What follows belongs to an exercise in optimizing a design on an open flow for small area, a short achievable clock period and few clock cycles; a production flow would make more cautious choices. Where RTL was checked, it was by simulation tests only, not by an equivalence proof against the original. Some runs may be left out. An edit can pass the tests and still lose a function that they never use. For run 2, only the layout was checked, not whether the RTL still works. No activity file was given, so power comes from the tool's default toggle rates.

[design/flow/config.mk]
export PLATFORM = sky130hd
export DESIGN_NAME = pipeline
export DESIGN_NICKNAME = pipeline
export VERILOG_FILES = /design/flow/design.v
export SDC_FILE = /design/flow/constraint.sdc
export NUM_CORES = 8
export LEC_CHECK = 0
export CAP_MARGIN = 30
export CORE_MARGIN = 2
export CORE_UTILIZATION = 40
export SLEW_MARGIN = 30
[design/flow/run.sh]
#!/bin/bash
# synth_recipe.tcl (not shown) runs the flow's synth.tcl, then flattens the netlist and writes it again
# the make line also repeats each setting of config.mk as NAME=value (left out here)
make -C /OpenROAD-flow-scripts/flow DESIGN_CONFIG=/design/flow/config.mk WORK_HOME=/design/flow/orfs CLKGATE_MAP_FILE= SYNTH_SCRIPT=/design/flow/synth_recipe.tcl finish
[design/flow/design.v]
`timescale 1ns / 1ps
module PC(curr, clk, next, PCWrite, reset);
    parameter word = 32;
    input   [word - 1:0]    next;
    input                   clk,    PCWrite,    reset;
    output  [word - 1:0]    curr;
    reg     [word - 1:0]    PC_mem;
    always @(posedge clk or posedge reset) begin
        if (reset == 1'b1) begin
            PC_mem <= 0;
        end
        else begin
            if (PCWrite) begin
                PC_mem <= next;
            end
        end
    end 
    assign curr = PC_mem;
endmodule
`timescale 1ns / 1ps
module adder(result, a, b);
    parameter word = 32;
    input   [word - 1:0]    a,     b;
    output  [word - 1:0]    result;
    reg     [word - 1:0]    result;
    always @(a, b) begin
        result = a + b;
    end
endmodule
`timescale 1ns / 1ps
module mux_by_2(F, sel, A, B);
    parameter N = 32;
    input               sel;
    input   [N-1 : 0]   A,  B;
    output  [N-1 : 0]   F; 
    reg     [N-1 : 0]   F;
    always @ (A, B, sel) begin
        case (sel)
            1'b0 : F = A;
            1'b1 : F = B;
            default : F = 0;
        endcase
    end
endmodule
`timescale 1ns / 1ps
module mux_by_3(F, sel, A, B, C);
    parameter N = 32;
    input   [1:0]       sel;
    input   [N-1 : 0]   A,  B,  C;
    output  [N-1 : 0]   F; 
    reg     [N-1 : 0]   F;
    always @ (A, B, C, sel) begin
        case (sel)
            2'b00 : F = A;
            2'b01 : F = B;
            2'b10 : F = C;
            2'b11 : F = C;
            default : F = 0;
        endcase
    end
endmodule
`timescale 1ns / 1ps
module IF_ID(IFID_pcplus4, IFID_instr, IF_pcplus4, IF_instr, IF_flush, IFID_write, clk, reset);
    parameter word = 32;
    input   [word - 1:0]  IF_pcplus4,     IF_instr;
    input                 IF_flush,       IFID_write,   clk,    reset;
    output  [word - 1:0]  IFID_pcplus4,   IFID_instr;
    reg     [word - 1:0]  IFID_pcplus4,   IFID_instr;
    always @(posedge clk or posedge reset) begin
        if (reset) begin
            IFID_pcplus4 <= 0;
            IFID_instr   <= 0;
        end
        else if (IF_flush) begin
            IFID_pcplus4 <= 0;
            IFID_instr   <= 0;
        end
        else if (IFID_write) begin
            IFID_pcplus4 <= IF_pcplus4;
            IFID_instr   <= IF_instr;
        end 
    end
endmodule
`timescale 1ns / 1ps
module control(RegDst, Jump, Branch, MemRead, MemtoReg, ALUop, MemWrite, ALUSrc, RegWrite, Beq, op);
    input   [5:0]   op;
    output          RegDst, Jump, Branch, MemRead, MemtoReg, MemWrite, ALUSrc, RegWrite, Beq;
    output  [1:0]   ALUop;
    reg             RegDst, Jump, Branch, MemRead, MemtoReg, MemWrite, ALUSrc, RegWrite, Beq;
    reg     [1:0]   ALUop;
    always @(op) begin
        case (op)
            6'b100011: begin
                ALUop = 2'b00; RegDst = 0; Jump = 0; Branch = 0; MemRead = 1; MemtoReg = 1; MemWrite = 0; ALUSrc = 1; RegWrite = 1; Beq = 0;
            end
            6'b101011: begin
                ALUop = 2'b00; RegDst = 0; Jump = 0; Branch = 0; MemRead = 0; MemtoReg = 0; MemWrite = 1; ALUSrc = 1; RegWrite = 0; Beq = 0;
            end
            6'b000000: begin
                ALUop = 2'b10; RegDst = 1; Jump = 0; Branch = 0; MemRead = 0; MemtoReg = 0; MemWrite = 0; ALUSrc = 0; RegWrite = 1; Beq = 0;
            end
            6'b001000: begin
                ALUop = 2'b00; RegDst = 0; Jump = 0; Branch = 0; MemRead = 0; MemtoReg = 0; MemWrite = 0; ALUSrc = 1; RegWrite = 1; Beq = 0;
            end
            6'b001100: begin
                ALUop = 2'b11; RegDst = 0; Jump = 0; Branch = 0; MemRead = 0; MemtoReg = 0; MemWrite = 0; ALUSrc = 1; RegWrite = 1; Beq = 0;
            end
            6'b000100: begin
                ALUop = 2'b01; RegDst = 0; Jump = 0; Branch = 1; MemRead = 0; MemtoReg = 0; MemWrite = 0; ALUSrc = 0; RegWrite = 0; Beq = 1;
            end
            6'b000101: begin
                ALUop = 2'b01; RegDst = 0; Jump = 0; Branch = 1; MemRead = 0; MemtoReg = 0; MemWrite = 0; ALUSrc = 0; RegWrite = 0; Beq = 0;
            end
            6'b000010: begin
                ALUop = 2'b00; RegDst = 0; Jump = 1; Branch = 0; MemRead = 0; MemtoReg = 0; MemWrite = 0; ALUSrc = 0; RegWrite = 0; Beq = 0;
            end
            default: begin
                ALUop = 2'b00; RegDst = 0; Jump = 0; Branch = 0; MemRead = 0; MemtoReg = 0; MemWrite = 0; ALUSrc = 0; RegWrite = 0; Beq = 0;
            end
        endcase
    end
endmodule
`timescale 1ns / 1ps
module reg_file(read_data1, read_data2, read_addr1, read_addr2, write_addr, write_data, regwrite, clk, reset);
    parameter addr_size = 5;
    parameter word = 32;
    input   [addr_size - 1:0] read_addr1, read_addr2, write_addr;
    input   [word - 1:0]      write_data;
    input                     regwrite,   clk,        reset;
    output  [word - 1:0]      read_data1, read_data2;
    reg     [word - 1:0]      reg_mem[2**addr_size - 1:0];
    integer                   n;
    always @(negedge clk or posedge reset) begin
        if (reset == 1'b1) begin
            for (n = 0; n < 2**addr_size; n = n + 1) begin
                reg_mem[n] = 0;
            end
        end
        else if (regwrite == 1'b1 && write_addr != 0) begin
            reg_mem[write_addr] = write_data;
        end
    end
    assign read_data1 = reg_mem[read_addr1];
    assign read_data2 = reg_mem[read_addr2];
endmodule
`timescale 1ns / 1ps
module comparator (equal, a, b);
    parameter word = 32;
    input   [word - 1:0] a,     b;
    output               equal;
    reg                  equal;
    always @(a or b) begin
        if (a == b) equal = 1'b1;
        else        equal = 1'b0;
    end
endmodule  
`timescale 1ns / 1ps
module sign_ext(out, in);
    parameter word = 32;
    parameter half_word = 16;
    input [half_word - 1:0] in;
    output [word - 1:0] out;
    assign out = {{half_word{in[half_word-1]}}, in};
endmodule
`timescale 1ns / 1ps
module shifter_1(out, in);
    parameter in_size = 26;
    parameter by = 2;
    input [in_size - 1:0] in;
    output [in_size - 1 + by:0] out;
    assign out[in_size - 1+by:by] = in;
    assign out[by - 1:0] = 0;
endmodule
`timescale 1ns / 1ps
module shifter_2(out, in);
    parameter word = 32;
    parameter by = 2;
    input [word - 1:0] in;
    output [word - 1:0] out;
    assign out[word - 1:by] = in[word - 1 - by:0];
    assign out[by - 1:0] = 0;
endmodule
module ID_EX(EX_RegDst, EX_MemRead, EX_MemtoReg, EX_ALUOp, EX_MemWrite, EX_ALUSrc, 
            EX_RegWrite, EX_Registers_Read_data_1, EX_Registers_Read_data_2, 
            EX_Sign_extend_out, ID_EX_RegisterRs, ID_EX_RegisterRt, ID_EX_RegisterRd, 
            Clock, Reset, ID_EX_Flush, ID_RegDst, ID_MemRead, ID_MemtoReg, ID_ALUOp, 
            ID_MemWrite, ID_ALUSrc, ID_RegWrite, ID_Registers_Read_data_1, 
            ID_Registers_Read_data_2, ID_Sign_extend_out, IF_ID_RegisterRs, IF_ID_RegisterRt, IF_ID_RegisterRd);
    parameter sel = 2;       
    parameter rwidth = 5;    
    parameter word = 32;
    input                       Clock, Reset, ID_EX_Flush,         ID_RegDst,                  ID_MemRead,         ID_MemtoReg,    ID_MemWrite,    ID_ALUSrc,  ID_RegWrite;
    input   [sel - 1:0]         ID_ALUOp;
    input   [rwidth - 1:0]      IF_ID_RegisterRs,           IF_ID_RegisterRt,           IF_ID_RegisterRd;
    input   [word - 1:0]        ID_Registers_Read_data_1,   ID_Registers_Read_data_2,   ID_Sign_extend_out;
    output                      EX_RegDst,                  EX_MemRead, EX_MemtoReg,    EX_MemWrite,        EX_ALUSrc,      EX_RegWrite;
    output  [sel - 1:0]         EX_ALUOp;
    output  [rwidth - 1:0]      ID_EX_RegisterRs,           ID_EX_RegisterRt,           ID_EX_RegisterRd;
    output  [word - 1:0]        EX_Registers_Read_data_1,   EX_Registers_Read_data_2,   EX_Sign_extend_out;
    reg                         EX_RegDst,                  EX_MemRead, EX_MemtoReg,    EX_MemWrite,        EX_ALUSrc,      EX_RegWrite;
    reg     [sel - 1:0]         EX_ALUOp;
    reg     [rwidth - 1:0]      ID_EX_RegisterRs,           ID_EX_RegisterRt,           ID_EX_RegisterRd;
    reg     [word - 1:0]        EX_Registers_Read_data_1,   EX_Registers_Read_data_2,   EX_Sign_extend_out;
    always @ (posedge Clock or posedge Reset) begin
        if (Reset == 1'b1) begin
            EX_RegDst   <= 0;
            EX_MemRead  <= 0;
            EX_MemtoReg <= 0;
            EX_ALUOp    <= 0;
            EX_MemWrite <= 0;
            EX_ALUSrc   <= 0;
            EX_RegWrite <= 0;
            EX_Registers_Read_data_1    <= 0;
            EX_Registers_Read_data_2    <= 0;
            EX_Sign_extend_out          <= 0;
            ID_EX_RegisterRs            <= 0;
            ID_EX_RegisterRt            <= 0;
            ID_EX_RegisterRd            <= 0;
        end
        else begin
        if (ID_EX_Flush == 1'b1) begin
            EX_RegDst   <= 0;
            EX_MemRead  <= 0;
            EX_MemtoReg <= 0;
            EX_ALUOp    <= 0;
            EX_MemWrite <= 0;
            EX_ALUSrc   <= 0;
            EX_RegWrite <= 0;
        end
        else begin
            EX_RegDst   <= ID_RegDst;
            EX_MemRead  <= ID_MemRead;
            EX_MemtoReg <= ID_MemtoReg;
            EX_ALUOp    <= ID_ALUOp;
            EX_MemWrite <= ID_MemWrite;
            EX_ALUSrc   <= ID_ALUSrc;
            EX_RegWrite <= ID_RegWrite;
        end
        EX_Registers_Read_data_1    <= ID_Registers_Read_data_1;
        EX_Registers_Read_data_2    <= ID_Registers_Read_data_2;
        EX_Sign_extend_out          <= ID_Sign_extend_out;
        ID_EX_RegisterRs            <= IF_ID_RegisterRs;
        ID_EX_RegisterRt            <= IF_ID_RegisterRt;
        ID_EX_RegisterRd            <= IF_ID_RegisterRd;
        end
    end
endmodule
`timescale 1ns / 1ps
module ALUcontrol(ALU_control, funct, ALU_op);
    input   [1:0]   ALU_op;
    input   [5:0]   funct;
    output  [3:0]   ALU_control;
    reg     [3:0]   ALU_control;
    always @ (funct or ALU_op) begin
        case (ALU_op)
            2'b00: ALU_control = 4'b0010;
            2'b01: ALU_control = 4'b0110;
            2'b11: ALU_control = 4'b0000;
            2'b10: begin
                case (funct)
                    6'b100000: ALU_control = 4'b0010;
                    6'b100010: ALU_control = 4'b0110;
                    6'b100101: ALU_control = 4'b0001;
                    6'b101010: ALU_control = 4'b0111;
                    6'b100100: ALU_control = 4'b0000; 
                    default:   ALU_control = 4'b0000;
                endcase
            end
            default: ALU_control <= 4'b0000;
        endcase
    end
endmodule
`timescale 1ns / 1ps
module ALU(result, a, b, ALU_control);
    parameter word = 32;
    input   [word - 1:0]    a,           b;
    input   [3:0]           ALU_control;
    output  [word - 1:0]    result;
    reg     [word - 1:0]    result;
    always @(a or b or ALU_control) begin
        case (ALU_control)
            4'b0010: result = a + b;
            4'b0110: result = a - b;
            4'b0000: result = a & b;
            4'b0001: result = a | b;
            4'b0111: result = (a < b)?1:0;
            default: result = 0;
        endcase
    end
endmodule
module EX_MEM (MEM_MemRead, MEM_MemtoReg, MEM_MemWrite, MEM_RegWrite, MEM_ALU_result, MEM_MUX6_out, MEM_MUX8_out,
            Clock, Reset, EX_MemRead, EX_MemtoReg, EX_MemWrite, EX_RegWrite, EX_ALU_result, EX_MUX6_out, EX_MUX8_out);
    parameter rwidth = 5;
    parameter word = 32;
    input                   Clock,  Reset,  EX_MemRead,     EX_MemtoReg,    EX_MemWrite,    EX_RegWrite;
    input   [rwidth - 1:0]  EX_MUX8_out;    
    input   [word - 1:0]    EX_ALU_result,  EX_MUX6_out;
    output                  MEM_MemRead,    MEM_MemtoReg,   MEM_MemWrite,   MEM_RegWrite;
    output  [rwidth - 1:0]  MEM_MUX8_out;
    output  [word - 1:0]    MEM_ALU_result, MEM_MUX6_out;
    reg                     MEM_MemRead,    MEM_MemtoReg,   MEM_MemWrite,   MEM_RegWrite;
    reg     [rwidth - 1:0]  MEM_MUX8_out;
    reg     [word - 1:0]    MEM_ALU_result, MEM_MUX6_out;
    always @ (posedge Clock or posedge Reset) begin
        if (Reset == 1'b1) begin
        MEM_MemRead     <= 0;
        MEM_MemtoReg    <= 0;
        MEM_MemWrite    <= 0;
        MEM_RegWrite    <= 0;
        MEM_ALU_result  <= 0;
        MEM_MUX6_out    <= 0;
        MEM_MUX8_out    <= 0;
        end
        else begin
        MEM_MemRead     <= EX_MemRead;
        MEM_MemtoReg    <= EX_MemtoReg;
        MEM_MemWrite    <= EX_MemWrite;
        MEM_RegWrite    <= EX_RegWrite;
        MEM_ALU_result  <= EX_ALU_result;
        MEM_MUX6_out    <= EX_MUX6_out;
        MEM_MUX8_out    <= EX_MUX8_out;
        end
    end
endmodule
module MEM_WB (WB_MemtoReg, WB_RegWrite, WB_Data_memory_Read_data, WB_ALU_result, WB_MUX8_out,
            Clock, Reset, MEM_RegWrite, MEM_MemtoReg, MEM_Data_memory_Read_data, MEM_ALU_result, MEM_MUX8_out);
    parameter rwidth = 5;
    parameter word = 32;
    input                   Clock,  Reset,              MEM_RegWrite,       MEM_MemtoReg;
    input   [rwidth - 1:0]  MEM_MUX8_out;
    input   [word - 1:0]    MEM_Data_memory_Read_data,  MEM_ALU_result;
    output                  WB_MemtoReg,                WB_RegWrite;
    output  [rwidth - 1:0]  WB_MUX8_out;
    output  [word - 1:0]    WB_Data_memory_Read_data,   WB_ALU_result;
    reg                     WB_MemtoReg,                WB_RegWrite;
    reg     [rwidth - 1:0]  WB_MUX8_out;
    reg     [word - 1:0]    WB_Data_memory_Read_data,   WB_ALU_result;
    always @ (posedge Clock or posedge Reset) begin
        if (Reset == 1'b1) begin
        WB_MemtoReg                 <= 0;
        WB_RegWrite                 <= 0;
        WB_Data_memory_Read_data    <= 0;
        WB_ALU_result               <= 0;
        WB_MUX8_out                 <= 0;
        end
        else begin
        WB_MemtoReg                 <= MEM_MemtoReg;
        WB_RegWrite                 <= MEM_RegWrite;
        WB_Data_memory_Read_data    <= MEM_Data_memory_Read_data;
        WB_ALU_result               <= MEM_ALU_result;
        WB_MUX8_out                 <= MEM_MUX8_out;
        end
    end
endmodule
`timescale 1ns / 1ps
module brc_hazard(forward1, forward2, PCWrite, IFID_write, ID_flush, 
                 ID_branch, IDEX_regWrite, EXMEM_regWrite, EXMEM_memRead, EX_regDst, EXMEM_regRd, ID_regRt, ID_regRs, clk);
    input           ID_branch,  IDEX_regWrite,  EXMEM_regWrite,     EXMEM_memRead,  clk;
    input [4:0]     EX_regDst,  EXMEM_regRd,    ID_regRt,           ID_regRs;
    output          forward1,   forward2,       PCWrite,            IFID_write,     ID_flush;
    reg             forward1,   forward2,       PCWrite,            IFID_write,     ID_flush;
    always @(negedge clk) begin
        forward1 = 0; forward2 = 0; PCWrite = 1; IFID_write = 1; ID_flush = 0;
        if (IDEX_regWrite && ID_branch) begin
            if (EX_regDst == ID_regRs || EX_regDst == ID_regRt) begin
                PCWrite = 0; IFID_write = 0; ID_flush = 1;
            end
        end
        if (EXMEM_regWrite && !EXMEM_memRead && ID_branch) begin
            if (EXMEM_regRd == ID_regRs && EXMEM_regRd != 0) forward1 = 1;
            if (EXMEM_regRd == ID_regRt && EXMEM_regRd != 0) forward2 = 1;
        end
        if (EXMEM_memRead && ID_branch) begin
            if (EXMEM_regRd == ID_regRs || EXMEM_regRd == ID_regRt) begin
                PCWrite = 0; IFID_write = 0; ID_flush = 1;
            end
        end
    end
endmodule  
`timescale 1ns / 1ps
module lw_hazard (PCWrite, IFID_write, ID_flush, IDEX_memRead, IFID_regRs, IFID_regRt, IDEX_regRt, clk);
    input   [4:0]   IFID_regRs,     IFID_regRt,     IDEX_regRt;
    input           IDEX_memRead,   clk;
    output          PCWrite,        IFID_write,     ID_flush;
    reg             PCWrite,        IFID_write,     ID_flush;
    always @(negedge clk) begin
        PCWrite     = 1;
        ID_flush    = 0;
        IFID_write  = 1;
        if (IDEX_memRead && (IFID_regRs == IDEX_regRt || IFID_regRt == IDEX_regRt)) begin
            PCWrite     = 0;
            ID_flush    = 1;
            IFID_write  = 0;
        end
    end
endmodule  
`timescale 1ns / 1ps
module R_forward(forward_A, forward_B, EXMEM_regWrite, MEMWB_regWrite, EXMEM_regRd, MEMWB_regRd, IDEX_regRs, IDEX_regRt, clk);
	input 	                EXMEM_regWrite, 	                MEMWB_regWrite,     clk;
	input 	[4:0] 			EXMEM_regRd, 	MEMWB_regRd, 		IDEX_regRs, 		IDEX_regRt;
	output 	[1:0] 			forward_A, 		forward_B;
	reg 	[1:0] 			forward_A, 		forward_B;
	always @(negedge clk) begin
        forward_A[1] = EXMEM_regWrite & (EXMEM_regRd != 0) & (EXMEM_regRd == IDEX_regRs);
        forward_B[1] = EXMEM_regWrite & (EXMEM_regRd != 0) & (EXMEM_regRd == IDEX_regRt);
        forward_A[0] = MEMWB_regWrite & (MEMWB_regRd != 0) & (MEMWB_regRd == IDEX_regRs) & (~(EXMEM_regWrite & EXMEM_regRd & (EXMEM_regRd == IDEX_regRs)));
        forward_B[0] = MEMWB_regWrite & (MEMWB_regRd != 0) & (MEMWB_regRd == IDEX_regRt) & (~(EXMEM_regWrite & EXMEM_regRd & (EXMEM_regRd == IDEX_regRt)));
	end
endmodule
`timescale 1ns / 1ps
module pipeline (clk, reset, imem_addr, imem_rdata, dmem_addr, dmem_wdata, dmem_we, dmem_rdata);
    parameter word = 32;
    input                       clk,            reset;
    output  [word - 1:0]        imem_addr;
    input   [word - 1:0]        imem_rdata;
    output  [word - 1:0]        dmem_addr,      dmem_wdata;
    output                      dmem_we;
    input   [word - 1:0]        dmem_rdata;
    wire    [word - 1:0]        curr;
    wire    [word - 1:0]        next,           IF_pcplus4,                     IF_instr,               jump_target;
    wire    [word - 1:0]        brc_target,     not_jump_target;
    wire                        PCWrite,        ID_real_brc,                    ID_jump,                IF_flush;
    PC          pc(curr, clk, next, PCWrite, reset);
    adder       pc_adder(IF_pcplus4, curr, 4);
    mux_by_2    brc_mux(not_jump_target, ID_real_brc, IF_pcplus4, brc_target);
    mux_by_2    jmp_mux(next, ID_jump, not_jump_target, jump_target);
    assign      imem_addr = curr;
    assign      IF_instr = imem_rdata;
    assign      IF_flush = (ID_real_brc | ID_jump) & PCWrite;
    wire    [word - 1:0]        IFID_pcplus4,   IFID_instr;
    wire                        IFID_write;
    IF_ID       ifid(IFID_pcplus4, IFID_instr, IF_pcplus4, IF_instr, IF_flush, IFID_write, clk, reset);
    wire                        ID_regDst,      ID_branch,      ID_memRead,         ID_beq;
    wire                        ID_memtoReg,    ID_memWrite,    ID_ALUSrc,          ID_regWrite,        ID_brc_part;
    wire                        MEMWB_memtoReg, MEMWB_regWrite, reg_equal,          forward1,           forward2;
    wire    [1:0]               ID_ALUop;
    wire    [4:0]               MEMWB_regRd;
    wire    [word - 1:0]        ID_read_data1,  ID_read_data2,  ID_reg_data1,       ID_reg_data2,       ext_imt;
    wire    [word - 1:0]        sh_ext_imt;
    wire    [word - 1:0]        EXMEM_ALU_result,               EXMEM_val_regRt,    WB_write_data;
    wire    [27:0]              jump_part;
    control     ctrl(ID_regDst, ID_jump, ID_branch, ID_memRead, ID_memtoReg, ID_ALUop, ID_memWrite, ID_ALUSrc, ID_regWrite, ID_beq, IFID_instr[31:26]);
    reg_file    regfile(ID_read_data1, ID_read_data2, IFID_instr[25:21], IFID_instr[20:16], MEMWB_regRd, WB_write_data, MEMWB_regWrite, clk, reset);
    mux_by_2    read_data_mux1(ID_reg_data1, forward1, ID_read_data1, EXMEM_ALU_result); 
    mux_by_2    read_data_mux2(ID_reg_data2, forward2, ID_read_data2, EXMEM_ALU_result);
    comparator  comp(reg_equal, ID_reg_data1, ID_reg_data2);
    sign_ext    extended(ext_imt, IFID_instr[15:0]);
    shifter_1   sh1(jump_part, IFID_instr[25:0]);
    assign      jump_target = {IFID_pcplus4[31:28], jump_part};
    shifter_2   sh2(sh_ext_imt, ext_imt);
    adder       brc_addr_adder(brc_target, sh_ext_imt, IFID_pcplus4);
    mux_by_2 #(1) beqOrbne(ID_brc_part, ID_beq, ~reg_equal, reg_equal);
    assign      ID_real_brc = ID_brc_part & ID_branch;
    wire    [word - 1:0]        IDEX_ext_imt,   IDEX_reg_data1, IDEX_reg_data2;
    wire    [4:0]               IDEX_regRs,     IDEX_regRt,     IDEX_regRd;
    wire                        IDEX_regDst,    IDEX_memRead,   IDEX_memtoReg,      IDEX_memWrite;
    wire                        IDEX_ALUSrc,    IDEX_regWrite,  ID_flush;
    wire    [1:0]               IDEX_ALUOp;
    ID_EX       idex(IDEX_regDst, IDEX_memRead, IDEX_memtoReg, IDEX_ALUOp, IDEX_memWrite, IDEX_ALUSrc, 
                IDEX_regWrite, IDEX_reg_data1, IDEX_reg_data2, IDEX_ext_imt, IDEX_regRs, IDEX_regRt, IDEX_regRd, 
                clk, reset, ID_flush, ID_regDst, ID_memRead, ID_memtoReg, ID_ALUop, ID_memWrite, ID_ALUSrc, 
                ID_regWrite, ID_reg_data1, ID_reg_data2, ext_imt, IFID_instr[25:21], IFID_instr[20:16], IFID_instr[15:11]);
    wire    [word - 1:0]        ALU_operand1,   ALU_operand2,       ALU_operand2_part;
    wire    [4:0]               EX_regDst;
    wire    [word - 1:0]        EX_ALU_result;
    wire    [3:0]               ALU_control;
    wire    [1:0]               forwardA,       forwardB;
    mux_by_2 #(5) regDst_mux(EX_regDst, IDEX_regDst, IDEX_regRt, IDEX_regRd);
    mux_by_3    ALU_mux1(ALU_operand1, forwardA, IDEX_reg_data1, WB_write_data, EXMEM_ALU_result);
    mux_by_3    ALU_mux2(ALU_operand2_part, forwardB, IDEX_reg_data2, WB_write_data, EXMEM_ALU_result);
    mux_by_2    ALU_mux3(ALU_operand2, IDEX_ALUSrc, ALU_operand2_part, IDEX_ext_imt);
    ALUcontrol  alu_ctrl(ALU_control, IDEX_ext_imt[5:0], IDEX_ALUOp);
    ALU         alu_com(EX_ALU_result, ALU_operand1, ALU_operand2, ALU_control);
    wire    [4:0]               EXMEM_regRd;   
    wire                        EXMEM_memRead,    EXMEM_memtoReg, EXMEM_memWrite,     EXMEM_regWrite;
    EX_MEM      exmem(EXMEM_memRead, EXMEM_memtoReg, EXMEM_memWrite, EXMEM_regWrite, EXMEM_ALU_result, EXMEM_val_regRt, EXMEM_regRd,
                clk, reset, IDEX_memRead, IDEX_memtoReg, IDEX_memWrite, IDEX_regWrite, EX_ALU_result, ALU_operand2_part, EX_regDst);
    wire    [word - 1:0]        MEM_read_mem;
    assign      dmem_addr = EXMEM_ALU_result;
    assign      dmem_wdata = EXMEM_val_regRt;
    assign      dmem_we = EXMEM_memWrite;
    assign      MEM_read_mem = dmem_rdata;
    wire    [word - 1:0]        MEMWB_ALU_result,   MEMWB_read_mem;
    MEM_WB      memwb(MEMWB_memtoReg, MEMWB_regWrite, MEMWB_read_mem, MEMWB_ALU_result, MEMWB_regRd,
                clk, reset, EXMEM_regWrite, EXMEM_memtoReg, MEM_read_mem, EXMEM_ALU_result, EXMEM_regRd);
    mux_by_2    mem2reg(WB_write_data, MEMWB_memtoReg, MEMWB_ALU_result, MEMWB_read_mem);
    wire                        PCWrite1,       IFID_write1;
    wire                        ID_flush1;
    brc_hazard  brc_hazard_detect(forward1, forward2, PCWrite1, IFID_write1, ID_flush1, 
                ID_branch, IDEX_regWrite, EXMEM_regWrite, EXMEM_memRead, EX_regDst, EXMEM_regRd, IFID_instr[20:16], IFID_instr[25:21], clk);
    wire                        PCWrite2,       IFID_write2,    ID_flush2;
    lw_hazard   lw_hazard_detect(PCWrite2, IFID_write2, ID_flush2, IDEX_memRead, IFID_instr[25:21], IFID_instr[20:16], IDEX_regRt, clk);
    assign      PCWrite = PCWrite1 & PCWrite2;
    assign      IFID_write = IFID_write1 & IFID_write2;
    assign      ID_flush = ID_flush1 | ID_flush2;
    R_forward   forwarding(forwardA, forwardB, EXMEM_regWrite, MEMWB_regWrite, EXMEM_regRd, MEMWB_regRd, IDEX_regRs, IDEX_regRt, clk);
endmodule  
[design/flow/constraint.sdc]
create_clock -name core_clock -period 12.0 [get_ports {clk}]
set_input_delay 2.4000 -clock core_clock [delete_from_list [all_inputs] [get_ports {clk}]]
set_output_delay 2.4000 -clock core_clock [all_outputs]
set_load 0.01 [all_outputs]
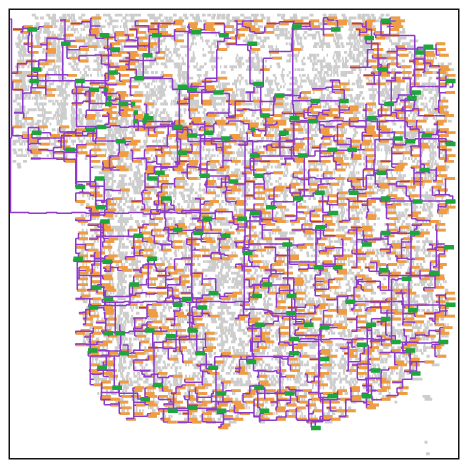
(run_1/clock_wires.png)
[flip-flops] orange | count: 1370
[clock-net drivers] green | count: 163
[clock wires] purple | length: 18800 um
routed clock nets: 164
flops lie: all over the die

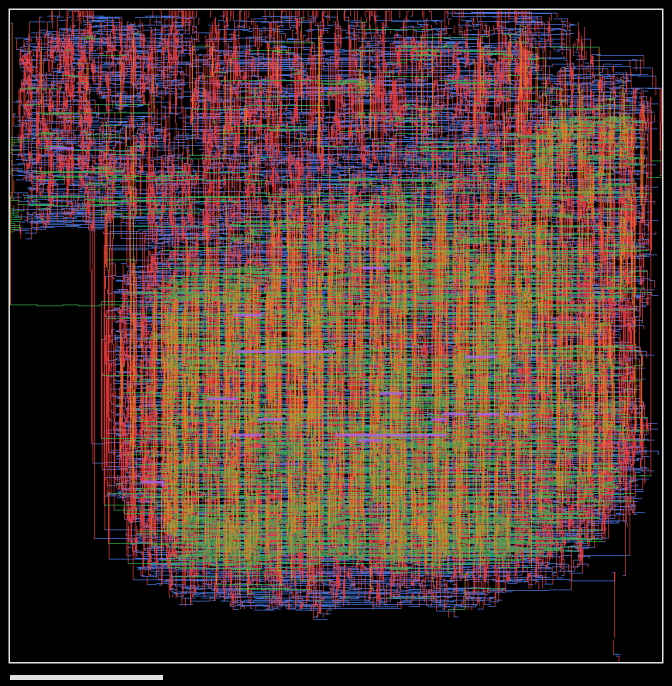
(run_1/layers.png)
Scale bar: 100 um.
| layer | colour | wire length |
|---|---|---|
| M5 | purple | 338 um |
| M4 | orange | 32.5 mm |
| M3 | green | 55.3 mm |
| M1 | blue | 132 mm |
| M2 | red | 145 mm |

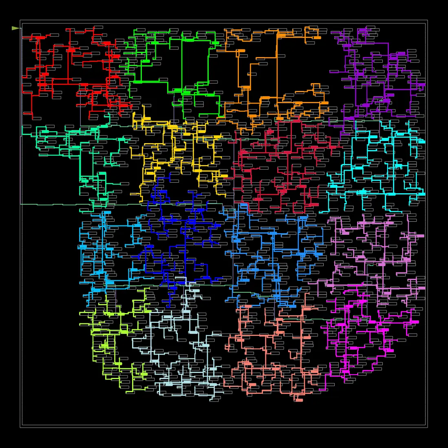
(run_1/cts.png)
H-tree depth: 4
clock root cell: clkbuf_16
clock sink count: 1370

==> reports/metrics.cfg, run 1 <==
[yosys]
ys_ff_latch = 1370
yosysTopAreaCellShare = 0.3613
netlist_top_cells_area = dfrtn_1, dfrtp_1, a22oi_1
synthDistinctLibCells = 95

[critical_path]
max_stage_delay_ns = 0.94
cp-end-kind = flop
cp-start-kind = flop

[power]
swShare = 0.3384
p_per_area_nw_per_um2 = 169.7
leakage_nw = 36.19
clk-power_mw = 5.05
power_leader = registers
p_comb_frac = 0.217

[clock_network]
max-clock-path-buffers = 3
clk-insertion-delay-late_ns = 0.82
cts_resized = 0
cts_tree = yes
numCtsBuffers = 153

[die]
pin_count = 163
die_height_um = 425.1

[grt]
grt_max_degree = 95
grt_use_met3 = 0.1761
grt.total_usage = 0.3953

[sta]
tightest_slew_ns = 1.200
whs_ns = 0.3478
drv_slew = 0

[drt]
drt-pass1-iter-count = 13
met3WireLength_um = 55290
maxUsedRoutingLayer = met5

[final_layout]
nNetsFinal = 8056
drive_gt1_frac = 0.1001

[run_status]
status = finished clean

[place]
port_buffers = 162
dp_slack_ns = 1.098

Testbench counts for the RTL of run 1, summed over its fixed seeds: cycles 43,039.
==> run 1: cell families after synthesis <==
family                     share of synthesized area
xor gates and xnor gates                     0.01939
and+or+nand+nor                               0.1892
muxes                                        0.01036
adders and majority gates                    0.02343
DFF                                           0.4826
AOI/OAI and AO/OA                             0.2220
buffers and inverters                        0.05299
==> run 1: area by class of cell <==
class                           instances  area, um^2
Fill cell                           16753       94690
Sequential cell                      1370       34260
Multi-Input combinational cell       5697       33950
Clock buffer                          224        4579
Timing Repair Buffer                  461        4225
Tap cell                             2340        2928
Clock inverter                         66       740.7
Inverter                              166       626.9
Antenna cell                           48       120.1
==> run 1: path summary, 6_finish.rpt <==
check	startpoint	end	slack, ns	depth (start not counted)
max in group asynchronous	reset	regfile.reg_mem[0][10]	3.06	5
hold / removal	idex.EX_MemWrite	exmem.MEM_MemWrite	0.35	0
setup reg to reg	regfile.reg_mem[19][3]	pc.PC_mem[0]	0.85	14
setup / recovery	regfile.reg_mem[19][3]	pc.PC_mem[0]	0.85	14
min in group asynchronous	reset	idex.EX_Registers_Read_data_1[25]	2.39	4
hold reg to reg	idex.EX_MemWrite	exmem.MEM_MemWrite	0.35	0
## Run 2: files that changed since run 1, shown whole
==> design/flow/design.v <==
`timescale 1ns / 1ps
module reg_file(read_data1, read_data2, read_addr1, read_addr2, write_addr, write_data, regwrite, clk, reset);
    input   [4:0]   read_addr1, read_addr2, write_addr;
    input   [31:0]  write_data;
    input           regwrite, clk, reset;
    output  [31:0]  read_data1, read_data2;
    reg     [31:0]  mem [1:31];
    reg     [31:1]  valid;
    integer i;
    always @(posedge clk or posedge reset) begin
        if (reset)
            valid <= 31'b0;
        else if (regwrite && write_addr != 5'd0)
            valid[write_addr] <= 1'b1;
    end
    genvar g;
    generate
        for (g = 1; g < 32; g = g + 1) begin : w
            always @(posedge clk)
                if (regwrite && write_addr == g)
                    mem[g] <= write_data;
        end
    endgenerate
    wire    [31:1]  sel1, sel2;
    generate
        for (g = 1; g < 32; g = g + 1) begin : s
            assign sel1[g] = valid[g] && read_addr1 == g;
            assign sel2[g] = valid[g] && read_addr2 == g;
        end
    endgenerate
    reg     [31:0]  r1, r2;
    always @* begin
        r1 = 32'b0;
        r2 = 32'b0;
        for (i = 1; i < 32; i = i + 1) begin
            r1 = r1 | ({32{sel1[i]}} & mem[i]);
            r2 = r2 | ({32{sel2[i]}} & mem[i]);
        end
    end
    assign read_data1 = r1;
    assign read_data2 = r2;
endmodule
`timescale 1ns / 1ps
module pipeline (clk, reset, imem_addr, imem_rdata, dmem_addr, dmem_wdata, dmem_we, dmem_rdata);
    input           clk, reset;
    output  [31:0]  imem_addr;
    input   [31:0]  imem_rdata;
    output  [31:0]  dmem_addr, dmem_wdata;
    output          dmem_we;
    input   [31:0]  dmem_rdata;
    reg     [31:2]  pc;
    reg             e_wr, e_lw, e_sw, e_br, e_bne;
    reg             e_imm_src, e_sub, e_and, e_or, e_slt;
    reg             e_fa, e_fb;
    reg     [4:0]   e_rd;
    reg     [31:0]  e_a, e_b;
    reg     [15:0]  e_imm;
    reg             m_wr, m_lw, m_we;
    reg     [4:0]   m_rd;
    reg     [31:0]  m_res, m_sd;
    wire    [31:0]  inst = imem_rdata;
    wire    [5:0]   op   = inst[31:26];
    wire    [5:0]   fn   = inst[5:0];
    wire    [4:0]   rs   = inst[25:21];
    wire    [4:0]   rt   = inst[20:16];
    wire    [4:0]   rdf  = inst[15:11];
    wire            is_r    = op == 6'h00;
    wire            is_j    = op == 6'h02;
    wire            is_beq  = op == 6'h04;
    wire            is_bne  = op == 6'h05;
    wire            is_addi = op == 6'h08;
    wire            is_andi = op == 6'h0C;
    wire            is_lw   = op == 6'h23;
    wire            is_sw   = op == 6'h2B;
    wire            use_rs  = is_r | is_beq | is_bne | is_addi | is_andi | is_lw | is_sw;
    wire            use_rt  = is_r | is_beq | is_bne | is_sw;
    wire            wr_rt   = is_addi | is_andi | is_lw;
    wire    [4:0]   dst     = is_r ? rdf : (wr_rt ? rt : 5'd0);
    wire            f_add   = is_r & (fn == 6'h20);
    wire            f_sub   = is_r & (fn == 6'h22);
    wire            f_or    = is_r & (fn == 6'h25);
    wire            f_slt   = is_r & (fn == 6'h2A);
    wire            f_and   = (is_r & ~f_add & ~f_sub & ~f_or & ~f_slt) | is_andi;
    wire    [31:0]  w_data  = m_lw ? dmem_rdata : m_res;
    wire    [31:0]  rf_a, rf_b;
    reg_file regfile(rf_a, rf_b, rs, rt, m_rd, w_data, m_wr, clk, reset);
    wire            byp_a   = m_wr && m_rd == rs;
    wire            byp_b   = m_wr && m_rd == rt;
    wire    [31:0]  f_a     = byp_a ? w_data : rf_a;
    wire    [31:0]  f_b     = byp_b ? w_data : rf_b;
    wire            fwd_a   = e_wr && !e_lw && e_rd == rs;
    wire            fwd_b   = e_wr && !e_lw && e_rd == rt;
    wire            ld_use  = e_wr && e_lw && ((use_rs && e_rd == rs) || (use_rt && e_rd == rt));
    wire    [31:0]  a       = e_fa ? m_res : e_a;
    wire    [31:0]  b       = e_fb ? m_res : e_b;
    wire    [31:0]  ext     = {{16{e_imm[15]}}, e_imm};
    wire    [31:0]  bo      = e_imm_src ? ext : b;
    wire    [32:0]  sum     = {1'b0, a} + {1'b0, bo ^ {32{e_sub}}} + {32'b0, e_sub};
    wire    [31:0]  res     = e_and ? (a & bo) :
                              e_or  ? (a | bo) :
                              e_slt ? {31'b0, ~sum[32]} :
                                      sum[31:0];
    wire            eq      = a == b;
    wire            taken   = e_br && (eq ^ e_bne);
    wire    [31:2]  target  = pc + {{14{e_imm[15]}}, e_imm};
    wire    [31:2]  pc_inc  = pc + 30'd1;
    wire    [31:2]  pc_next = taken  ? target :
                              ld_use ? pc :
                              is_j   ? {pc_inc[31:28], inst[25:0]} :
                                       pc_inc;
    wire            f_go    = !taken && !ld_use;
    always @(posedge clk or posedge reset) begin
        if (reset) begin
            pc      <= 30'b0;
            e_wr    <= 1'b0;
            e_lw    <= 1'b0;
            e_sw    <= 1'b0;
            e_br    <= 1'b0;
            m_wr    <= 1'b0;
            m_we    <= 1'b0;
        end else begin
            pc      <= pc_next;
            e_wr    <= f_go && dst != 5'd0;
            e_lw    <= f_go && is_lw;
            e_sw    <= f_go && is_sw;
            e_br    <= f_go && (is_beq | is_bne);
            m_wr    <= e_wr;
            m_we    <= e_sw;
        end
    end
    always @(posedge clk) begin
        e_rd        <= dst;
        e_bne       <= is_bne;
        e_imm_src   <= ~is_r;
        e_sub       <= f_sub | f_slt;
        e_and       <= f_and;
        e_or        <= f_or;
        e_slt       <= f_slt;
        e_fa        <= fwd_a;
        e_fb        <= fwd_b;
        e_a         <= f_a;
        e_b         <= f_b;
        e_imm       <= inst[15:0];
        m_lw        <= e_lw;
        m_rd        <= e_rd;
        m_res       <= res;
        m_sd        <= b;
    end
    assign imem_addr  = {pc, 2'b00};
    assign dmem_addr  = m_res;
    assign dmem_wdata = m_sd;
    assign dmem_we    = m_we;
endmodule
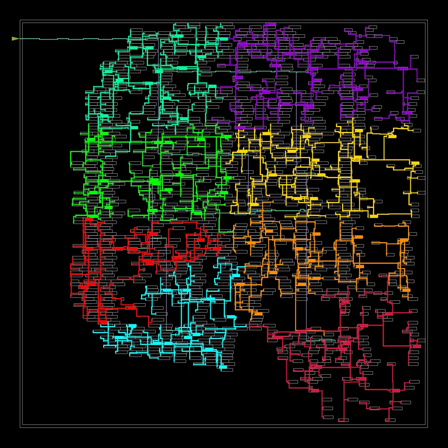
(run_2/cts.png)
H-tree depth: 3
Seq Cell Count: 1222

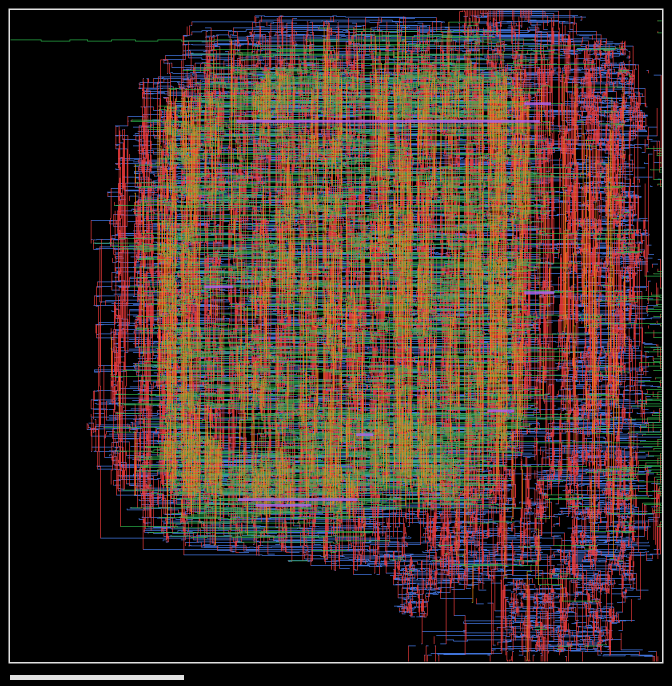
(run_2/layers.png)
Scale bar: 100 um.
| layer | colour | wire length |
|---|---|---|
| M2 | red | 104 mm |
| M5 | purple | 337 um |
| M3 | green | 46.0 mm |
| M1 | blue | 86.2 mm |
| M4 | orange | 22.1 mm |

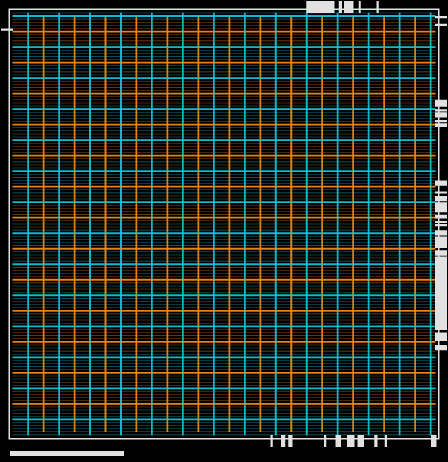
(run_2/floorplan.png)
Scale bar: 100 um. Pins as bars on the die edge.
| net | colour |
|---|---|
| VDD | orange |
| VSS | cyan |
rows: 136
met4 straps: 27
met1 rails: 137

==> run 2 against run 1 <==
Net effect: synthesized cell count is 48% lower; count of clock-buffer cells in the layout is 65 lower; sequential power is 16% lower; largest cell class unchanged; largest power group unchanged.
==> reports/metrics.cfg, run 2 <==
[drt]
met3WireLength_um = 45990  ; -17%
maxUsedRoutingLayer = met5
drt-pass1-iter-count = 15  ; +2

[clock_network]
max-clock-path-buffers = 3  ; unchanged
cts_tree = yes
clk-insertion-delay-late_ns = 0.80  ; -0.02 ns
numCtsBuffers = 120  ; -22%
cts_resized = 0  ; unchanged
root_buffer = clkbuf_16

[final_layout]
nNetsFinal = 4381  ; -46%
nFillCells = 12130  ; -28%

[critical_path]
cp-start-kind = flop
max_stage_delay_ns = 0.95  ; about the same
rr_endpoint = m_res[0]
reg2reg_from = e_fb
critPathLaunch = e_fb
reg2reg_setup_slack_ns = 6.42  ; +5.57 ns

[yosys]
ys_ff_latch = 1222  ; -11%
synth_top_family_by_area = compound AO/OA/AOI/OAI gates
netlist_top_cells_area = edfxtp_1, a22o_1, a221oi_1
synth-adder-area-share = 0.01730  ; -0.006129
synth_compound_gate_area_share = 0.2035  ; -0.01852
synth_xor_area_frac = 0.02447  ; +0.005084

[grt]
grt_use_met3 = 0.1698  ; -0.006329
grt.total_usage = 0.3551  ; -0.04023

[place]
port_buffers = 160  ; -1.2%

[die]
pin_count = 163  ; unchanged

[sta]
tightest_slew_ns = 1.150  ; -0.05051 ns
drv_slew = 0  ; unchanged

[run_status]
status = finished clean

[power]
leakage_nw = 21.33  ; -41%
swShare = 0.2530  ; -0.08546
p_comb_frac = 0.101  ; -0.116

[worst_hold_path]
worstHoldPathCells = 0  ; unchanged
hold_end = m_we
min-delay-start = e_sw

## run 2: cell types whose count changed in the layout (fill, tap and decap cells not counted), sizes merged, moves of 202 or more
cell    delta
dfrtn   -1024
edfxtp   +992
nor2     -733
nand2    -672
a21oi    -576
o21ai    -516
a22oi    -448
a22o     +355
a221oi   +337
nand3    -289
dfrtp    -269
and3     -202
## run 2: area by class of cell
| type | instances | area, um^2 | area share |
|---|---|---|---|
| inverters | 74 | 277.8 | 0.004416 |
| clock inverters | 70 | 643.1 | 0.01023 |
| multi-input cells | 2544 | 19170 | 0.3048 |
| flip-flops and latches | 1222 | 34730 | 0.5523 |
| clock buffers | 159 | 3282 | 0.05218 |
| diodes | 7 | 17.52 | 0.0002785 |
| well taps | 1794 | 2245 | 0.03569 |
| repair buffers | 278 | 2524 | 0.04013 |
## run 2: how the worst max path moves through the flow
stage	slack [ns]	to	cells past startpoint
3_3_place_gp	6.12	e_a[8]	6
6_report	6.42	m_res[0]	14
2_1_floorplan	7.30	pc[22]	9
4_1_cts	6.52	m_res[0]	14
3_5_place_dp	6.15	e_b[20]	9
5_1_grt	6.13	m_res[0]	14
## Run 3: files that changed since run 2, shown whole
removed: design/flow/run.sh
==> design/flow/design.v <==
`timescale 1ns / 1ps
module reg_file(read_data1, read_data2, read_addr1, read_addr2, write_addr, write_data, regwrite, clk, reset);
    input   [4:0]   read_addr1, read_addr2, write_addr;
    input   [31:0]  write_data;
    input           regwrite, clk, reset;
    output  [31:0]  read_data1, read_data2;
    reg     [31:0]  mem [1:31];
    reg     [31:1]  valid;
    integer i;
    genvar  g;
    wire    [31:1]  wsel;
    generate
        for (g = 1; g < 32; g = g + 1) begin : ws
            assign wsel[g] = regwrite && write_addr == g;
        end
    endgenerate
    always @(posedge clk or posedge reset) begin
        if (reset)
            valid <= 31'b0;
        else
            valid <= valid | wsel;
    end
    generate
        for (g = 1; g < 32; g = g + 1) begin : w
            always @(posedge clk)
                if (wsel[g])
                    mem[g] <= write_data;
        end
    endgenerate
    wire    [31:1]  rd_en = valid & ~wsel;
    wire    [31:1]  sel1, sel2;
    generate
        for (g = 1; g < 32; g = g + 1) begin : s
            assign sel1[g] = rd_en[g] && read_addr1 == g;
            assign sel2[g] = rd_en[g] && read_addr2 == g;
        end
    endgenerate
    wire            byp1 = regwrite && write_addr == read_addr1 && read_addr1 != 5'd0;
    wire            byp2 = regwrite && write_addr == read_addr2 && read_addr2 != 5'd0;
    reg     [31:0]  r1, r2;
    always @* begin
        r1 = {32{byp1}} & write_data;
        r2 = {32{byp2}} & write_data;
        for (i = 1; i < 32; i = i + 1) begin
            r1 = r1 | ({32{sel1[i]}} & mem[i]);
            r2 = r2 | ({32{sel2[i]}} & mem[i]);
        end
    end
    assign read_data1 = r1;
    assign read_data2 = r2;
endmodule
`timescale 1ns / 1ps
module pipeline (clk, reset, imem_addr, imem_rdata, dmem_addr, dmem_wdata, dmem_we, dmem_rdata);
    input           clk, reset;
    output  [31:0]  imem_addr;
    input   [31:0]  imem_rdata;
    output  [31:0]  dmem_addr, dmem_wdata;
    output          dmem_we;
    input   [31:0]  dmem_rdata;
    reg     [31:2]  pc;
    reg             e_wr, e_lw, e_sw, e_br, e_bne;
    reg             e_imm_src, e_sub, e_and, e_or, e_slt;
    reg     [4:0]   e_rd;
    reg     [31:0]  e_a, e_b;
    reg     [15:0]  e_imm;
    reg             e_pred;
    reg             m_wr, m_lw, m_we;
    reg     [4:0]   m_rd;
    reg     [31:0]  m_res, m_sd;
    wire    [31:0]  inst = imem_rdata;
    wire    [5:0]   op   = inst[31:26];
    wire    [5:0]   fn   = inst[5:0];
    wire    [4:0]   rs   = inst[25:21];
    wire    [4:0]   rt   = inst[20:16];
    wire    [4:0]   rdf  = inst[15:11];
    wire            is_r    = op == 6'h00;
    wire            is_j    = op == 6'h02;
    wire            is_beq  = op == 6'h04;
    wire            is_bne  = op == 6'h05;
    wire            is_addi = op == 6'h08;
    wire            is_andi = op == 6'h0C;
    wire            is_lw   = op == 6'h23;
    wire            is_sw   = op == 6'h2B;
    wire            use_rs  = is_r | is_beq | is_bne | is_addi | is_andi | is_lw | is_sw;
    wire            use_rt  = is_r | is_beq | is_bne | is_sw;
    wire            wr_rt   = is_addi | is_andi | is_lw;
    wire    [4:0]   dst     = is_r ? rdf : (wr_rt ? rt : 5'd0);
    wire            f_add   = is_r & (fn == 6'h20);
    wire            f_sub   = is_r & (fn == 6'h22);
    wire            f_or    = is_r & (fn == 6'h25);
    wire            f_slt   = is_r & (fn == 6'h2A);
    wire            f_and   = (is_r & ~f_add & ~f_sub & ~f_or & ~f_slt) | is_andi;
    wire    [31:0]  w_data  = m_lw ? dmem_rdata : m_res;
    wire    [31:0]  f_a, f_b;
    reg_file regfile(f_a, f_b, rs, rt, m_rd, w_data, m_wr, clk, reset);
    wire            fwd_a   = e_wr && !e_lw && e_rd == rs;
    wire            fwd_b   = e_wr && !e_lw && e_rd == rt;
    wire            ld_use  = e_wr && e_lw && ((use_rs && e_rd == rs) || (use_rt && e_rd == rt));
    wire    [31:0]  a       = e_a;
    wire    [31:0]  b       = e_b;
    wire    [31:0]  ext     = {{16{e_imm[15]}}, e_imm};
    wire    [31:0]  bo      = e_imm_src ? ext : b;
    wire    [32:0]  sum     = {1'b0, a} + {1'b0, bo ^ {32{e_sub}}} + {32'b0, e_sub};
    wire    [31:0]  res     = e_and ? (a & bo) :
                              e_or  ? (a | bo) :
                              e_slt ? {31'b0, ~sum[32]} :
                                      sum[31:0];
    wire            eq      = a == b;
    wire            taken   = eq ^ e_bne;
    wire            mispred = e_br && (taken ^ e_pred);
    wire    [31:2]  e_ext   = {{14{e_imm[15]}}, e_imm};
    wire    [31:2]  e_alt   = e_pred ? pc - e_ext : pc + e_ext;
    wire    [31:2]  pc_inc  = pc + 30'd1;
    wire            is_br   = is_beq | is_bne;
    wire            pred    = is_br & inst[15];
    wire    [16:0]  bt_lo   = {1'b0, pc_inc[17:2]} + {1'b0, inst[15:0]};
    wire    [31:18] up_m1   = pc_inc[31:18] - 14'd1;
    wire    [31:2]  btgt    = {bt_lo[16] ? pc_inc[31:18] : up_m1, bt_lo[15:0]};
    wire    [31:2]  pc_next = mispred ? e_alt :
                              ld_use  ? pc :
                              is_j    ? {pc_inc[31:28], inst[25:0]} :
                              pred    ? btgt :
                                        pc_inc;
    wire            f_go    = !mispred && !ld_use;
    always @(posedge clk or posedge reset) begin
        if (reset) begin
            pc      <= 30'b0;
            e_wr    <= 1'b0;
            e_lw    <= 1'b0;
            e_sw    <= 1'b0;
            e_br    <= 1'b0;
            m_wr    <= 1'b0;
            m_we    <= 1'b0;
        end else begin
            pc      <= pc_next;
            e_wr    <= f_go && dst != 5'd0;
            e_lw    <= f_go && is_lw;
            e_sw    <= f_go && is_sw;
            e_br    <= f_go && is_br;
            m_wr    <= e_wr;
            m_we    <= e_sw;
        end
    end
    always @(posedge clk) begin
        e_rd        <= dst;
        e_bne       <= is_bne;
        e_pred      <= inst[15];
        e_imm_src   <= ~is_r;
        e_sub       <= f_sub | f_slt;
        e_and       <= f_and;
        e_or        <= f_or;
        e_slt       <= f_slt;
        e_a         <= fwd_a ? res : f_a;
        e_b         <= fwd_b ? res : f_b;
        e_imm       <= inst[15:0];
        m_lw        <= e_lw;
        m_rd        <= e_rd;
        m_res       <= res;
        m_sd        <= b;
    end
    assign imem_addr  = {pc, 2'b00};
    assign dmem_addr  = m_res;
    assign dmem_wdata = m_sd;
    assign dmem_we    = m_we;
endmodule
==> design/flow/flow/run.sh <==
#!/bin/bash
# Own flow: the standard synthesis and layout with these changes:
#  - timing repair is asked for more setup slack than the 12 ns clock needs,
#    so that it shortens the worst paths (TNS_END_PERCENT=0: only the worst);
#  - port buffers are buf_2 rather than the slow delay buffer picked by default;
set -euo pipefail
cd "$(dirname "${BASH_SOURCE[0]}")/.."
bash standard.sh synth > synth.log 2>&1
bash standard.sh \
    SETUP_SLACK_MARGIN=8.3 TNS_END_PERCENT=0 \
    "BUFFER_PORTS_ARGS=-buffer_cell sky130_fd_sc_hd__buf_2" \
    CTS_CLUSTER_SIZE=20 CTS_CLUSTER_DIAMETER=100 CTS_BUF_LIST=sky130_fd_sc_hd__clkbuf_16 \
    finish > layout.log 2>&1
==> design/flow/standard.sh <==
#!/bin/bash
# synth_recipe.tcl (not shown) runs the flow's synth.tcl, then flattens the netlist and writes it again
# the make line also repeats each setting of config.mk as NAME=value (left out here)
make -C /OpenROAD-flow-scripts/flow DESIGN_CONFIG=/design/flow/config.mk WORK_HOME=/design/flow/orfs CLKGATE_MAP_FILE= SYNTH_SCRIPT=/design/flow/synth_recipe.tcl "${@:-finish}"
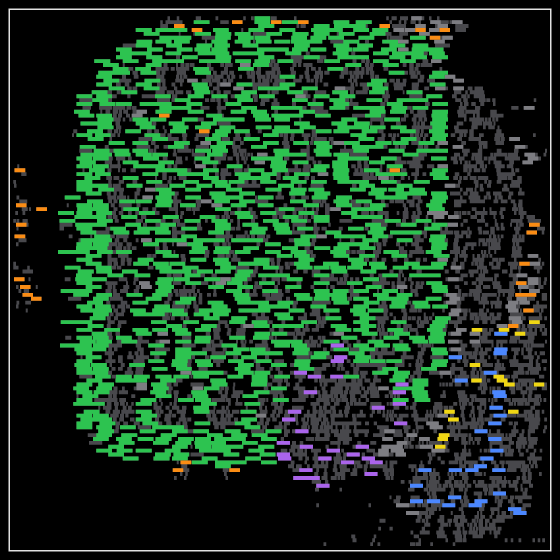
(run_3/ff_map.png)
| signal | colour | placed flops |
|---|---|---|
| `regfile.valid` | purple | 31 |
| `m_res` | orange | 32 |
| `regfile.mem` | green | 992 |
| `e_imm` | yellow | 16 |
| `pc` | blue | 30 |
not coloured: 119

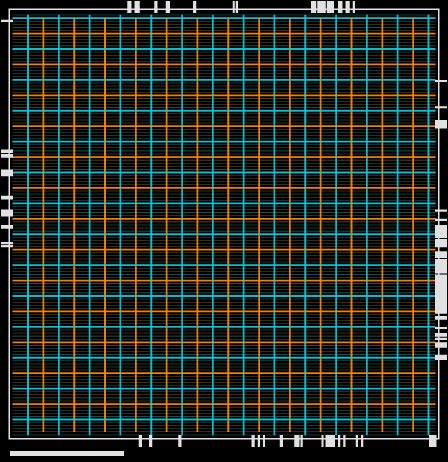
(run_3/floorplan.png)
Scale bar: 100 um. Pins as bars on the die edge.
| net | colour |
|---|---|
| VDD | orange |
| VSS | cyan |
rows: 136
signal pins: 163

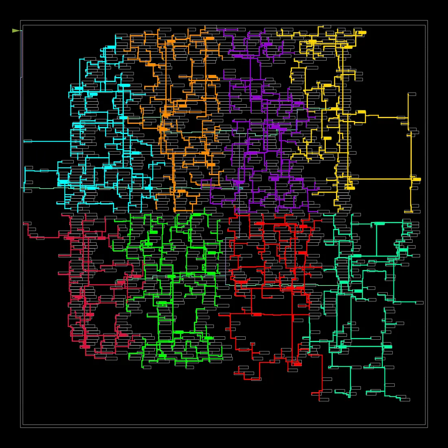
(run_3/cts.png)
Num CTS Buffers: 74
Seq Cell Count: 1220
clock sink count: 1220

==> run 3 against run 2 <==
Net effect: synthesized area grew 1.0%; non-clock buffer count up 56; largest power group unchanged; highest routed layer unchanged; cell area fell by 1.2%; first-iteration DRC count up 0.21%.
==> reports/metrics.cfg, run 3 <==
[run_status]
status = finished clean

[place]
gp_congestion = 0.9746
port_buffers = 160  ; unchanged
dp_slack_ns = 6.434
placed_cell_area_um2 = 59430

[drt]
viasPerCell = 7.605
drtIter0Drc = 12468
drt-pass1-iter-count = 17  ; +2

[power]
leakage_nw = 21.22  ; -0.51%

[grt]
grt.total_usage = 0.3685  ; +0.01342
grt_pass1_vias = 44043

[yosys]
yosysTopAreaCell = edfxtp_1
synth_cells = 4352
avgSynthCellArea_um2 = 12.79
netlist_top_cells_area = edfxtp_1, a22oi_1, dfxtp_1
ys_ff_latch = 1220  ; -0.16%
synth_common_cells = edfxtp_1, a22oi_1, clkbuf_1, a21oi_1, a221oi_1
ys.warnings.count = 3

[die]
die_area_um2 = 142200
pin_count = 163  ; unchanged

[sta]
fin_tns_setup_ns = 0
tightest_slew_ns = 1.196  ; +0.04641 ns
drv_slew = 0  ; unchanged

[worst_hold_path]
hold_path.class = reg2reg
worstHoldPathCells = 0  ; unchanged
hold_end = m_we
min-delay-start = e_sw

[critical_path]
critPathRequiredTime_ns = 12.57
reg2reg_from = m_rd[1]
cp_num_cells = 10  ; -4
cp_num_buf_inv = 3
critical_path.top_delay_family = buffers and inverters
max_stage_delay_ns = 0.57  ; -0.38 ns
crit_end = e_a[6]
reg2reg_setup_slack_ns = 7.42  ; +1.00 ns
critPathLaunch = imem_rdata[23]
r2r_cells = 10
rr_endpoint = e_b[15]
cp-start-kind = input pin

[final_layout]
fin_util = 0.4510
stdcell_count = 6346
largest_reg_flops = 992
nNetsFinal = 4624  ; +5.5%
nFillCells = 12411  ; +2.3%

[clock_network]
clk-insertion-delay-late_ns = 0.70  ; -0.10 ns
root_buffer = clkbuf_16
htree_num_levels = 3  ; unchanged
clk_pin_slew_ns = 0.09
hold_buffers = 0
cts_tree = yes
cts_resized = 36  ; +36
max-clock-path-buffers = 3  ; unchanged

Testbench counts for the RTL of run 3, summed over its fixed seeds: cycles 37,155.
run 3: cells by family after synthesis:
logic type | synth area share
AOI/OAI and AO/OA | 0.2020
muxes | 0.01191
xor gates and xnor gates | 0.02958
adders and majority gates | 0.01883
other | 0.00006736
and+or+nand+nor | 0.08965
DFF | 0.6231
buffers and inverters | 0.02488
run 3: metal layers:
layer / routed length (um) / part of all wire / GRT usage
met2: 107500 / 0.40 / 0.5139
met5: 378 / 0.0014 / 0.01063
met4: 22790 / 0.084 / 0.2205
met3: 50070 / 0.18 / 0.1936
met1: 90590 / 0.33 / 0.4477
run 3: area by class of cell:
class | count | area, um^2 | share of cell area
antenna | 14 | 35.03 | 0.0005636
clock buffer | 77 | 1927 | 0.03100
clock inverter | 61 | 342.8 | 0.005515
inverter | 74 | 281.5 | 0.004529
multi-input combinational | 2772 | 20440 | 0.3288
sequential | 1220 | 34700 | 0.5582
tap | 1794 | 2245 | 0.03611
timing repair buffer | 334 | 2192 | 0.03527
run 3: power breakdown:
part | switching, mW | total (mW) | internal [mW]
Clock | 1.51 | 2.70 | 1.19
Sequential | 0.167 | 4.86 | 4.69
Combinational | 0.819 | 1.35 | 0.535
Total | 2.49 | 8.91 | 6.42
==> run 4: changes to the inputs <==
--- a/design/flow/design.v
+++ b/design/flow/design.v
@@ -59,10 +59,11 @@
     input   [31:0]  dmem_rdata;
     reg     [31:2]  pc;
     reg             e_wr, e_lw, e_sw, e_br, e_bne;
-    reg             e_imm_src, e_sub, e_and, e_or, e_slt;
+    reg             e_sub, e_and, e_or, e_slt;
     reg     [4:0]   e_rd;
-    reg     [31:0]  e_a, e_b;
-    reg     [15:0]  e_imm;
+    reg     [31:0]  e_a;         
+    reg     [31:0]  e_b;         
+    reg     [31:0]  e_c;         
     reg             e_pred;
     reg             m_wr, m_lw, m_we;
     reg     [4:0]   m_rd;
@@ -95,32 +96,33 @@
     reg_file regfile(f_a, f_b, rs, rt, m_rd, w_data, m_wr, clk, reset);
     wire            fwd_a   = e_wr && !e_lw && e_rd == rs;
     wire            fwd_b   = e_wr && !e_lw && e_rd == rt;
-    wire            ld_use  = e_wr && e_lw && ((use_rs && e_rd == rs) || (use_rt && e_rd == rt));
+    wire            ld_use  = e_wr && e_lw && (e_rd == rs || e_rd == rt);
     wire    [31:0]  a       = e_a;
-    wire    [31:0]  b       = e_b;
-    wire    [31:0]  ext     = {{16{e_imm[15]}}, e_imm};
-    wire    [31:0]  bo      = e_imm_src ? ext : b;
+    wire    [31:0]  bo      = e_b;
     wire    [32:0]  sum     = {1'b0, a} + {1'b0, bo ^ {32{e_sub}}} + {32'b0, e_sub};
     wire    [31:0]  res     = e_and ? (a & bo) :
                               e_or  ? (a | bo) :
                               e_slt ? {31'b0, ~sum[32]} :
                                       sum[31:0];
-    wire            eq      = a == b;
+    wire            eq      = a == e_c;
     wire            taken   = eq ^ e_bne;
     wire            mispred = e_br && (taken ^ e_pred);
-    wire    [31:2]  e_ext   = {{14{e_imm[15]}}, e_imm};
-    wire    [31:2]  e_alt   = e_pred ? pc - e_ext : pc + e_ext;
+    wire    [31:2]  e_alt   = e_pred ? pc - e_b[29:0] : pc + e_b[29:0];
     wire    [31:2]  pc_inc  = pc + 30'd1;
     wire            is_br   = is_beq | is_bne;
-    wire            pred    = is_br & inst[15];
-    wire    [16:0]  bt_lo   = {1'b0, pc_inc[17:2]} + {1'b0, inst[15:0]};
-    wire    [31:18] up_m1   = pc_inc[31:18] - 14'd1;
-    wire    [31:2]  btgt    = {bt_lo[16] ? pc_inc[31:18] : up_m1, bt_lo[15:0]};
-    wire    [31:2]  pc_next = mispred ? e_alt :
-                              ld_use  ? pc :
-                              is_j    ? {pc_inc[31:28], inst[25:0]} :
-                              pred    ? btgt :
-                                        pc_inc;
+    wire    [8:0]   bt_lo   = {1'b0, pc_inc[9:2]} + {1'b0, inst[7:0]};
+    wire            pred    = is_br & (inst[15:8] == 8'hFF) & bt_lo[8];
+    wire    [31:2]  btgt    = {pc_inc[31:10], bt_lo[7:0]};
+    wire            s_alt   = mispred;
+    wire            s_hold  = !mispred && ld_use;
+    wire            s_j     = !mispred && !ld_use && is_j;
+    wire            s_bt    = !mispred && !ld_use && pred;
+    wire            s_inc   = !mispred && !ld_use && !is_j && !pred;
+    wire    [31:2]  pc_next = ({30{s_alt}}  & e_alt) |
+                              ({30{s_hold}} & pc) |
+                              ({30{s_j}}    & {pc_inc[31:28], inst[25:0]}) |
+                              ({30{s_bt}}   & btgt) |
+                              ({30{s_inc}}  & pc_inc);
     wire            f_go    = !mispred && !ld_use;
     always @(posedge clk or posedge reset) begin
         if (reset) begin
@@ -144,19 +146,18 @@
     always @(posedge clk) begin
         e_rd        <= dst;
         e_bne       <= is_bne;
-        e_pred      <= inst[15];
-        e_imm_src   <= ~is_r;
+        e_pred      <= pred;
         e_sub       <= f_sub | f_slt;
         e_and       <= f_and;
         e_or        <= f_or;
         e_slt       <= f_slt;
         e_a         <= fwd_a ? res : f_a;
-        e_b         <= fwd_b ? res : f_b;
-        e_imm       <= inst[15:0];
+        e_b         <= is_r ? (fwd_b ? res : f_b) : {{16{inst[15]}}, inst[15:0]};
+        e_c         <= fwd_b ? res : f_b;
         m_lw        <= e_lw;
         m_rd        <= e_rd;
         m_res       <= res;
-        m_sd        <= b;
+        m_sd        <= e_c;
     end
     assign imem_addr  = {pc, 2'b00};
     assign dmem_addr  = m_res;
==> design/flow/flow/run.sh (replaced) <==
#!/bin/bash
# Own flow: the standard synthesis and layout with these changes:
#  - timing repair is asked for more setup slack than the 12 ns clock needs,
#    so that it shortens the paths (SETUP_SLACK_MARGIN);
#  - port buffers are buf_2 rather than the slow delay buffer picked by default;
set -euo pipefail
cd "$(dirname "${BASH_SOURCE[0]}")/.."
bash standard.sh synth > synth.log 2>&1
bash standard.sh \
    SETUP_SLACK_MARGIN=7.9 TNS_END_PERCENT=100 \
    "BUFFER_PORTS_ARGS=-buffer_cell sky130_fd_sc_hd__buf_2" \
    CTS_CLUSTER_SIZE=20 CTS_CLUSTER_DIAMETER=100 CTS_BUF_LIST=sky130_fd_sc_hd__clkbuf_16 \
    finish > layout.log 2>&1
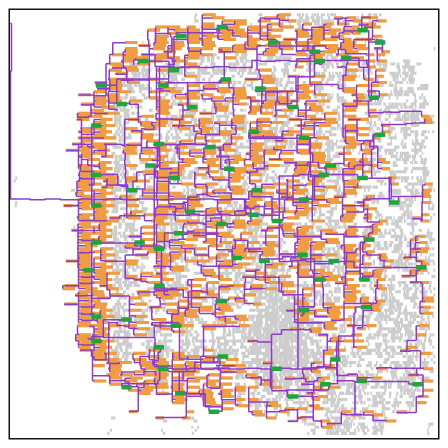
(run_4/clock_wires.png)
[clock wires] purple | length: 14300 um
[clock-net drivers] green | count: 73
[flip-flops] orange | count: 1236
routed clock nets: 74

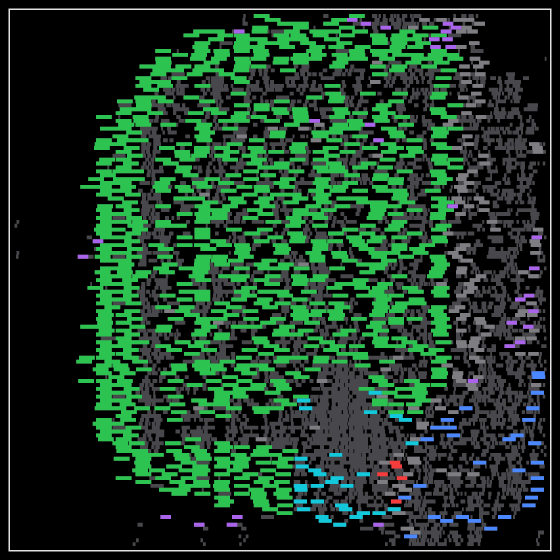
(run_4/ff_map.png)
| signal | colour | placed flops |
|---|---|---|
| `m_res` | purple | 32 |
| `regfile.valid` | cyan | 31 |
| `e_rd` | red | 5 |
| `regfile.mem` | green | 992 |
| `pc` | blue | 30 |

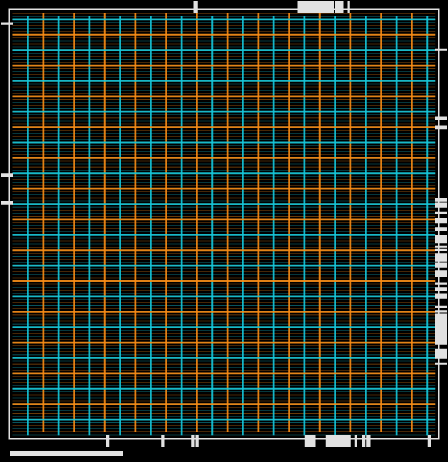
(run_4/floorplan.png)
Scale bar: 100 um. Pins as bars on the die edge.
| net | colour |
|---|---|
| VSS | cyan |
| VDD | orange |
met5 straps: 27
met1 rails: 138

==> run 4 against run 3 <==
Net effect: power decreased by 0.19%; register-to-register slack improved by 0.34 ns; global-route usage increased by 1.9 points; flip-flop and latch count increased by 16; count of clock-buffer cells in the layout unchanged; critical endpoint is now e_a[16].
==> reports/metrics.cfg, run 4 <==
[yosys]
ys.warnings.count = 3  ; unchanged
netlist_top_cells_area = edfxtp_1, a22oi_1, dfxtp_1
synth_common_cells = edfxtp_1, a22oi_1, a221oi_1, clkbuf_1, nor2_1

[critical_path]
crit_end = e_a[16]
cp_num_buf_inv = 4  ; +1
cp_num_cells = 11  ; +1
r2r_cells = 9  ; -1
rr_endpoint = e_b[13]
critPathLaunch = imem_rdata[22]
critPathRequiredTime_ns = 12.61  ; +0.04 ns
cp-start-kind = input pin
reg2reg_setup_slack_ns = 7.76  ; +0.34 ns
critical_path.top_delay_family = buffers and inverters
reg2reg_from = m_wr
max_stage_delay_ns = 0.38  ; -0.19 ns

[power]
p_int_mw = 6.424  ; about the same
switching_power_mw = 2.472  ; -0.81%
swShare = 0.2779  ; -0.001741
power_leader = registers
p_seq_mw = 4.92  ; +1%
pwr-share-seq = 0.553  ; +0.008
p_comb_frac = 0.146  ; -0.006
clkPwrFrac = 0.301  ; -0.002

[final_layout]
stdcell_count = 6603  ; +4.0%
largest_reg_flops = 992  ; unchanged

[drt]
viasPerCell = 7.569  ; -0.48%
drt-pass1-iter-count = 14  ; -3
route.met2.wl_um = 115500  ; +7.5%
drtIter0Drc = 12222  ; -2.0%
maxUsedRoutingLayer = met5

[clock_network]
cts_resized = 188  ; +420%
hold_buffers = 0  ; unchanged
clk-insertion-delay-late_ns = 0.75  ; +0.05 ns
numCtsBuffers = 73  ; -1.4%
clock_sinks = 1236  ; +1.3%
root_buffer = clkbuf_16

[die]
pin_count = 163  ; unchanged

[grt]
grt_util_met2 = 0.5445  ; +0.03064
grt.busiest_layer = met2
use_met1 = 0.4558  ; +0.008115
grt_use_met3 = 0.1859  ; -0.007698
grt.total_usage = 0.3878  ; +0.01930

[run_status]
status = finished clean

[worst_hold_path]
hold_path.class = reg2reg
min-delay-start = e_sw

[place]
port_buffers = 160  ; unchanged
gp_congestion = 1.000  ; +2.6%

[sta]
fin_tns_setup_ns = 0  ; unchanged

Testbench counts for the RTL of run 4, summed over its fixed seeds: cycles 37,217.
run 4: cell count changes in the layout (fill, tap and decap cells not counted), sizes merged, moves of 46 or more:
cell    previous run  this run
inv              129       175
a222oi           100         0
xnor2            114        66
a22oi            488       547
o21ai            109       161
buf              331       431
run 4: area by class of cell:
class,count,area [um^2]
Tap cell,1876,2347
Antenna cell,16,40.04
Timing Repair Buffer,447,4238
Multi-Input combinational cell,2773,21310
Sequential cell,1236,35040
Clock inverter,54,246.5
Inverter,124,465.4
Fill cell,12169,73580
Clock buffer,77,1927
run 4: cells by family after synthesis:
group                    Yosys count  share of synthesized area
multiplexers                      53                   0.009807
AND/OR/NAND/NOR                  895                    0.08299
flip-flops                      1236                     0.6251
AO/OA/AOI/OAI                   1579                     0.2079
buffers and inverters            431                    0.03072
other                              1                 0.00006696
XOR/XNOR                         171                    0.02674
adder cells (fa/ha/maj)           73                    0.01671
run 4: metrics by stage:
step	power [mW]	setup slack, ns	instance area (um^2)	utilization
finish	8.896	7.758	65610	0.4714
global route	9.140	7.751	65580	0.4711
CTS	8.763	7.869	63770	0.4581
detailed placement	6.176	6.193	60360	0.4337
global placement	6.164	6.192	60290	0.4332
floorplan	5.747	7.636	57010	-
==> run 5: a larger rewrite; changed files in full <==
==> design/flow/design.v <==
`timescale 1ns / 1ps
module pipeline (clk, reset, imem_addr, imem_rdata, dmem_addr, dmem_wdata, dmem_we, dmem_rdata);
    input           clk, reset;
    output  [31:0]  imem_addr;
    input   [31:0]  imem_rdata;
    output  [31:0]  dmem_addr, dmem_wdata;
    output          dmem_we;
    input   [31:0]  dmem_rdata;
    reg     [31:2]  pc;
    reg             d_v;
    reg     [31:0]  d_ir;
    reg             d_bt_c;      
    reg             e_wr, e_lw, e_sw, e_br, e_bne;
    reg             e_sub, e_and, e_or, e_slt;
    reg     [4:0]   e_rd;
    reg     [31:0]  e_a;         
    reg     [31:0]  e_b;         
    reg     [31:0]  e_c;         
    reg             e_pred;
    reg             m_wr, m_lw, m_we;
    reg     [4:0]   m_rd;
    reg     [31:0]  m_res, m_sd;
    wire            mispred;
    wire    [31:2]  e_alt;
    wire    [31:0]  res;
    wire            ld_use;
    wire    [31:0]  inst    = imem_rdata;
    wire    [31:2]  pc_next;
    wire            f_bt_c;
    fetch_next fnext(pc_next, f_bt_c, pc, inst, mispred, ld_use, e_alt);
    wire    [5:0]   op   = d_ir[31:26];
    wire    [5:0]   fn   = d_ir[5:0];
    wire    [4:0]   rs   = d_ir[25:21];
    wire    [4:0]   rt   = d_ir[20:16];
    wire    [4:0]   rdf  = d_ir[15:11];
    wire    [15:0]  imm  = d_ir[15:0];
    wire            is_r    = op == 6'h00;
    wire            is_beq  = op == 6'h04;
    wire            is_bne  = op == 6'h05;
    wire            is_addi = op == 6'h08;
    wire            is_andi = op == 6'h0C;
    wire            is_lw   = op == 6'h23;
    wire            is_sw   = op == 6'h2B;
    wire            is_br   = is_beq | is_bne;
    wire            use_rs  = is_r | is_br | is_addi | is_andi | is_lw | is_sw;
    wire            use_rt  = is_r | is_br | is_sw;
    wire            wr_rt   = is_addi | is_andi | is_lw;
    wire    [4:0]   dst     = is_r ? rdf : (wr_rt ? rt : 5'd0);
    wire            f_add   = is_r & (fn == 6'h20);
    wire            f_sub   = is_r & (fn == 6'h22);
    wire            f_or    = is_r & (fn == 6'h25);
    wire            f_slt   = is_r & (fn == 6'h2A);
    wire            f_and   = (is_r & ~f_add & ~f_sub & ~f_or & ~f_slt) | is_andi;
    wire    [31:0]  w_data  = m_lw ? dmem_rdata : m_res;
    reg     [31:0]  rf [1:31];
    reg     [31:1]  rf_v;
    wire    [31:1]  wsel, rd_en, sel_a, sel_b;
    genvar          g;
    generate
        for (g = 1; g < 32; g = g + 1) begin : rfw
            assign wsel[g]  = m_wr && m_rd == g;
            assign rd_en[g] = rf_v[g] && !wsel[g];
            assign sel_a[g] = rd_en[g] && rs == g;
            assign sel_b[g] = rd_en[g] && rt == g;
            always @(posedge clk)
                if (wsel[g])
                    rf[g] <= w_data;
        end
    endgenerate
    always @(posedge clk or posedge reset) begin
        if (reset)
            rf_v <= 31'b0;
        else
            rf_v <= rf_v | wsel;
    end
    wire            byp_a   = m_wr && m_rd == rs && rs != 5'd0;
    wire            byp_b   = m_wr && m_rd == rt && rt != 5'd0;
    reg     [31:0]  r_a, r_b;
    integer         i;
    always @* begin
        r_a = {32{byp_a}} & w_data;
        r_b = {32{byp_b}} & w_data;
        for (i = 1; i < 32; i = i + 1) begin
            r_a = r_a | ({32{sel_a[i]}} & rf[i]);
            r_b = r_b | ({32{sel_b[i]}} & rf[i]);
        end
    end
    wire            fwd_a   = e_wr && !e_lw && e_rd == rs;
    wire            fwd_b   = e_wr && !e_lw && e_rd == rt;
    wire    [31:0]  v_a     = fwd_a ? res : r_a;
    wire    [31:0]  v_b     = fwd_b ? res : r_b;
    assign          ld_use  = d_v && e_wr && e_lw && ((use_rs && e_rd == rs) || (use_rt && e_rd == rt));
    wire    [31:0]  ext     = {{16{imm[15]}}, imm};
    wire            d_back  = (imm[15:8] == 8'hFF) & d_bt_c;
    wire    [31:2]  br_alt  = d_back ? pc - ext[29:0] : pc + ext[29:0];
    wire            d_pred  = is_br & d_back;
    wire            d_go    = d_v && !ld_use && !mispred;
    wire    [32:0]  sum     = {1'b0, e_a} + {1'b0, e_b ^ {32{e_sub}}} + {32'b0, e_sub};
    assign          res     = e_and ? (e_a & e_b) :
                              e_or  ? (e_a | e_b) :
                              e_slt ? {31'b0, ~sum[32]} :
                                      sum[31:0];
    wire            eq      = e_a == e_c;
    wire            taken   = eq ^ e_bne;
    assign          mispred = e_br && (taken ^ e_pred);
    assign          e_alt   = e_b[29:0];
    always @(posedge clk or posedge reset) begin
        if (reset) begin
            pc      <= 30'b0;
            d_v     <= 1'b0;
            e_wr    <= 1'b0;
            e_lw    <= 1'b0;
            e_sw    <= 1'b0;
            e_br    <= 1'b0;
            m_wr    <= 1'b0;
            m_we    <= 1'b0;
        end else begin
            pc      <= pc_next;
            if (!ld_use)
                d_v <= !mispred;
            e_wr    <= d_go && dst != 5'd0;
            e_lw    <= d_go && is_lw;
            e_sw    <= d_go && is_sw;
            e_br    <= d_go && is_br;
            m_wr    <= e_wr;
            m_we    <= e_sw;
        end
    end
    always @(posedge clk) begin
        if (!ld_use) begin
            d_ir    <= inst;
            d_bt_c  <= f_bt_c;
        end
        e_rd        <= dst;
        e_bne       <= is_bne;
        e_pred      <= d_pred;
        e_sub       <= f_sub | f_slt;
        e_and       <= f_and;
        e_or        <= f_or;
        e_slt       <= f_slt;
        e_a         <= v_a;
        e_b         <= is_r ? v_b : (is_br ? {2'b00, br_alt} : ext);
        e_c         <= v_b;
        m_lw        <= e_lw;
        m_rd        <= e_rd;
        m_res       <= res;
        m_sd        <= e_c;
    end
    assign imem_addr  = {pc, 2'b00};
    assign dmem_addr  = m_res;
    assign dmem_wdata = m_sd;
    assign dmem_we    = m_we;
endmodule
module fetch_next(pc_next, bt_c, pc, inst, mispred, ld_use, e_alt);
    output  [31:2]  pc_next;
    output          bt_c;
    input   [31:2]  pc;
    input   [31:0]  inst;
    input           mispred, ld_use;
    input   [31:2]  e_alt;
    wire            f_j     = inst[31:26] == 6'h02;
    wire            f_br    = inst[31:27] == 5'b00010;       
    wire    [31:2]  pc_inc  = pc + 30'd1;
    wire    [8:0]   bt_lo   = {1'b0, pc_inc[9:2]} + {1'b0, inst[7:0]};
    wire            f_pred  = f_br & (inst[15:8] == 8'hFF) & bt_lo[8];
    wire    [31:2]  btgt    = {pc_inc[31:10], bt_lo[7:0]};
    assign          bt_c    = bt_lo[8];
    wire            s_alt   = mispred;
    wire            s_hold  = !mispred && ld_use;
    wire            s_j     = !mispred && !ld_use && f_j;
    wire            s_bt    = !mispred && !ld_use && f_pred;
    wire            s_inc   = !mispred && !ld_use && !f_j && !f_pred;
    assign          pc_next = ({30{s_alt}}  & e_alt) |
                              ({30{s_hold}} & pc) |
                              ({30{s_j}}    & {pc_inc[31:28], inst[25:0]}) |
                              ({30{s_bt}}   & btgt) |
                              ({30{s_inc}}  & pc_inc);
endmodule
==> design/flow/flow/run.sh <==
#!/bin/bash
# Own flow: the standard synthesis and layout with these changes:
#  - timing repair is asked for more setup slack than the 12 ns clock needs,
#    so that it shortens the paths (SETUP_SLACK_MARGIN);
#  - port buffers are buf_2 rather than the slow delay buffer picked by default;
set -euo pipefail
cd "$(dirname "${BASH_SOURCE[0]}")/.."
bash standard.sh synth > synth.log 2>&1
bash standard.sh \
    SETUP_SLACK_MARGIN=8.2 TNS_END_PERCENT=100 \
    "BUFFER_PORTS_ARGS=-buffer_cell sky130_fd_sc_hd__buf_2" \
    CTS_CLUSTER_SIZE=20 CTS_CLUSTER_DIAMETER=100 CTS_BUF_LIST=sky130_fd_sc_hd__clkbuf_16 \
    finish > layout.log 2>&1
==> design/flow/config.mk <==
export PLATFORM = sky130hd
export DESIGN_NAME = pipeline
export DESIGN_NICKNAME = pipeline
export VERILOG_FILES = /design/flow/design.v
export SDC_FILE = /design/flow/constraint.sdc
export NUM_CORES = 8
export LEC_CHECK = 0
export CAP_MARGIN = 30
export CORE_MARGIN = 2
export CORE_UTILIZATION = 40
export SLEW_MARGIN = 30
export SYNTH_HIERARCHICAL = 1
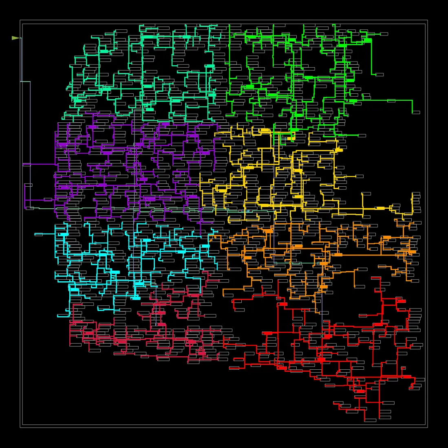
(run_5/cts.png)
Num CTS Buffers: 76
clock sink count: 1270

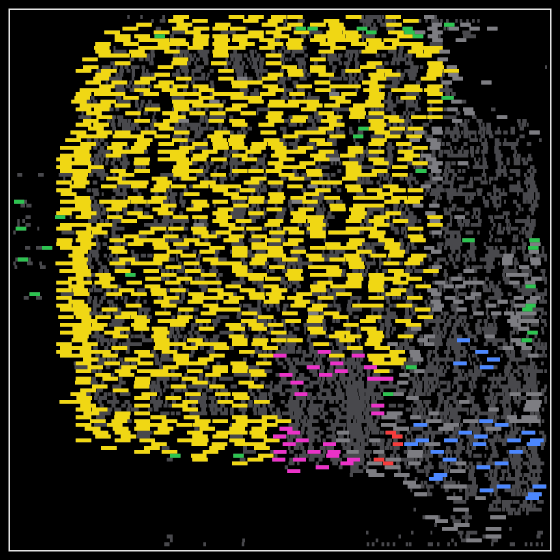
(run_5/ff_map.png)
| signal | colour | placed flops |
|---|---|---|
| `rf_v` | magenta | 31 |
| `e_rd` | red | 5 |
| `rf` | yellow | 992 |
| `m_res` | green | 32 |
| `pc` | blue | 30 |

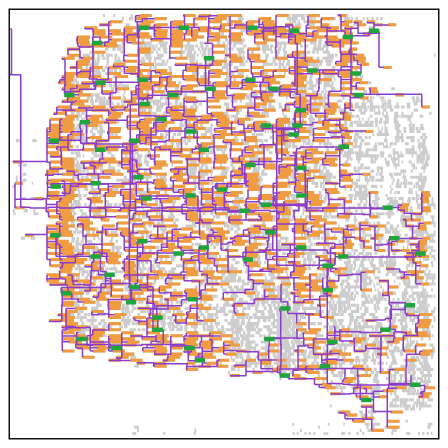
(run_5/clock_wires.png)
[clock wires] purple | length: 14700 um
[flip-flops] orange | count: 1270
[clock-net drivers] green | count: 76
flops lie: all over the die

==> run 5 against run 4 <==
Net effect: maximum frequency grew 7.5%; highest routed layer unchanged; non-clock buffer count grew 38; combinational power grew 5%; sequential share of layout area is 1.5 points higher; cell area grew 0.26%; flip-flop and latch count increased by 34; critical endpoint is now e_a[5]; synthesized area rose by 1.9%; synthesized cell count down 0.92%; hold slack better by 0.0067 ns; register-to-register slack better by 0.30 ns; core utilization is 0.68 points lower; clock skew grew 0.016 ns.
==> reports/metrics.cfg, run 5 <==
[critical_path]
crit_end = e_a[5]
reg2reg_from = d_ir[24]
reg2reg_setup_slack_ns = 8.05  ; +0.30 ns
rr_endpoint = e_a[5]
r2r_cells = 10  ; +1

[grt]
grt_util_met2 = 0.5443  ; about the same
use_met1 = 0.4433  ; -0.01249

[clock_network]
hold_buffers = 0  ; unchanged

[drt]
drtIter0Drc = 11365  ; -7.0%
viasPerCell = 7.543  ; -0.34%
drt-pass1-iter-count = 12  ; -2

[yosys]
synth_top_family_by_area = compound AO/OA/AOI/OAI gates
synth-simple-area-share = 0.08716  ; +0.004167
synth.mux.area_fraction = 0.007674  ; -0.002133

[run_status]
status = finished clean

[power]
power_leader = registers
clkPwrFrac = 0.304  ; +0.003

[final_layout]
multi_input_area_share = 0.3184  ; -0.006395
nFillCells = 12652  ; +4.0%
multi_input_cells = 2745  ; -1.0%
seqAreaFraction = 0.5488  ; +0.01477
buf_share = 0.05514  ; -0.009449
largest_cell_class = registers

[die]
pin_count = 163  ; unchanged
taps = 1890  ; +0.75%

Testbench counts for the RTL of run 5, summed over its fixed seeds: cycles 38,834.
-- run 5: cell count changes after synthesis, moves of 27 or more --
| cell | delta |
|---|---|
| a22oi_1 | -49 |
| nor2_1 | -40 |
| inv_1 | -36 |
| nand3_1 | +30 |
| a222oi_1 | +41 |
| a221o_1 | +27 |
| edfxtp_1 | +33 |
| o21ai_0 | -42 |
-- run 5: logic make-up after synthesis --
logic type | count (synthesis)
simple gates | 923
xor+xnor | 173
other cells | 1
flops | 1270
fa+ha+maj | 77
compound gates | 1529
mux | 41
buf+inv | 384
-- run 5: timing repair --
action                                  in CTS  in global routing
gates resized for setup                    131                153
setup buffers                               71                 63
cloned                                       3                  3
endpoints found under the setup margin     165                 85
pin swaps                                   22                 46
-- run 5: metrics by stage --
step                      setup slack (ns)  hold WS (ns)  instances  cell area [um^2]
after global placement               6.486        0.3424       6341             61130
after global routing                 8.006        0.3855       6626             65750
after CTS                            8.000        0.3795       6558             64540
after floorplan                      8.187        0.3312       4399             57170
after detailed placement             7.092        0.3449       6344             61180
final                                8.054        0.3727       6639             65780
==> run 6: changes to the inputs <==
--- a/design/flow/design.v
+++ b/design/flow/design.v
@@ -10,6 +10,7 @@
     reg             d_v;
     reg     [31:0]  d_ir;
     reg             d_bt_c;      
+    reg     [9:2]   d_pclo;      
     reg             e_wr, e_lw, e_sw, e_br, e_bne;
     reg             e_sub, e_and, e_or, e_slt;
     reg     [4:0]   e_rd;
@@ -27,7 +28,8 @@
     wire    [31:0]  inst    = imem_rdata;
     wire    [31:2]  pc_next;
     wire            f_bt_c;
-    fetch_next fnext(pc_next, f_bt_c, pc, inst, mispred, ld_use, e_alt);
+    wire    [9:2]   f_pclo;
+    fetch_next fnext(pc_next, f_bt_c, f_pclo, pc, inst, mispred, ld_use, e_alt);
     wire    [5:0]   op   = d_ir[31:26];
     wire    [5:0]   fn   = d_ir[5:0];
     wire    [4:0]   rs   = d_ir[25:21];
@@ -73,18 +75,19 @@
         else
             rf_v <= rf_v | wsel;
     end
+    wire    [32*31-1:0] rf_all;
+    generate
+        for (g = 1; g < 32; g = g + 1) begin : rfa
+            assign rf_all[32*(g-1) +: 32] = rf[g];
+        end
+    endgenerate
+    wire    [31:0]  t_a, t_b;
+    and_or_31 rda(t_a, sel_a, rf_all);
+    and_or_31 rdb(t_b, sel_b, rf_all);
     wire            byp_a   = m_wr && m_rd == rs && rs != 5'd0;
     wire            byp_b   = m_wr && m_rd == rt && rt != 5'd0;
-    reg     [31:0]  r_a, r_b;
-    integer         i;
-    always @* begin
-        r_a = {32{byp_a}} & w_data;
-        r_b = {32{byp_b}} & w_data;
-        for (i = 1; i < 32; i = i + 1) begin
-            r_a = r_a | ({32{sel_a[i]}} & rf[i]);
-            r_b = r_b | ({32{sel_b[i]}} & rf[i]);
-        end
-    end
+    wire    [31:0]  r_a     = byp_a ? w_data : t_a;
+    wire    [31:0]  r_b     = byp_b ? w_data : t_b;
     wire            fwd_a   = e_wr && !e_lw && e_rd == rs;
     wire            fwd_b   = e_wr && !e_lw && e_rd == rt;
     wire    [31:0]  v_a     = fwd_a ? res : r_a;
@@ -92,7 +95,7 @@
     assign          ld_use  = d_v && e_wr && e_lw && ((use_rs && e_rd == rs) || (use_rt && e_rd == rt));
     wire    [31:0]  ext     = {{16{imm[15]}}, imm};
     wire            d_back  = (imm[15:8] == 8'hFF) & d_bt_c;
-    wire    [31:2]  br_alt  = d_back ? pc - ext[29:0] : pc + ext[29:0];
+    wire    [31:2]  br_alt  = d_back ? {pc[31:10], d_pclo} : pc + {{14{imm[15]}}, imm};
     wire            d_pred  = is_br & d_back;
     wire            d_go    = d_v && !ld_use && !mispred;
     wire    [32:0]  sum     = {1'b0, e_a} + {1'b0, e_b ^ {32{e_sub}}} + {32'b0, e_sub};
@@ -130,6 +133,7 @@
         if (!ld_use) begin
             d_ir    <= inst;
             d_bt_c  <= f_bt_c;
+            d_pclo  <= f_pclo;
         end
         e_rd        <= dst;
         e_bne       <= is_bne;
@@ -151,9 +155,10 @@
     assign dmem_wdata = m_sd;
     assign dmem_we    = m_we;
 endmodule
-module fetch_next(pc_next, bt_c, pc, inst, mispred, ld_use, e_alt);
+module fetch_next(pc_next, bt_c, pclo, pc, inst, mispred, ld_use, e_alt);
     output  [31:2]  pc_next;
     output          bt_c;
+    output  [9:2]   pclo;
     input   [31:2]  pc;
     input   [31:0]  inst;
     input           mispred, ld_use;
@@ -165,6 +170,7 @@
     wire            f_pred  = f_br & (inst[15:8] == 8'hFF) & bt_lo[8];
     wire    [31:2]  btgt    = {pc_inc[31:10], bt_lo[7:0]};
     assign          bt_c    = bt_lo[8];
+    assign          pclo    = pc_inc[9:2];
     wire            s_alt   = mispred;
     wire            s_hold  = !mispred && ld_use;
     wire            s_j     = !mispred && !ld_use && f_j;
@@ -176,3 +182,16 @@
                               ({30{s_bt}}   & btgt) |
                               ({30{s_inc}}  & pc_inc);
 endmodule
+module and_or_31(out, sel, d);
+    output  [31:0]      out;
+    input   [31:1]      sel;
+    input   [32*31-1:0] d;
+    reg     [31:0]      r;
+    integer             i;
+    always @* begin
+        r = 32'b0;
+        for (i = 1; i < 32; i = i + 1)
+            r = r | ({32{sel[i]}} & d[32*(i-1) +: 32]);
+    end
+    assign out = r;
+endmodule
--- a/design/flow/flow/run.sh
+++ b/design/flow/flow/run.sh
@@ -7,7 +7,7 @@
 cd "$(dirname "${BASH_SOURCE[0]}")/.."
 bash standard.sh synth > synth.log 2>&1
 bash standard.sh \
-    SETUP_SLACK_MARGIN=8.2 TNS_END_PERCENT=100 \
+    SETUP_SLACK_MARGIN=8.4 TNS_END_PERCENT=100 \
     "BUFFER_PORTS_ARGS=-buffer_cell sky130_fd_sc_hd__buf_2" \
     CTS_CLUSTER_SIZE=20 CTS_CLUSTER_DIAMETER=100 CTS_BUF_LIST=sky130_fd_sc_hd__clkbuf_16 \
     finish > layout.log 2>&1
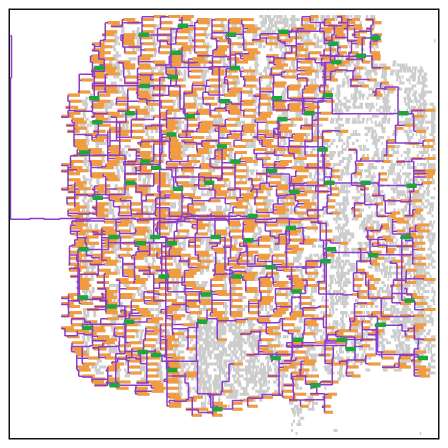
(run_6/clock_wires.png)
[flip-flops] orange | count: 1278
[clock-net drivers] green | count: 75
[clock wires] purple | length: 14500 um
flops lie: all over the die
routed clock nets: 76

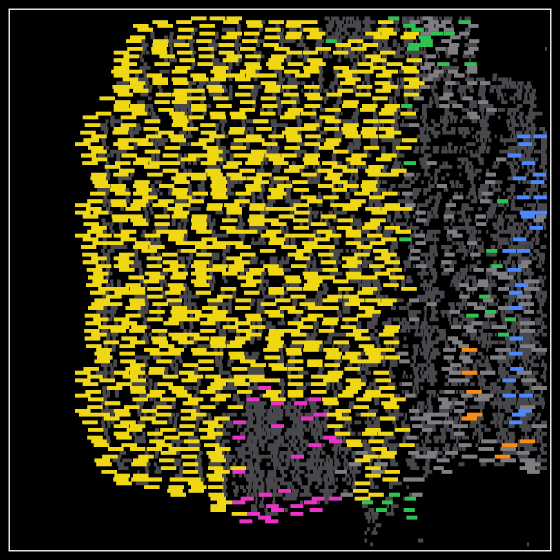
(run_6/ff_map.png)
| signal | colour | placed flops |
|---|---|---|
| `pc` | blue | 30 |
| `rf` | yellow | 992 |
| `d_pclo` | orange | 8 |
| `rf_v` | magenta | 31 |
| `m_res` | green | 32 |
not coloured: 185

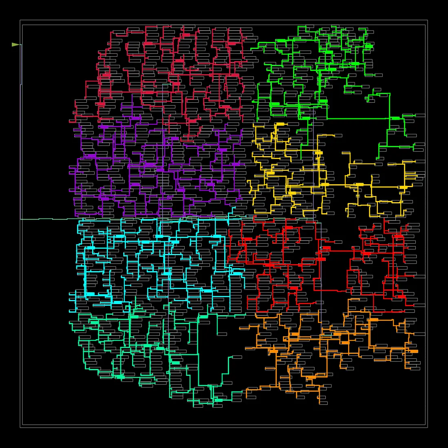
(run_6/cts.png)
Num CTS Buffers: 75
clock sink count: 1278
Seq Cell Count: 1278

==> run 6 against run 5 <==
Net effect: maximum frequency is 7.5% higher; critical endpoint is now imem_addr[20]; final cell count shrank 0.44%; non-clock buffer count down 108; power rose by 0.95%; synthesized area grew 2.0%; critical path depth shrank 9; still clean on timing, DRC and antenna.
==> reports/metrics.cfg, run 6 <==
[drt]
wl_met1_um = 85990
drt-pass1-iter-count = 10  ; -2
ant_nets = 0
viasPerCell = 6.842  ; -9.3%
drtIter0Drc = 7606  ; -33%

[power]
p_per_area_nw_per_um2 = 141.4
p_int_mw = 6.787
design_power_total_mw = 9.358
pwr-share-seq = 0.544
clkPwrFrac = 0.292  ; -0.012

[die]
die_area_um2 = 148500
std_cell_rows = 139
pin_count = 163  ; unchanged
taps = 1903  ; +0.69%

[critical_path]
cp_cell_sequence = buf_6
reg2reg_setup_slack_ns = 8.35  ; +0.30 ns
crit_end = imem_addr[20]
worstPathArrival_ns = 1.27
rr_endpoint = e_a[31]
reg2reg_from = d_ir[23]
crit_path_max_fanout = 2
r2r_cells = 10  ; unchanged
critical_path.top_delay_family = flip-flops

[yosys]
synth.mux.area_fraction = 0.01363  ; +0.005960
synth-adder-area-share = 0.01802
async_flop_share = 0.05321
ys.warnings.count = 9
synth-edff-count = 1033
synth-simple-area-share = 0.09202  ; +0.004864
yosysTopAreaCellShare = 0.5332
ys_ff_latch = 1278
yosysTopAreaCell = edfxtp_1
synth_top_family_by_area = compound AO/OA/AOI/OAI gates

[grt]
grt_pass1_vias = 42929

[place]
dp_slack_ns = 7.420  ; +0.3283 ns
place_inst = 6392  ; +0.76%
placed_cell_area_um2 = 61510  ; +0.54%
gp_congestion = 0.9394

[run_status]
status = finished clean

[final_layout]
fin_util = 0.4596
seqAreaFraction = 0.5502  ; +0.001420
final_cell_mix = edfxtp_1, a22oi_1, nand3_1, buf_4, nand4_1
nFillCells = 12755  ; +0.81%
layout_commonest_cell = edfxtp_1
multi_input_cells = 2813  ; +2.5%
multi_input_area_share = 0.3229  ; +0.004502
largest_cell_class = registers
stdcell_count = 6610  ; -0.44%
final_cell_area_um2 = 66190  ; +0.62%
buf_share = 0.04953  ; -0.005614

[sta]
setup_slack_ns = 8.328  ; +0.2747 ns
whs_ns = 0.3610  ; -0.01169 ns

[worst_hold_path]
hold_end = m_sd[6]

[clock_network]
htree_num_levels = 3

Testbench counts for the RTL of run 6, summed over its fixed seeds: cycles 38,834.
==> run 6: power groups by stage <==
stage	combinational, mW	sequential (mW)	clock [mW]
2_1_floorplan	0.758	5.21	0
3_3_place_gp	1.17	5.26	0
3_5_place_dp	1.19	5.26	0
4_1_cts	1.43	5.09	2.75
5_1_grt	1.63	5.10	2.90
6_report	1.54	5.09	2.73
==> run 6: what timing repair did <==
action	4_1_cts	5_1_grt
pin swaps	11	55
buffers inserted	50	36
gates resized for setup	270	168
hold buffers	0	0
setup endpoints to repair	192	336
gates cloned	0	9
==> run 6: cell families after synthesis <==
logic type | after synthesis
AOI/OAI and AO/OA | 1502
xor gates and xnor gates | 164
adders and majority gates | 82
buffers and inverters | 408
DFF | 1278
muxes | 76
other | 1
and+or+nand+nor | 987
==> run 6: modules after synthesis, one instance, submodules excluded <==
module | times used | flops+latches
and_or_31 | 2 | 0
fetch_next | 1 | 0
pipeline | 1 | 1278
==> run 6: routing by layer <==
metal / vias to the layer above / track usage
li1: 18594 / -
met1: 22761 / 0.3839
met2: 3246 / 0.4729
met3: 617 / 0.07792
met4: 10 / 0.1326
met5: - / 0
==> run 7: changes to the inputs <==
--- a/design/flow/design.v
+++ b/design/flow/design.v
@@ -18,6 +18,7 @@
     reg     [31:0]  e_b;         
     reg     [31:0]  e_c;         
     reg             e_pred;
+    reg             e_skip1;     
     reg             m_wr, m_lw, m_we;
     reg     [4:0]   m_rd;
     reg     [31:0]  m_res, m_sd;
@@ -29,7 +30,8 @@
     wire    [31:2]  pc_next;
     wire            f_bt_c;
     wire    [9:2]   f_pclo;
-    fetch_next fnext(pc_next, f_bt_c, f_pclo, pc, inst, mispred, ld_use, e_alt);
+    wire            f_nseq;
+    fetch_next fnext(pc_next, f_bt_c, f_pclo, f_nseq, pc, inst, mispred, ld_use, e_alt);
     wire    [5:0]   op   = d_ir[31:26];
     wire    [5:0]   fn   = d_ir[5:0];
     wire    [4:0]   rs   = d_ir[25:21];
@@ -97,7 +99,8 @@
     wire            d_back  = (imm[15:8] == 8'hFF) & d_bt_c;
     wire    [31:2]  br_alt  = d_back ? {pc[31:10], d_pclo} : pc + {{14{imm[15]}}, imm};
     wire            d_pred  = is_br & d_back;
-    wire            d_go    = d_v && !ld_use && !mispred;
+    wire            d_go    = d_v && !ld_use && !mispred && !skip1;
+    wire            d_br    = is_br && imm != 16'd0;
     wire    [32:0]  sum     = {1'b0, e_a} + {1'b0, e_b ^ {32{e_sub}}} + {32'b0, e_sub};
     assign          res     = e_and ? (e_a & e_b) :
                               e_or  ? (e_a | e_b) :
@@ -105,7 +108,8 @@
                                       sum[31:0];
     wire            eq      = e_a == e_c;
     wire            taken   = eq ^ e_bne;
-    assign          mispred = e_br && (taken ^ e_pred);
+    wire            skip1   = e_br && taken && e_skip1;
+    assign          mispred = e_br && (taken ^ e_pred) && !e_skip1;
     assign          e_alt   = e_b[29:0];
     always @(posedge clk or posedge reset) begin
         if (reset) begin
@@ -124,7 +128,7 @@
             e_wr    <= d_go && dst != 5'd0;
             e_lw    <= d_go && is_lw;
             e_sw    <= d_go && is_sw;
-            e_br    <= d_go && is_br;
+            e_br    <= d_go && d_br;
             m_wr    <= e_wr;
             m_we    <= e_sw;
         end
@@ -138,6 +142,7 @@
         e_rd        <= dst;
         e_bne       <= is_bne;
         e_pred      <= d_pred;
+        e_skip1     <= imm == 16'd1 && !f_nseq;
         e_sub       <= f_sub | f_slt;
         e_and       <= f_and;
         e_or        <= f_or;
@@ -155,10 +160,11 @@
     assign dmem_wdata = m_sd;
     assign dmem_we    = m_we;
 endmodule
-module fetch_next(pc_next, bt_c, pclo, pc, inst, mispred, ld_use, e_alt);
+module fetch_next(pc_next, bt_c, pclo, nseq, pc, inst, mispred, ld_use, e_alt);
     output  [31:2]  pc_next;
     output          bt_c;
     output  [9:2]   pclo;
+    output          nseq;        
     input   [31:2]  pc;
     input   [31:0]  inst;
     input           mispred, ld_use;
@@ -171,6 +177,7 @@
     wire    [31:2]  btgt    = {pc_inc[31:10], bt_lo[7:0]};
     assign          bt_c    = bt_lo[8];
     assign          pclo    = pc_inc[9:2];
+    assign          nseq    = f_j | f_pred;
     wire            s_alt   = mispred;
     wire            s_hold  = !mispred && ld_use;
     wire            s_j     = !mispred && !ld_use && f_j;
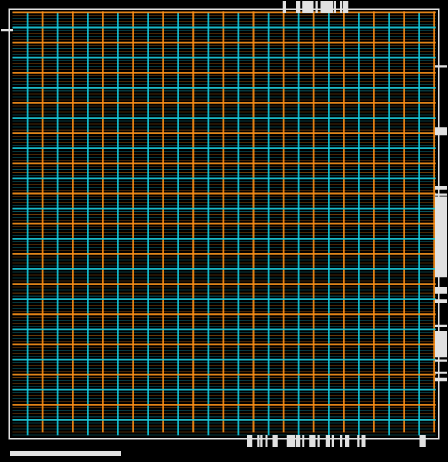
(run_7/floorplan.png)
Scale bar: 100 um. Pins as bars on the die edge.
| net | colour |
|---|---|
| VDD | orange |
| VSS | cyan |
met1 rails: 141
met4 straps: 28
met5 straps: 28

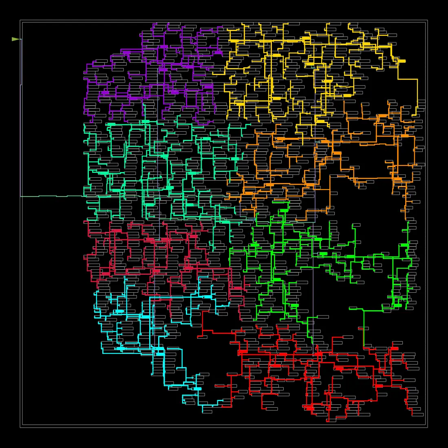
(run_7/cts.png)
clock sink count: 1279
Num CTS Buffers: 74
Seq Cell Count: 1279

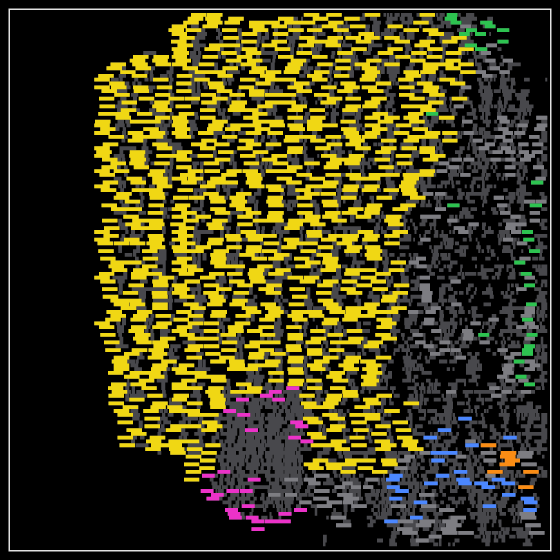
(run_7/ff_map.png)
| signal | colour | placed flops |
|---|---|---|
| `pc` | blue | 30 |
| `d_pclo` | orange | 8 |
| `m_res` | green | 32 |
| `rf_v` | magenta | 31 |
| `rf` | yellow | 992 |
not coloured: 186

==> run 7 against run 6 <==
Net effect: first-iteration DRC count grew 4.2%; clock skew grew 0.013 ns; clock power is essentially flat; hold slack gained 0.0026 ns; via count grew 1.5%; power grew 1.4%; setup slack lost 0.22 ns; combinational power grew 8%; sequential share of layout area shrank 0.99 points; global-route usage grew 0.42 points; critical endpoint is now rf[11][18].
==> reports/metrics.cfg, run 7 <==
[worst_hold_path]
hold_end = m_we

[critical_path]
r2r_cells = 14  ; +4
worstPathArrival_ns = 4.17  ; +2.90 ns
reg2reg_from = m_wr

[power]
p_comb_mw = 1.66  ; +8%
pwr-share-seq = 0.541  ; -0.003
p_int_mw = 6.781  ; about the same
design_power_total_mw = 9.487  ; +1.4%

[grt]
use_met1 = 0.3904  ; +0.006470
grt_pass1_vias = 42423  ; -1.2%
grt_util_met2 = 0.4622  ; -0.01072

[yosys]
ys.warnings.count = 9  ; unchanged
yosysTopAreaCell = edfxtp_1
yosysTopAreaCellShare = 0.5323  ; -0.0008586
synth-edff-count = 1033  ; unchanged

[run_status]
status = finished clean

[final_layout]
stdcell_count = 6745  ; +2.0%
final_cell_area_um2 = 67430  ; +1.9%
fin_util = 0.4643  ; +0.004679
nFillCells = 12741  ; -0.11%
layout_commonest_cell = edfxtp_1

[die]
std_cell_rows = 140  ; +0.72%
pin_count = 163  ; unchanged

[sta]
setup_slack_ns = 8.105  ; -0.2228 ns

[drt]
drtIter0Drc = 7927  ; +4.2%
viasPerCell = 6.808  ; -0.50%
ant_nets = 0  ; unchanged

[place]
place_inst = 6438  ; +0.72%

[clock_network]
htree_num_levels = 3  ; unchanged

Testbench counts for the RTL of run 7, summed over its fixed seeds: cycles 38,424.
## run 7: cell types whose count changed after synthesis, moves of 13 or more
cell,before,now
nand2_1,168,203
mux2_2,26,13
nor4_1,15,28
nor2_1,132,113
o211ai_1,29,44
buf_2,20,35
a221o_1,12,26
o221ai_1,50,35
nor3b_1,21,7
a21o_1,45,29
## run 7: area by class of cell
cell class	count	area share
Multi-Input combinational cell	2832	0.3195
Clock inverter	39	0.004138
Antenna cell	4	0.0001485
Tap cell	1917	0.03557
Timing Repair inverter	8	0.0007052
Clock buffer	75	0.02784
Timing Repair Buffer	462	0.06417
Inverter	129	0.007682
Sequential cell	1279	0.5403
## run 7: what timing repair did
action | CTS | global route
cloned | 5 | 16
endpoints found under the hold margin | 0 | 0
gates resized for setup | 338 | 207
pin swaps | 27 | 73
setup endpoints to repair | 216 | 340
hold buffers | 0 | 0
setup buffers | 90 | 71
## run 7: kinds of logic (layout without fill, tap and decap cells)
group	count (synthesis)	in the layout	share of synthesized area
buf+inv	431	713	0.03111
other cells	1	6	0.00006435
simple gates	990	990	0.09164
fa+ha+maj	82	82	0.01799
mux	58	58	0.01026
compound gates	1536	1536	0.2016
flops	1279	1279	0.6227
xor+xnor	164	164	0.02465
==> run 8: changes to the inputs <==
==> design/flow/flow/run.sh (replaced) <==
#!/bin/bash
# Own flow: the standard synthesis and layout with these changes:
#  - timing repair is asked for more setup slack than the 12 ns clock needs,
#    so that it shortens the paths (SETUP_SLACK_MARGIN), working on the worst
#    half of the failing endpoints (TNS_END_PERCENT);
#  - floorplan removes synthesis's buffers instead of a first repair pass;
#  - port buffers are buf_2 rather than the slow delay buffer picked by default;
#  - larger clock-tree sink clusters, so fewer clock buffers;
set -euo pipefail
cd "$(dirname "${BASH_SOURCE[0]}")/.."
bash standard.sh synth > synth.log 2>&1
# the platform's don't-use list, and the cells repair may not use here
DU=""
for c in \
          probe_p_8 probec_p_8 lpflow_bleeder_1 lpflow_clkbufkapwr_1 lpflow_clkbufkapwr_16 \
          lpflow_clkbufkapwr_2 lpflow_clkbufkapwr_4 lpflow_clkbufkapwr_8 lpflow_clkinvkapwr_1 \
          lpflow_clkinvkapwr_16 lpflow_clkinvkapwr_2 lpflow_clkinvkapwr_4 lpflow_clkinvkapwr_8 \
          lpflow_decapkapwr_12 lpflow_decapkapwr_3 lpflow_decapkapwr_4 lpflow_decapkapwr_6 \
          lpflow_decapkapwr_8 lpflow_inputiso0n_1 lpflow_inputiso0p_1 lpflow_inputiso1n_1 \
          lpflow_inputiso1p_1 lpflow_inputisolatch_1 lpflow_isobufsrc_1 lpflow_isobufsrc_16 \
          lpflow_isobufsrc_2 lpflow_isobufsrc_4 lpflow_isobufsrc_8 lpflow_isobufsrckapwr_16 \
          lpflow_lsbuf_lh_hl_isowell_tap_1 lpflow_lsbuf_lh_hl_isowell_tap_2 \
          lpflow_lsbuf_lh_hl_isowell_tap_4 lpflow_lsbuf_lh_isowell_4 \
          lpflow_lsbuf_lh_isowell_tap_1 lpflow_lsbuf_lh_isowell_tap_2 \
          lpflow_lsbuf_lh_isowell_tap_4 \
         clkinvlp_2 clkinvlp_4 clkdlybuf4s15_1 clkdlybuf4s15_2 clkdlybuf4s18_1 clkdlybuf4s18_2 \
         clkdlybuf4s25_1 clkdlybuf4s25_2 clkdlybuf4s50_1 clkdlybuf4s50_2 dlygate4sd1_1 \
         dlygate4sd2_1 dlygate4sd3_1 dlymetal6s2s_1 dlymetal6s4s_1 dlymetal6s6s_1; do
    DU="$DU sky130_fd_sc_hd__$c"
done
echo "DONT_USE_CELLS=$DU" > dont_use.log
bash standard.sh \
    SETUP_SLACK_MARGIN=8.4 TNS_END_PERCENT=50 REMOVE_ABC_BUFFERS=1 \
    "BUFFER_PORTS_ARGS=-buffer_cell sky130_fd_sc_hd__buf_2" \
    CTS_CLUSTER_SIZE=20 CTS_CLUSTER_DIAMETER=100 CTS_BUF_LIST=sky130_fd_sc_hd__clkbuf_16 \
    "DONT_USE_CELLS=$DU" \
    finish > layout.log 2>&1
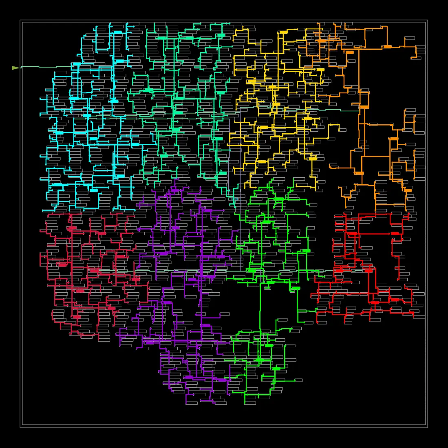
(run_8/cts.png)
Num CTS Buffers: 76

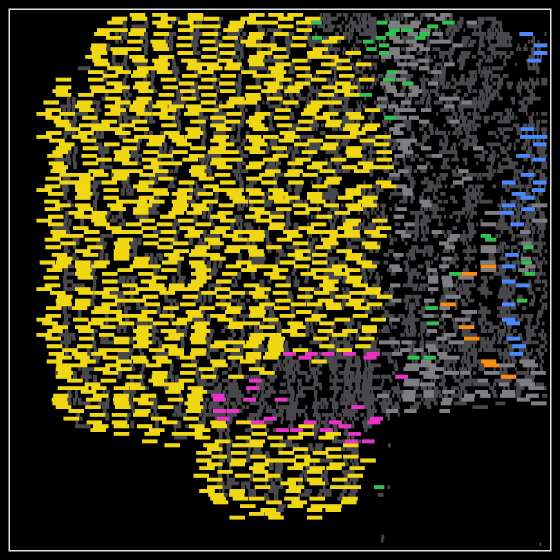
(run_8/ff_map.png)
| signal | colour | placed flops |
|---|---|---|
| `rf` | yellow | 992 |
| `pc` | blue | 30 |
| `m_res` | green | 32 |
| `d_pclo` | orange | 8 |
| `rf_v` | magenta | 31 |
not coloured: 186

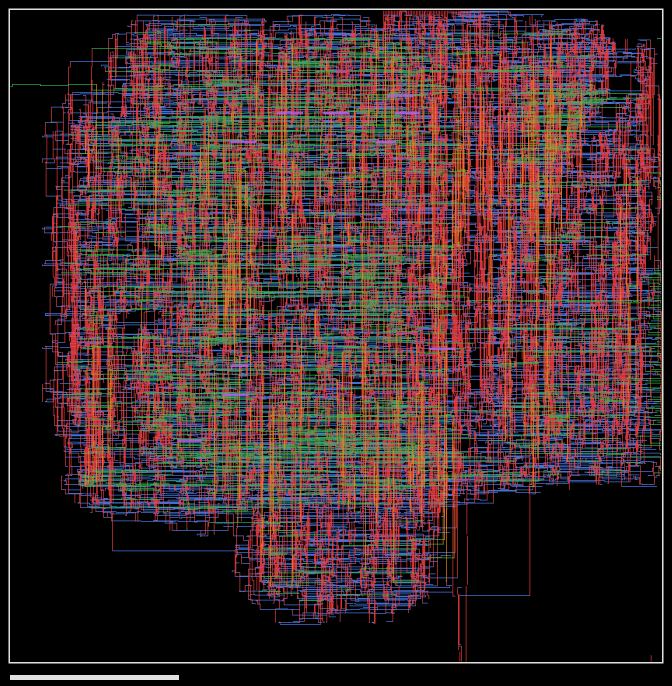
(run_8/layers.png)
Scale bar: 100 um.
| layer | colour | wire length |
|---|---|---|
| M2 | red | 100 mm |
| M5 | purple | 128 um |
| M3 | green | 30.6 mm |
| M4 | orange | 10000 um |
| M1 | blue | 89.7 mm |

==> run 8 against run 7 <==
Net effect: still clean on timing, DRC and antenna; final cell count decreased by 0.58%; combinational power decreased by 9%; synthesized cell count unchanged; register-to-register slack improved by 0.12 ns; clock skew increased by 0.023 ns; maximum frequency increased by 4.1%; cell area decreased by 2.4%; core utilization decreased by 1.1 points; critical path type is now reg2reg; critical endpoint is now e_b[23].
==> reports/metrics.cfg, run 8 <==
[grt]
grt_pass1_vias = 42763  ; +0.80%
grt.busiest_layer = met2
use_met1 = 0.4125  ; +0.02209
grt_util_met2 = 0.4469  ; -0.01530

[final_layout]
inv_count = 129  ; -5.8%
final_cell_area_um2 = 65790  ; -2.4%
largest_cell_class = registers
multi_input_cells = 2832  ; unchanged
multi_input_area_share = 0.3229  ; +0.003453
n_all_buffers = 429  ; -7.1%
seqAreaFraction = 0.5531  ; +0.01286
stdcell_count = 6706  ; -0.58%
clkCellAreaFrac = 0.03425  ; +0.002278
clock_buffers = 77  ; +2.7%
buf_share = 0.04557  ; -0.01860
n_antenna_cell = 5  ; +1
fin_util = 0.4531  ; -0.01126

[power]
p_comb_mw = 1.51  ; -9%
design_power_total_mw = 9.354  ; -1.4%
p_comb_frac = 0.162
pwr-share-seq = 0.544  ; +0.003

[drt]
drtIter0Drc = 7713  ; -2.7%
viasPerCell = 6.833  ; +0.36%
ant_nets = 0  ; unchanged

[run_status]
status = finished clean

[place]
place_inst = 6447  ; +0.14%

[sta]
setup_slack_ns = 8.257  ; +0.1517 ns

[critical_path]
r2r_cells = 13  ; -1
worstPathArrival_ns = 4.32  ; +0.15 ns
reg2reg_from = m_wr

[die]
std_cell_rows = 140  ; unchanged
taps = 1917  ; unchanged

[yosys]
synth-edff-count = 1033  ; unchanged
yosysTopAreaCell = edfxtp_1
yosysTopAreaCellShare = 0.5323  ; unchanged
ys.warnings.count = 9  ; unchanged

[clock_network]
hold_buffers = 0  ; unchanged
clock_sinks = 1279  ; unchanged

==> run 8: cell count changes in the layout (fill, tap and decap cells not counted), sizes merged <==
cell      previous run  this run
bufbuf               3         0
clkinv              21        19
buf                451       418
diode                4         5
inv                137       146
clkbuf              83        88
bufinv               1         2
clkinvlp            17         0
==> run 8: worst reg2reg max path, delay by kind of cell, from the launching register on <==
family / cells / cell delay, ns
compound gates: 6 / 1.45
buf+inv: 2 / 0.38
flops: 1 / 0.43
simple gates: 5 / 1.37
==> run 8: kinds of logic after synthesis <==
kind of cell               after synthesis  share of synthesized area
muxes                                   58                    0.01026
DFF                                   1279                     0.6227
buffers and inverters                  431                    0.03111
adders and majority gates               82                    0.01799
and+or+nand+nor                        990                    0.09164
AOI/OAI and AO/OA                     1536                     0.2016
other                                    1                 0.00006435
xor gates and xnor gates               164                    0.02465
==> run 8: Yosys stat by module (local to each module, per instance) <==
module      cells  area, um^2
pipeline     2787       45680
and_or_31     733        5344
fetch_next    288        1903
==> run 8: timing repair <==
item | CTS | global route
resized for setup | 239 | 173
cloned | 0 | 2
setup endpoints to repair | 249 | 272
pin swaps | 23 | 37
setup buffers | 84 | 47
==> run 9: changes to the inputs <==
--- a/design/flow/design.v
+++ b/design/flow/design.v
@@ -83,22 +83,20 @@
             assign rf_all[32*(g-1) +: 32] = rf[g];
         end
     endgenerate
-    wire    [31:0]  t_a, t_b;
-    and_or_31 rda(t_a, sel_a, rf_all);
-    and_or_31 rdb(t_b, sel_b, rf_all);
     wire            byp_a   = m_wr && m_rd == rs && rs != 5'd0;
     wire            byp_b   = m_wr && m_rd == rt && rt != 5'd0;
-    wire    [31:0]  r_a     = byp_a ? w_data : t_a;
-    wire    [31:0]  r_b     = byp_b ? w_data : t_b;
     wire            fwd_a   = e_wr && !e_lw && e_rd == rs;
     wire            fwd_b   = e_wr && !e_lw && e_rd == rt;
-    wire    [31:0]  v_a     = fwd_a ? res : r_a;
-    wire    [31:0]  v_b     = fwd_b ? res : r_b;
+    wire    [31:0]  e_a_d, e_b_d, e_c_d, e_a_d2;
+    wire    [31:0]  e_b_imm;
+    read_port rpa(e_a_d, e_a_d2, sel_a, rf_all, byp_a, fwd_a, 1'b1, w_data, res, 32'b0);
+    read_port rpb(e_c_d, e_b_d, sel_b, rf_all, byp_b, fwd_b, is_r, w_data, res, e_b_imm);
     assign          ld_use  = d_v && e_wr && e_lw && ((use_rs && e_rd == rs) || (use_rt && e_rd == rt));
     wire    [31:0]  ext     = {{16{imm[15]}}, imm};
     wire            d_back  = (imm[15:8] == 8'hFF) & d_bt_c;
     wire    [31:2]  br_alt  = d_back ? {pc[31:10], d_pclo} : pc + {{14{imm[15]}}, imm};
     wire            d_pred  = is_br & d_back;
+    assign          e_b_imm = is_br ? {2'b00, br_alt} : ext;
     wire            d_go    = d_v && !ld_use && !mispred && !skip1;
     wire            d_br    = is_br && imm != 16'd0;
     wire    [32:0]  sum     = {1'b0, e_a} + {1'b0, e_b ^ {32{e_sub}}} + {32'b0, e_sub};
@@ -147,9 +145,9 @@
         e_and       <= f_and;
         e_or        <= f_or;
         e_slt       <= f_slt;
-        e_a         <= v_a;
-        e_b         <= is_r ? v_b : (is_br ? {2'b00, br_alt} : ext);
-        e_c         <= v_b;
+        e_a         <= e_a_d;
+        e_b         <= e_b_d;
+        e_c         <= e_c_d;
         m_lw        <= e_lw;
         m_rd        <= e_rd;
         m_res       <= res;
@@ -189,10 +187,12 @@
                               ({30{s_bt}}   & btgt) |
                               ({30{s_inc}}  & pc_inc);
 endmodule
-module and_or_31(out, sel, d);
-    output  [31:0]      out;
+module read_port(out, out2, sel, d, byp, fwd, use_reg, wd, res, other);
+    output  [31:0]      out, out2;
     input   [31:1]      sel;
     input   [32*31-1:0] d;
+    input               byp, fwd, use_reg;
+    input   [31:0]      wd, res, other;
     reg     [31:0]      r;
     integer             i;
     always @* begin
@@ -200,5 +200,6 @@
         for (i = 1; i < 32; i = i + 1)
             r = r | ({32{sel[i]}} & d[32*(i-1) +: 32]);
     end
-    assign out = r;
+    assign out  = fwd ? res : (byp ? wd : r);
+    assign out2 = use_reg ? out : other;
 endmodule
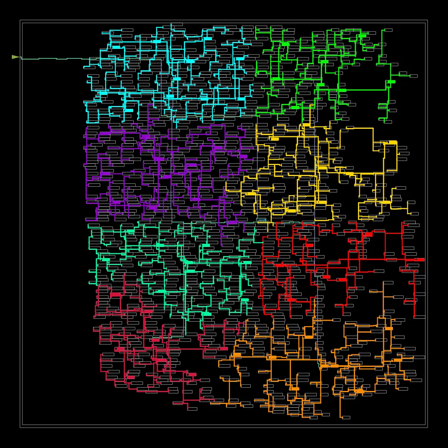
(run_9/cts.png)
Num CTS Buffers: 75

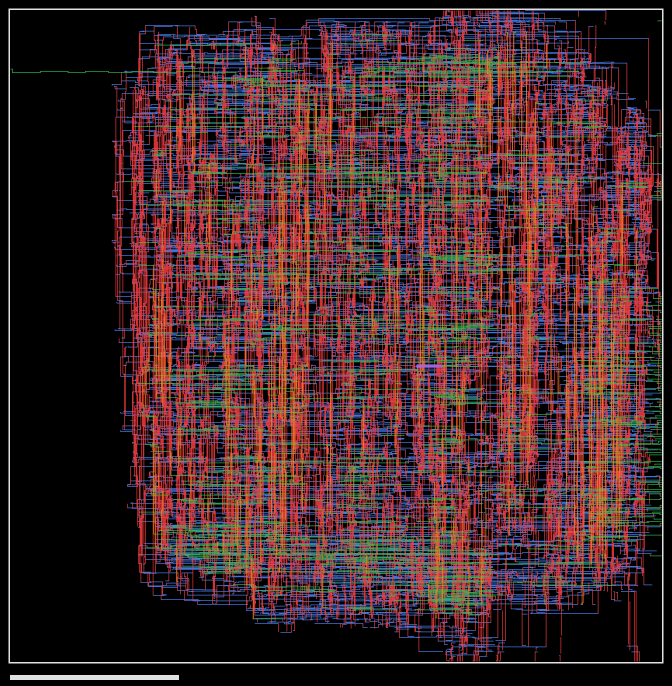
(run_9/layers.png)
Scale bar: 100 um.
| layer | colour | wire length |
|---|---|---|
| M2 | red | 102 mm |
| M5 | purple | 13.8 um |
| M1 | blue | 82.1 mm |
| M3 | green | 21.3 mm |
| M4 | orange | 11500 um |

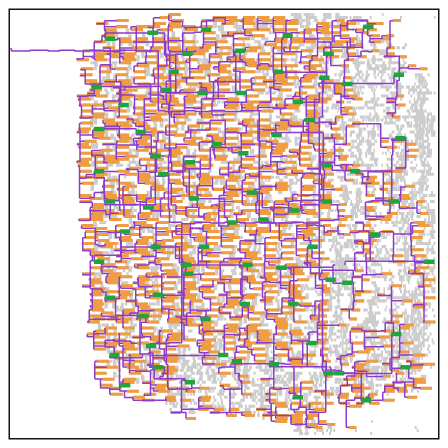
(run_9/clock_wires.png)
[clock-net drivers] green | count: 75
[clock wires] purple | length: 14900 um
[flip-flops] orange | count: 1279
routed clock nets: 76

==> run 9 against run 8 <==
Net effect: still clean on timing, DRC and antenna; final cell count fell by 1.1%; clock power fell by 3%; power barely moved; synthesized area rose by 0.32%; via count fell by 3.5%; critical endpoint is now imem_addr[16].
==> reports/metrics.cfg, run 9 <==
[run_status]
status = finished clean

[grt]
antenna_found_initial = 1
grt_util_met2 = 0.4564  ; +0.009548
grt.busiest_layer = met2
use_met1 = 0.3596  ; -0.05295
grt_use_met3 = 0.05121
grt_pass1_vias = 42110  ; -1.5%
grt_max_degree = 79

[die]
taps = 1917  ; unchanged
std_cell_rows = 140  ; unchanged
core_area_um2 = 145400

[final_layout]
clock_buffers = 76  ; -1.3%
fin_util = 0.4506  ; -0.002457
n_all_buffers = 426  ; -0.70%
n_antenna_cell = 4  ; -1
largest_cell_class = registers
final_cell_area_um2 = 65510  ; -0.42%
buf_share = 0.03988  ; -0.005689
multi_input_area_share = 0.3318  ; +0.008837
clkCellAreaFrac = 0.03270  ; -0.001555
seqAreaFraction = 0.5551  ; +0.001964
multi_input_cells = 2836  ; +0.14%
stdcell_count = 6635  ; -1.1%
largest_reg_flops = 992
inv_count = 64  ; -50%
n_sequential_cell = 1279

[critical_path]
worstPathArrival_ns = 1.33  ; -2.99 ns

[clock_network]
clock_sinks = 1279  ; unchanged
hold_buffers = 0  ; unchanged
htree_num_levels = 3

[drt]
ant_nets = 0  ; unchanged
route.met2.wl_um = 101600
wire_per_inst_um = 32.63
viasPerCell = 6.667  ; -2.4%

[sta]
setup_slack_ns = 8.274  ; +0.01639 ns
final.period_utilization = 0.3105

[yosys]
avgSynthCellArea_um2 = 13.04
ys.warnings.count = 9  ; unchanged

[place]
place_inst = 6376  ; -1.1%

[power]
design_power_total_mw = 9.360  ; about the same

Testbench counts for the RTL of run 9, summed over its fixed seeds: cycles 38,424.
run 9: changes by cell type in the layout (fill, tap and decap cells not counted), sizes merged, moves of 61 or more:
cell	change
a22oi	-441
a22o	+255
a221oi	+248
nor2b	+99
o31ai	+88
a222oi	-68
or4	-63
inv	-62
nand3	-62
nor3	+61
run 9: path summary, 6_finish.rpt:
| check | from | end | slack, ns | cells after the start |
|---|---|---|---|---|
| min in group asynchronous | reset | e_wr | 1.85 | 2 |
| setup reg to reg | pc[9] | e_b[27] | 8.36 | 15 |
| max in group asynchronous | reset | pc[31] | 8.71 | 3 |
| setup / recovery | pc[16] | imem_addr[16] | 8.27 | 1 |
| hold reg to reg | e_c[12] | m_sd[12] | 0.35 | 0 |
| hold / removal | e_c[12] | m_sd[12] | 0.35 | 0 |
run 9: timing repair:
action	in CTS	in global routing
resized for setup	113	190
pin swaps	14	39
setup endpoints to repair	224	188
setup buffers	41	102
cloned	1	1
run 9: power by group:
part           leakage (nW)  switching (mW)  total [mW]  internal [mW]
sequential             11.7           0.122        5.10           4.98
clock                  1.12            1.53        2.69           1.17
combinational          9.32           0.955        1.57          0.611
total                  22.1            2.61        9.36           6.75

==> layout pictures side by side <==
Metal layers overlaid.
Scale bar: 100 um.
(a)
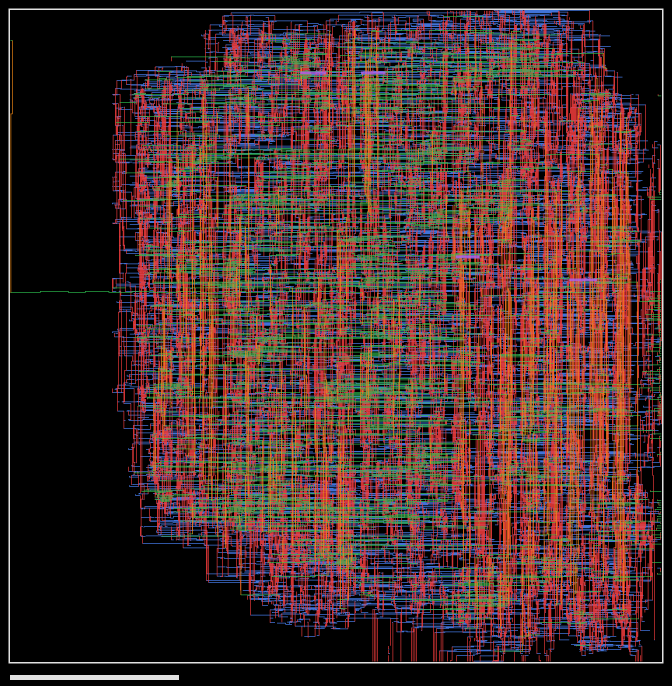
(b)
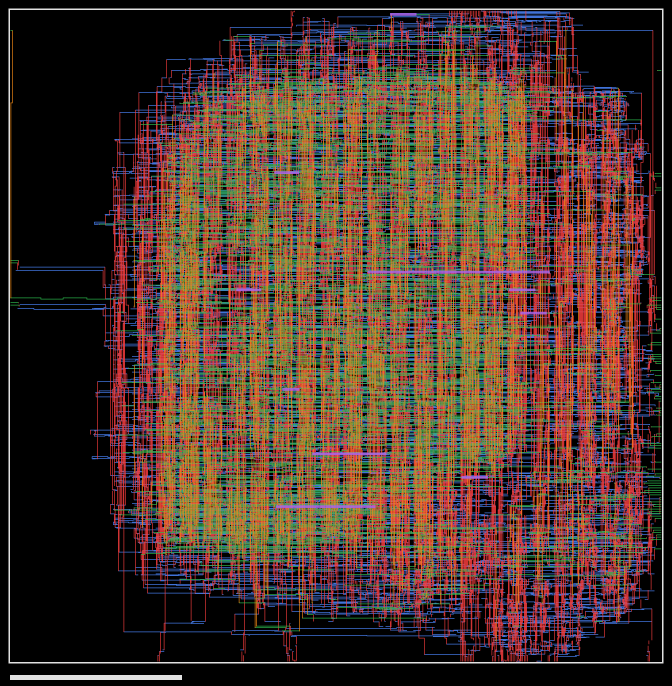
(c)
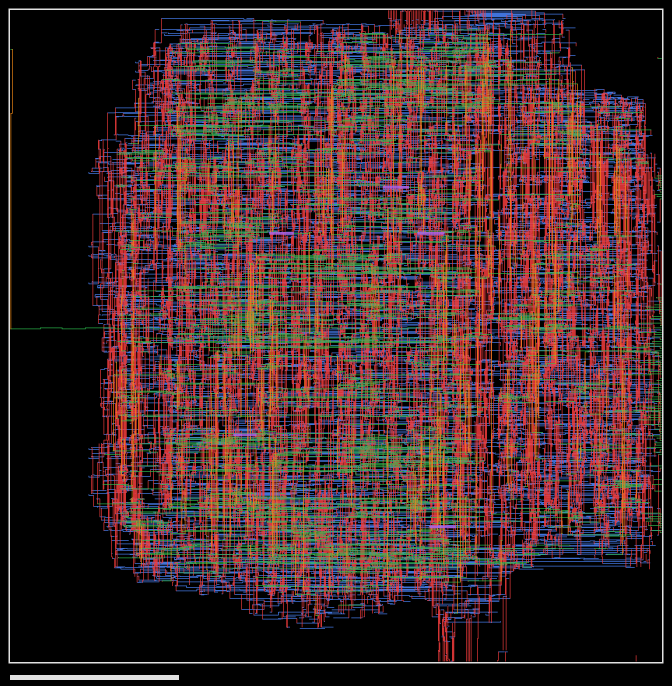
- most wire: (b)
- run 6 = (c)
- run 4 = (b)
- run 7 = (a)


==> notes/layouts.md <==
Pictures saved along the way, in no particular order.

Floorplan with the power grid.
Scale bar: 100 um. Pins as bars on the die edge.
image #1
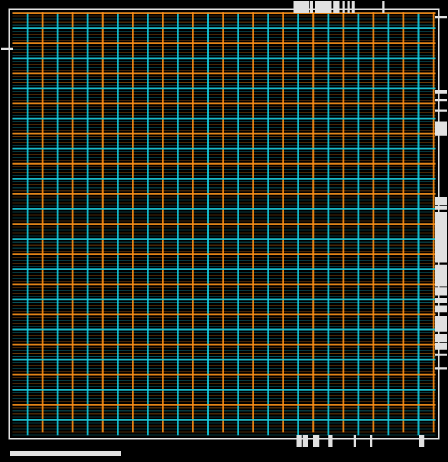
image #2
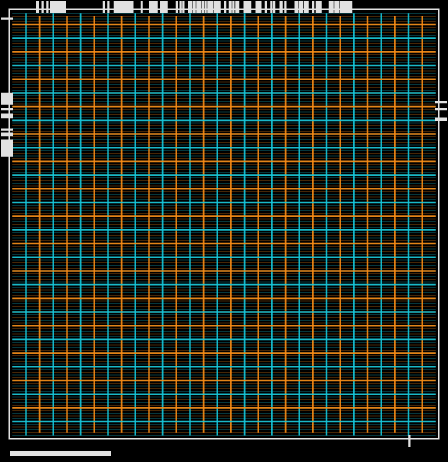
| from | picture |
|---|---|
| run 9 | image #1 |
| run 1 | image #2 |
The one with the largest die is image #2.

==> static timing again, ports no longer ideal <==
The results above use ideal ports. As a check the final layouts listed here were re-extracted and re-timed, cells and wires unchanged. Step 1 assumes that a clkbuf_16 drives the clock port and a buf_2 every other input. Step 2, shift: input delay + t, output delay - t, t = (earliest + latest rising clock arrival at the registers) / 2. This alone moves slack from input paths to output paths. Slacks: no drivers / after step 1 / after step 2; pairs: no drivers / after step 1.
| run | shift t [ns] | slack for setup (ns) | hold WS [ns] | worst setup path at the end | worst slew at a driven data input, ns |
|---|---|---|---|---|---|
| run 2 | 0.858 | 6.423 / 6.423 / 5.822 | 0.354 / 0.354 / 0.354 | input to register | 0.07 |
| run 3 | 0.754 | 7.266 / 7.299 / 6.545 | 0.360 / 0.360 / 0.360 | input to register | 0.09 |
| run 4 | 0.810 | 7.758 / 7.744 / 6.934 | 0.366 / 0.366 / 0.366 | input to register | 0.14 |
| run 5 | 0.796 | 8.054 / 7.995 / 7.329 | 0.373 / 0.373 / 0.373 | input to register | 0.05 |
| run 6 | 0.774 | 8.328 / 8.252 / 7.619 | 0.361 / 0.361 / 0.361 | input to register | 0.05 |
| run 7 | 0.793 | 8.105 / 8.137 / 7.351 | 0.364 / 0.364 / 0.364 | input to register | 0.07 |
| run 8 | 0.788 | 8.257 / 8.243 / 7.543 | 0.353 / 0.353 / 0.353 | input to register | 0.06 |
| run 9 | 0.795 | 8.274 / 8.187 / 7.701 | 0.349 / 0.349 / 0.349 | input to register | 0.05 |
After both steps setup and hold are still met in every run listed. For run 4, which loses most, drivers alone change the setup slack by -0.014 ns; drivers and shift together by -0.824 ns.
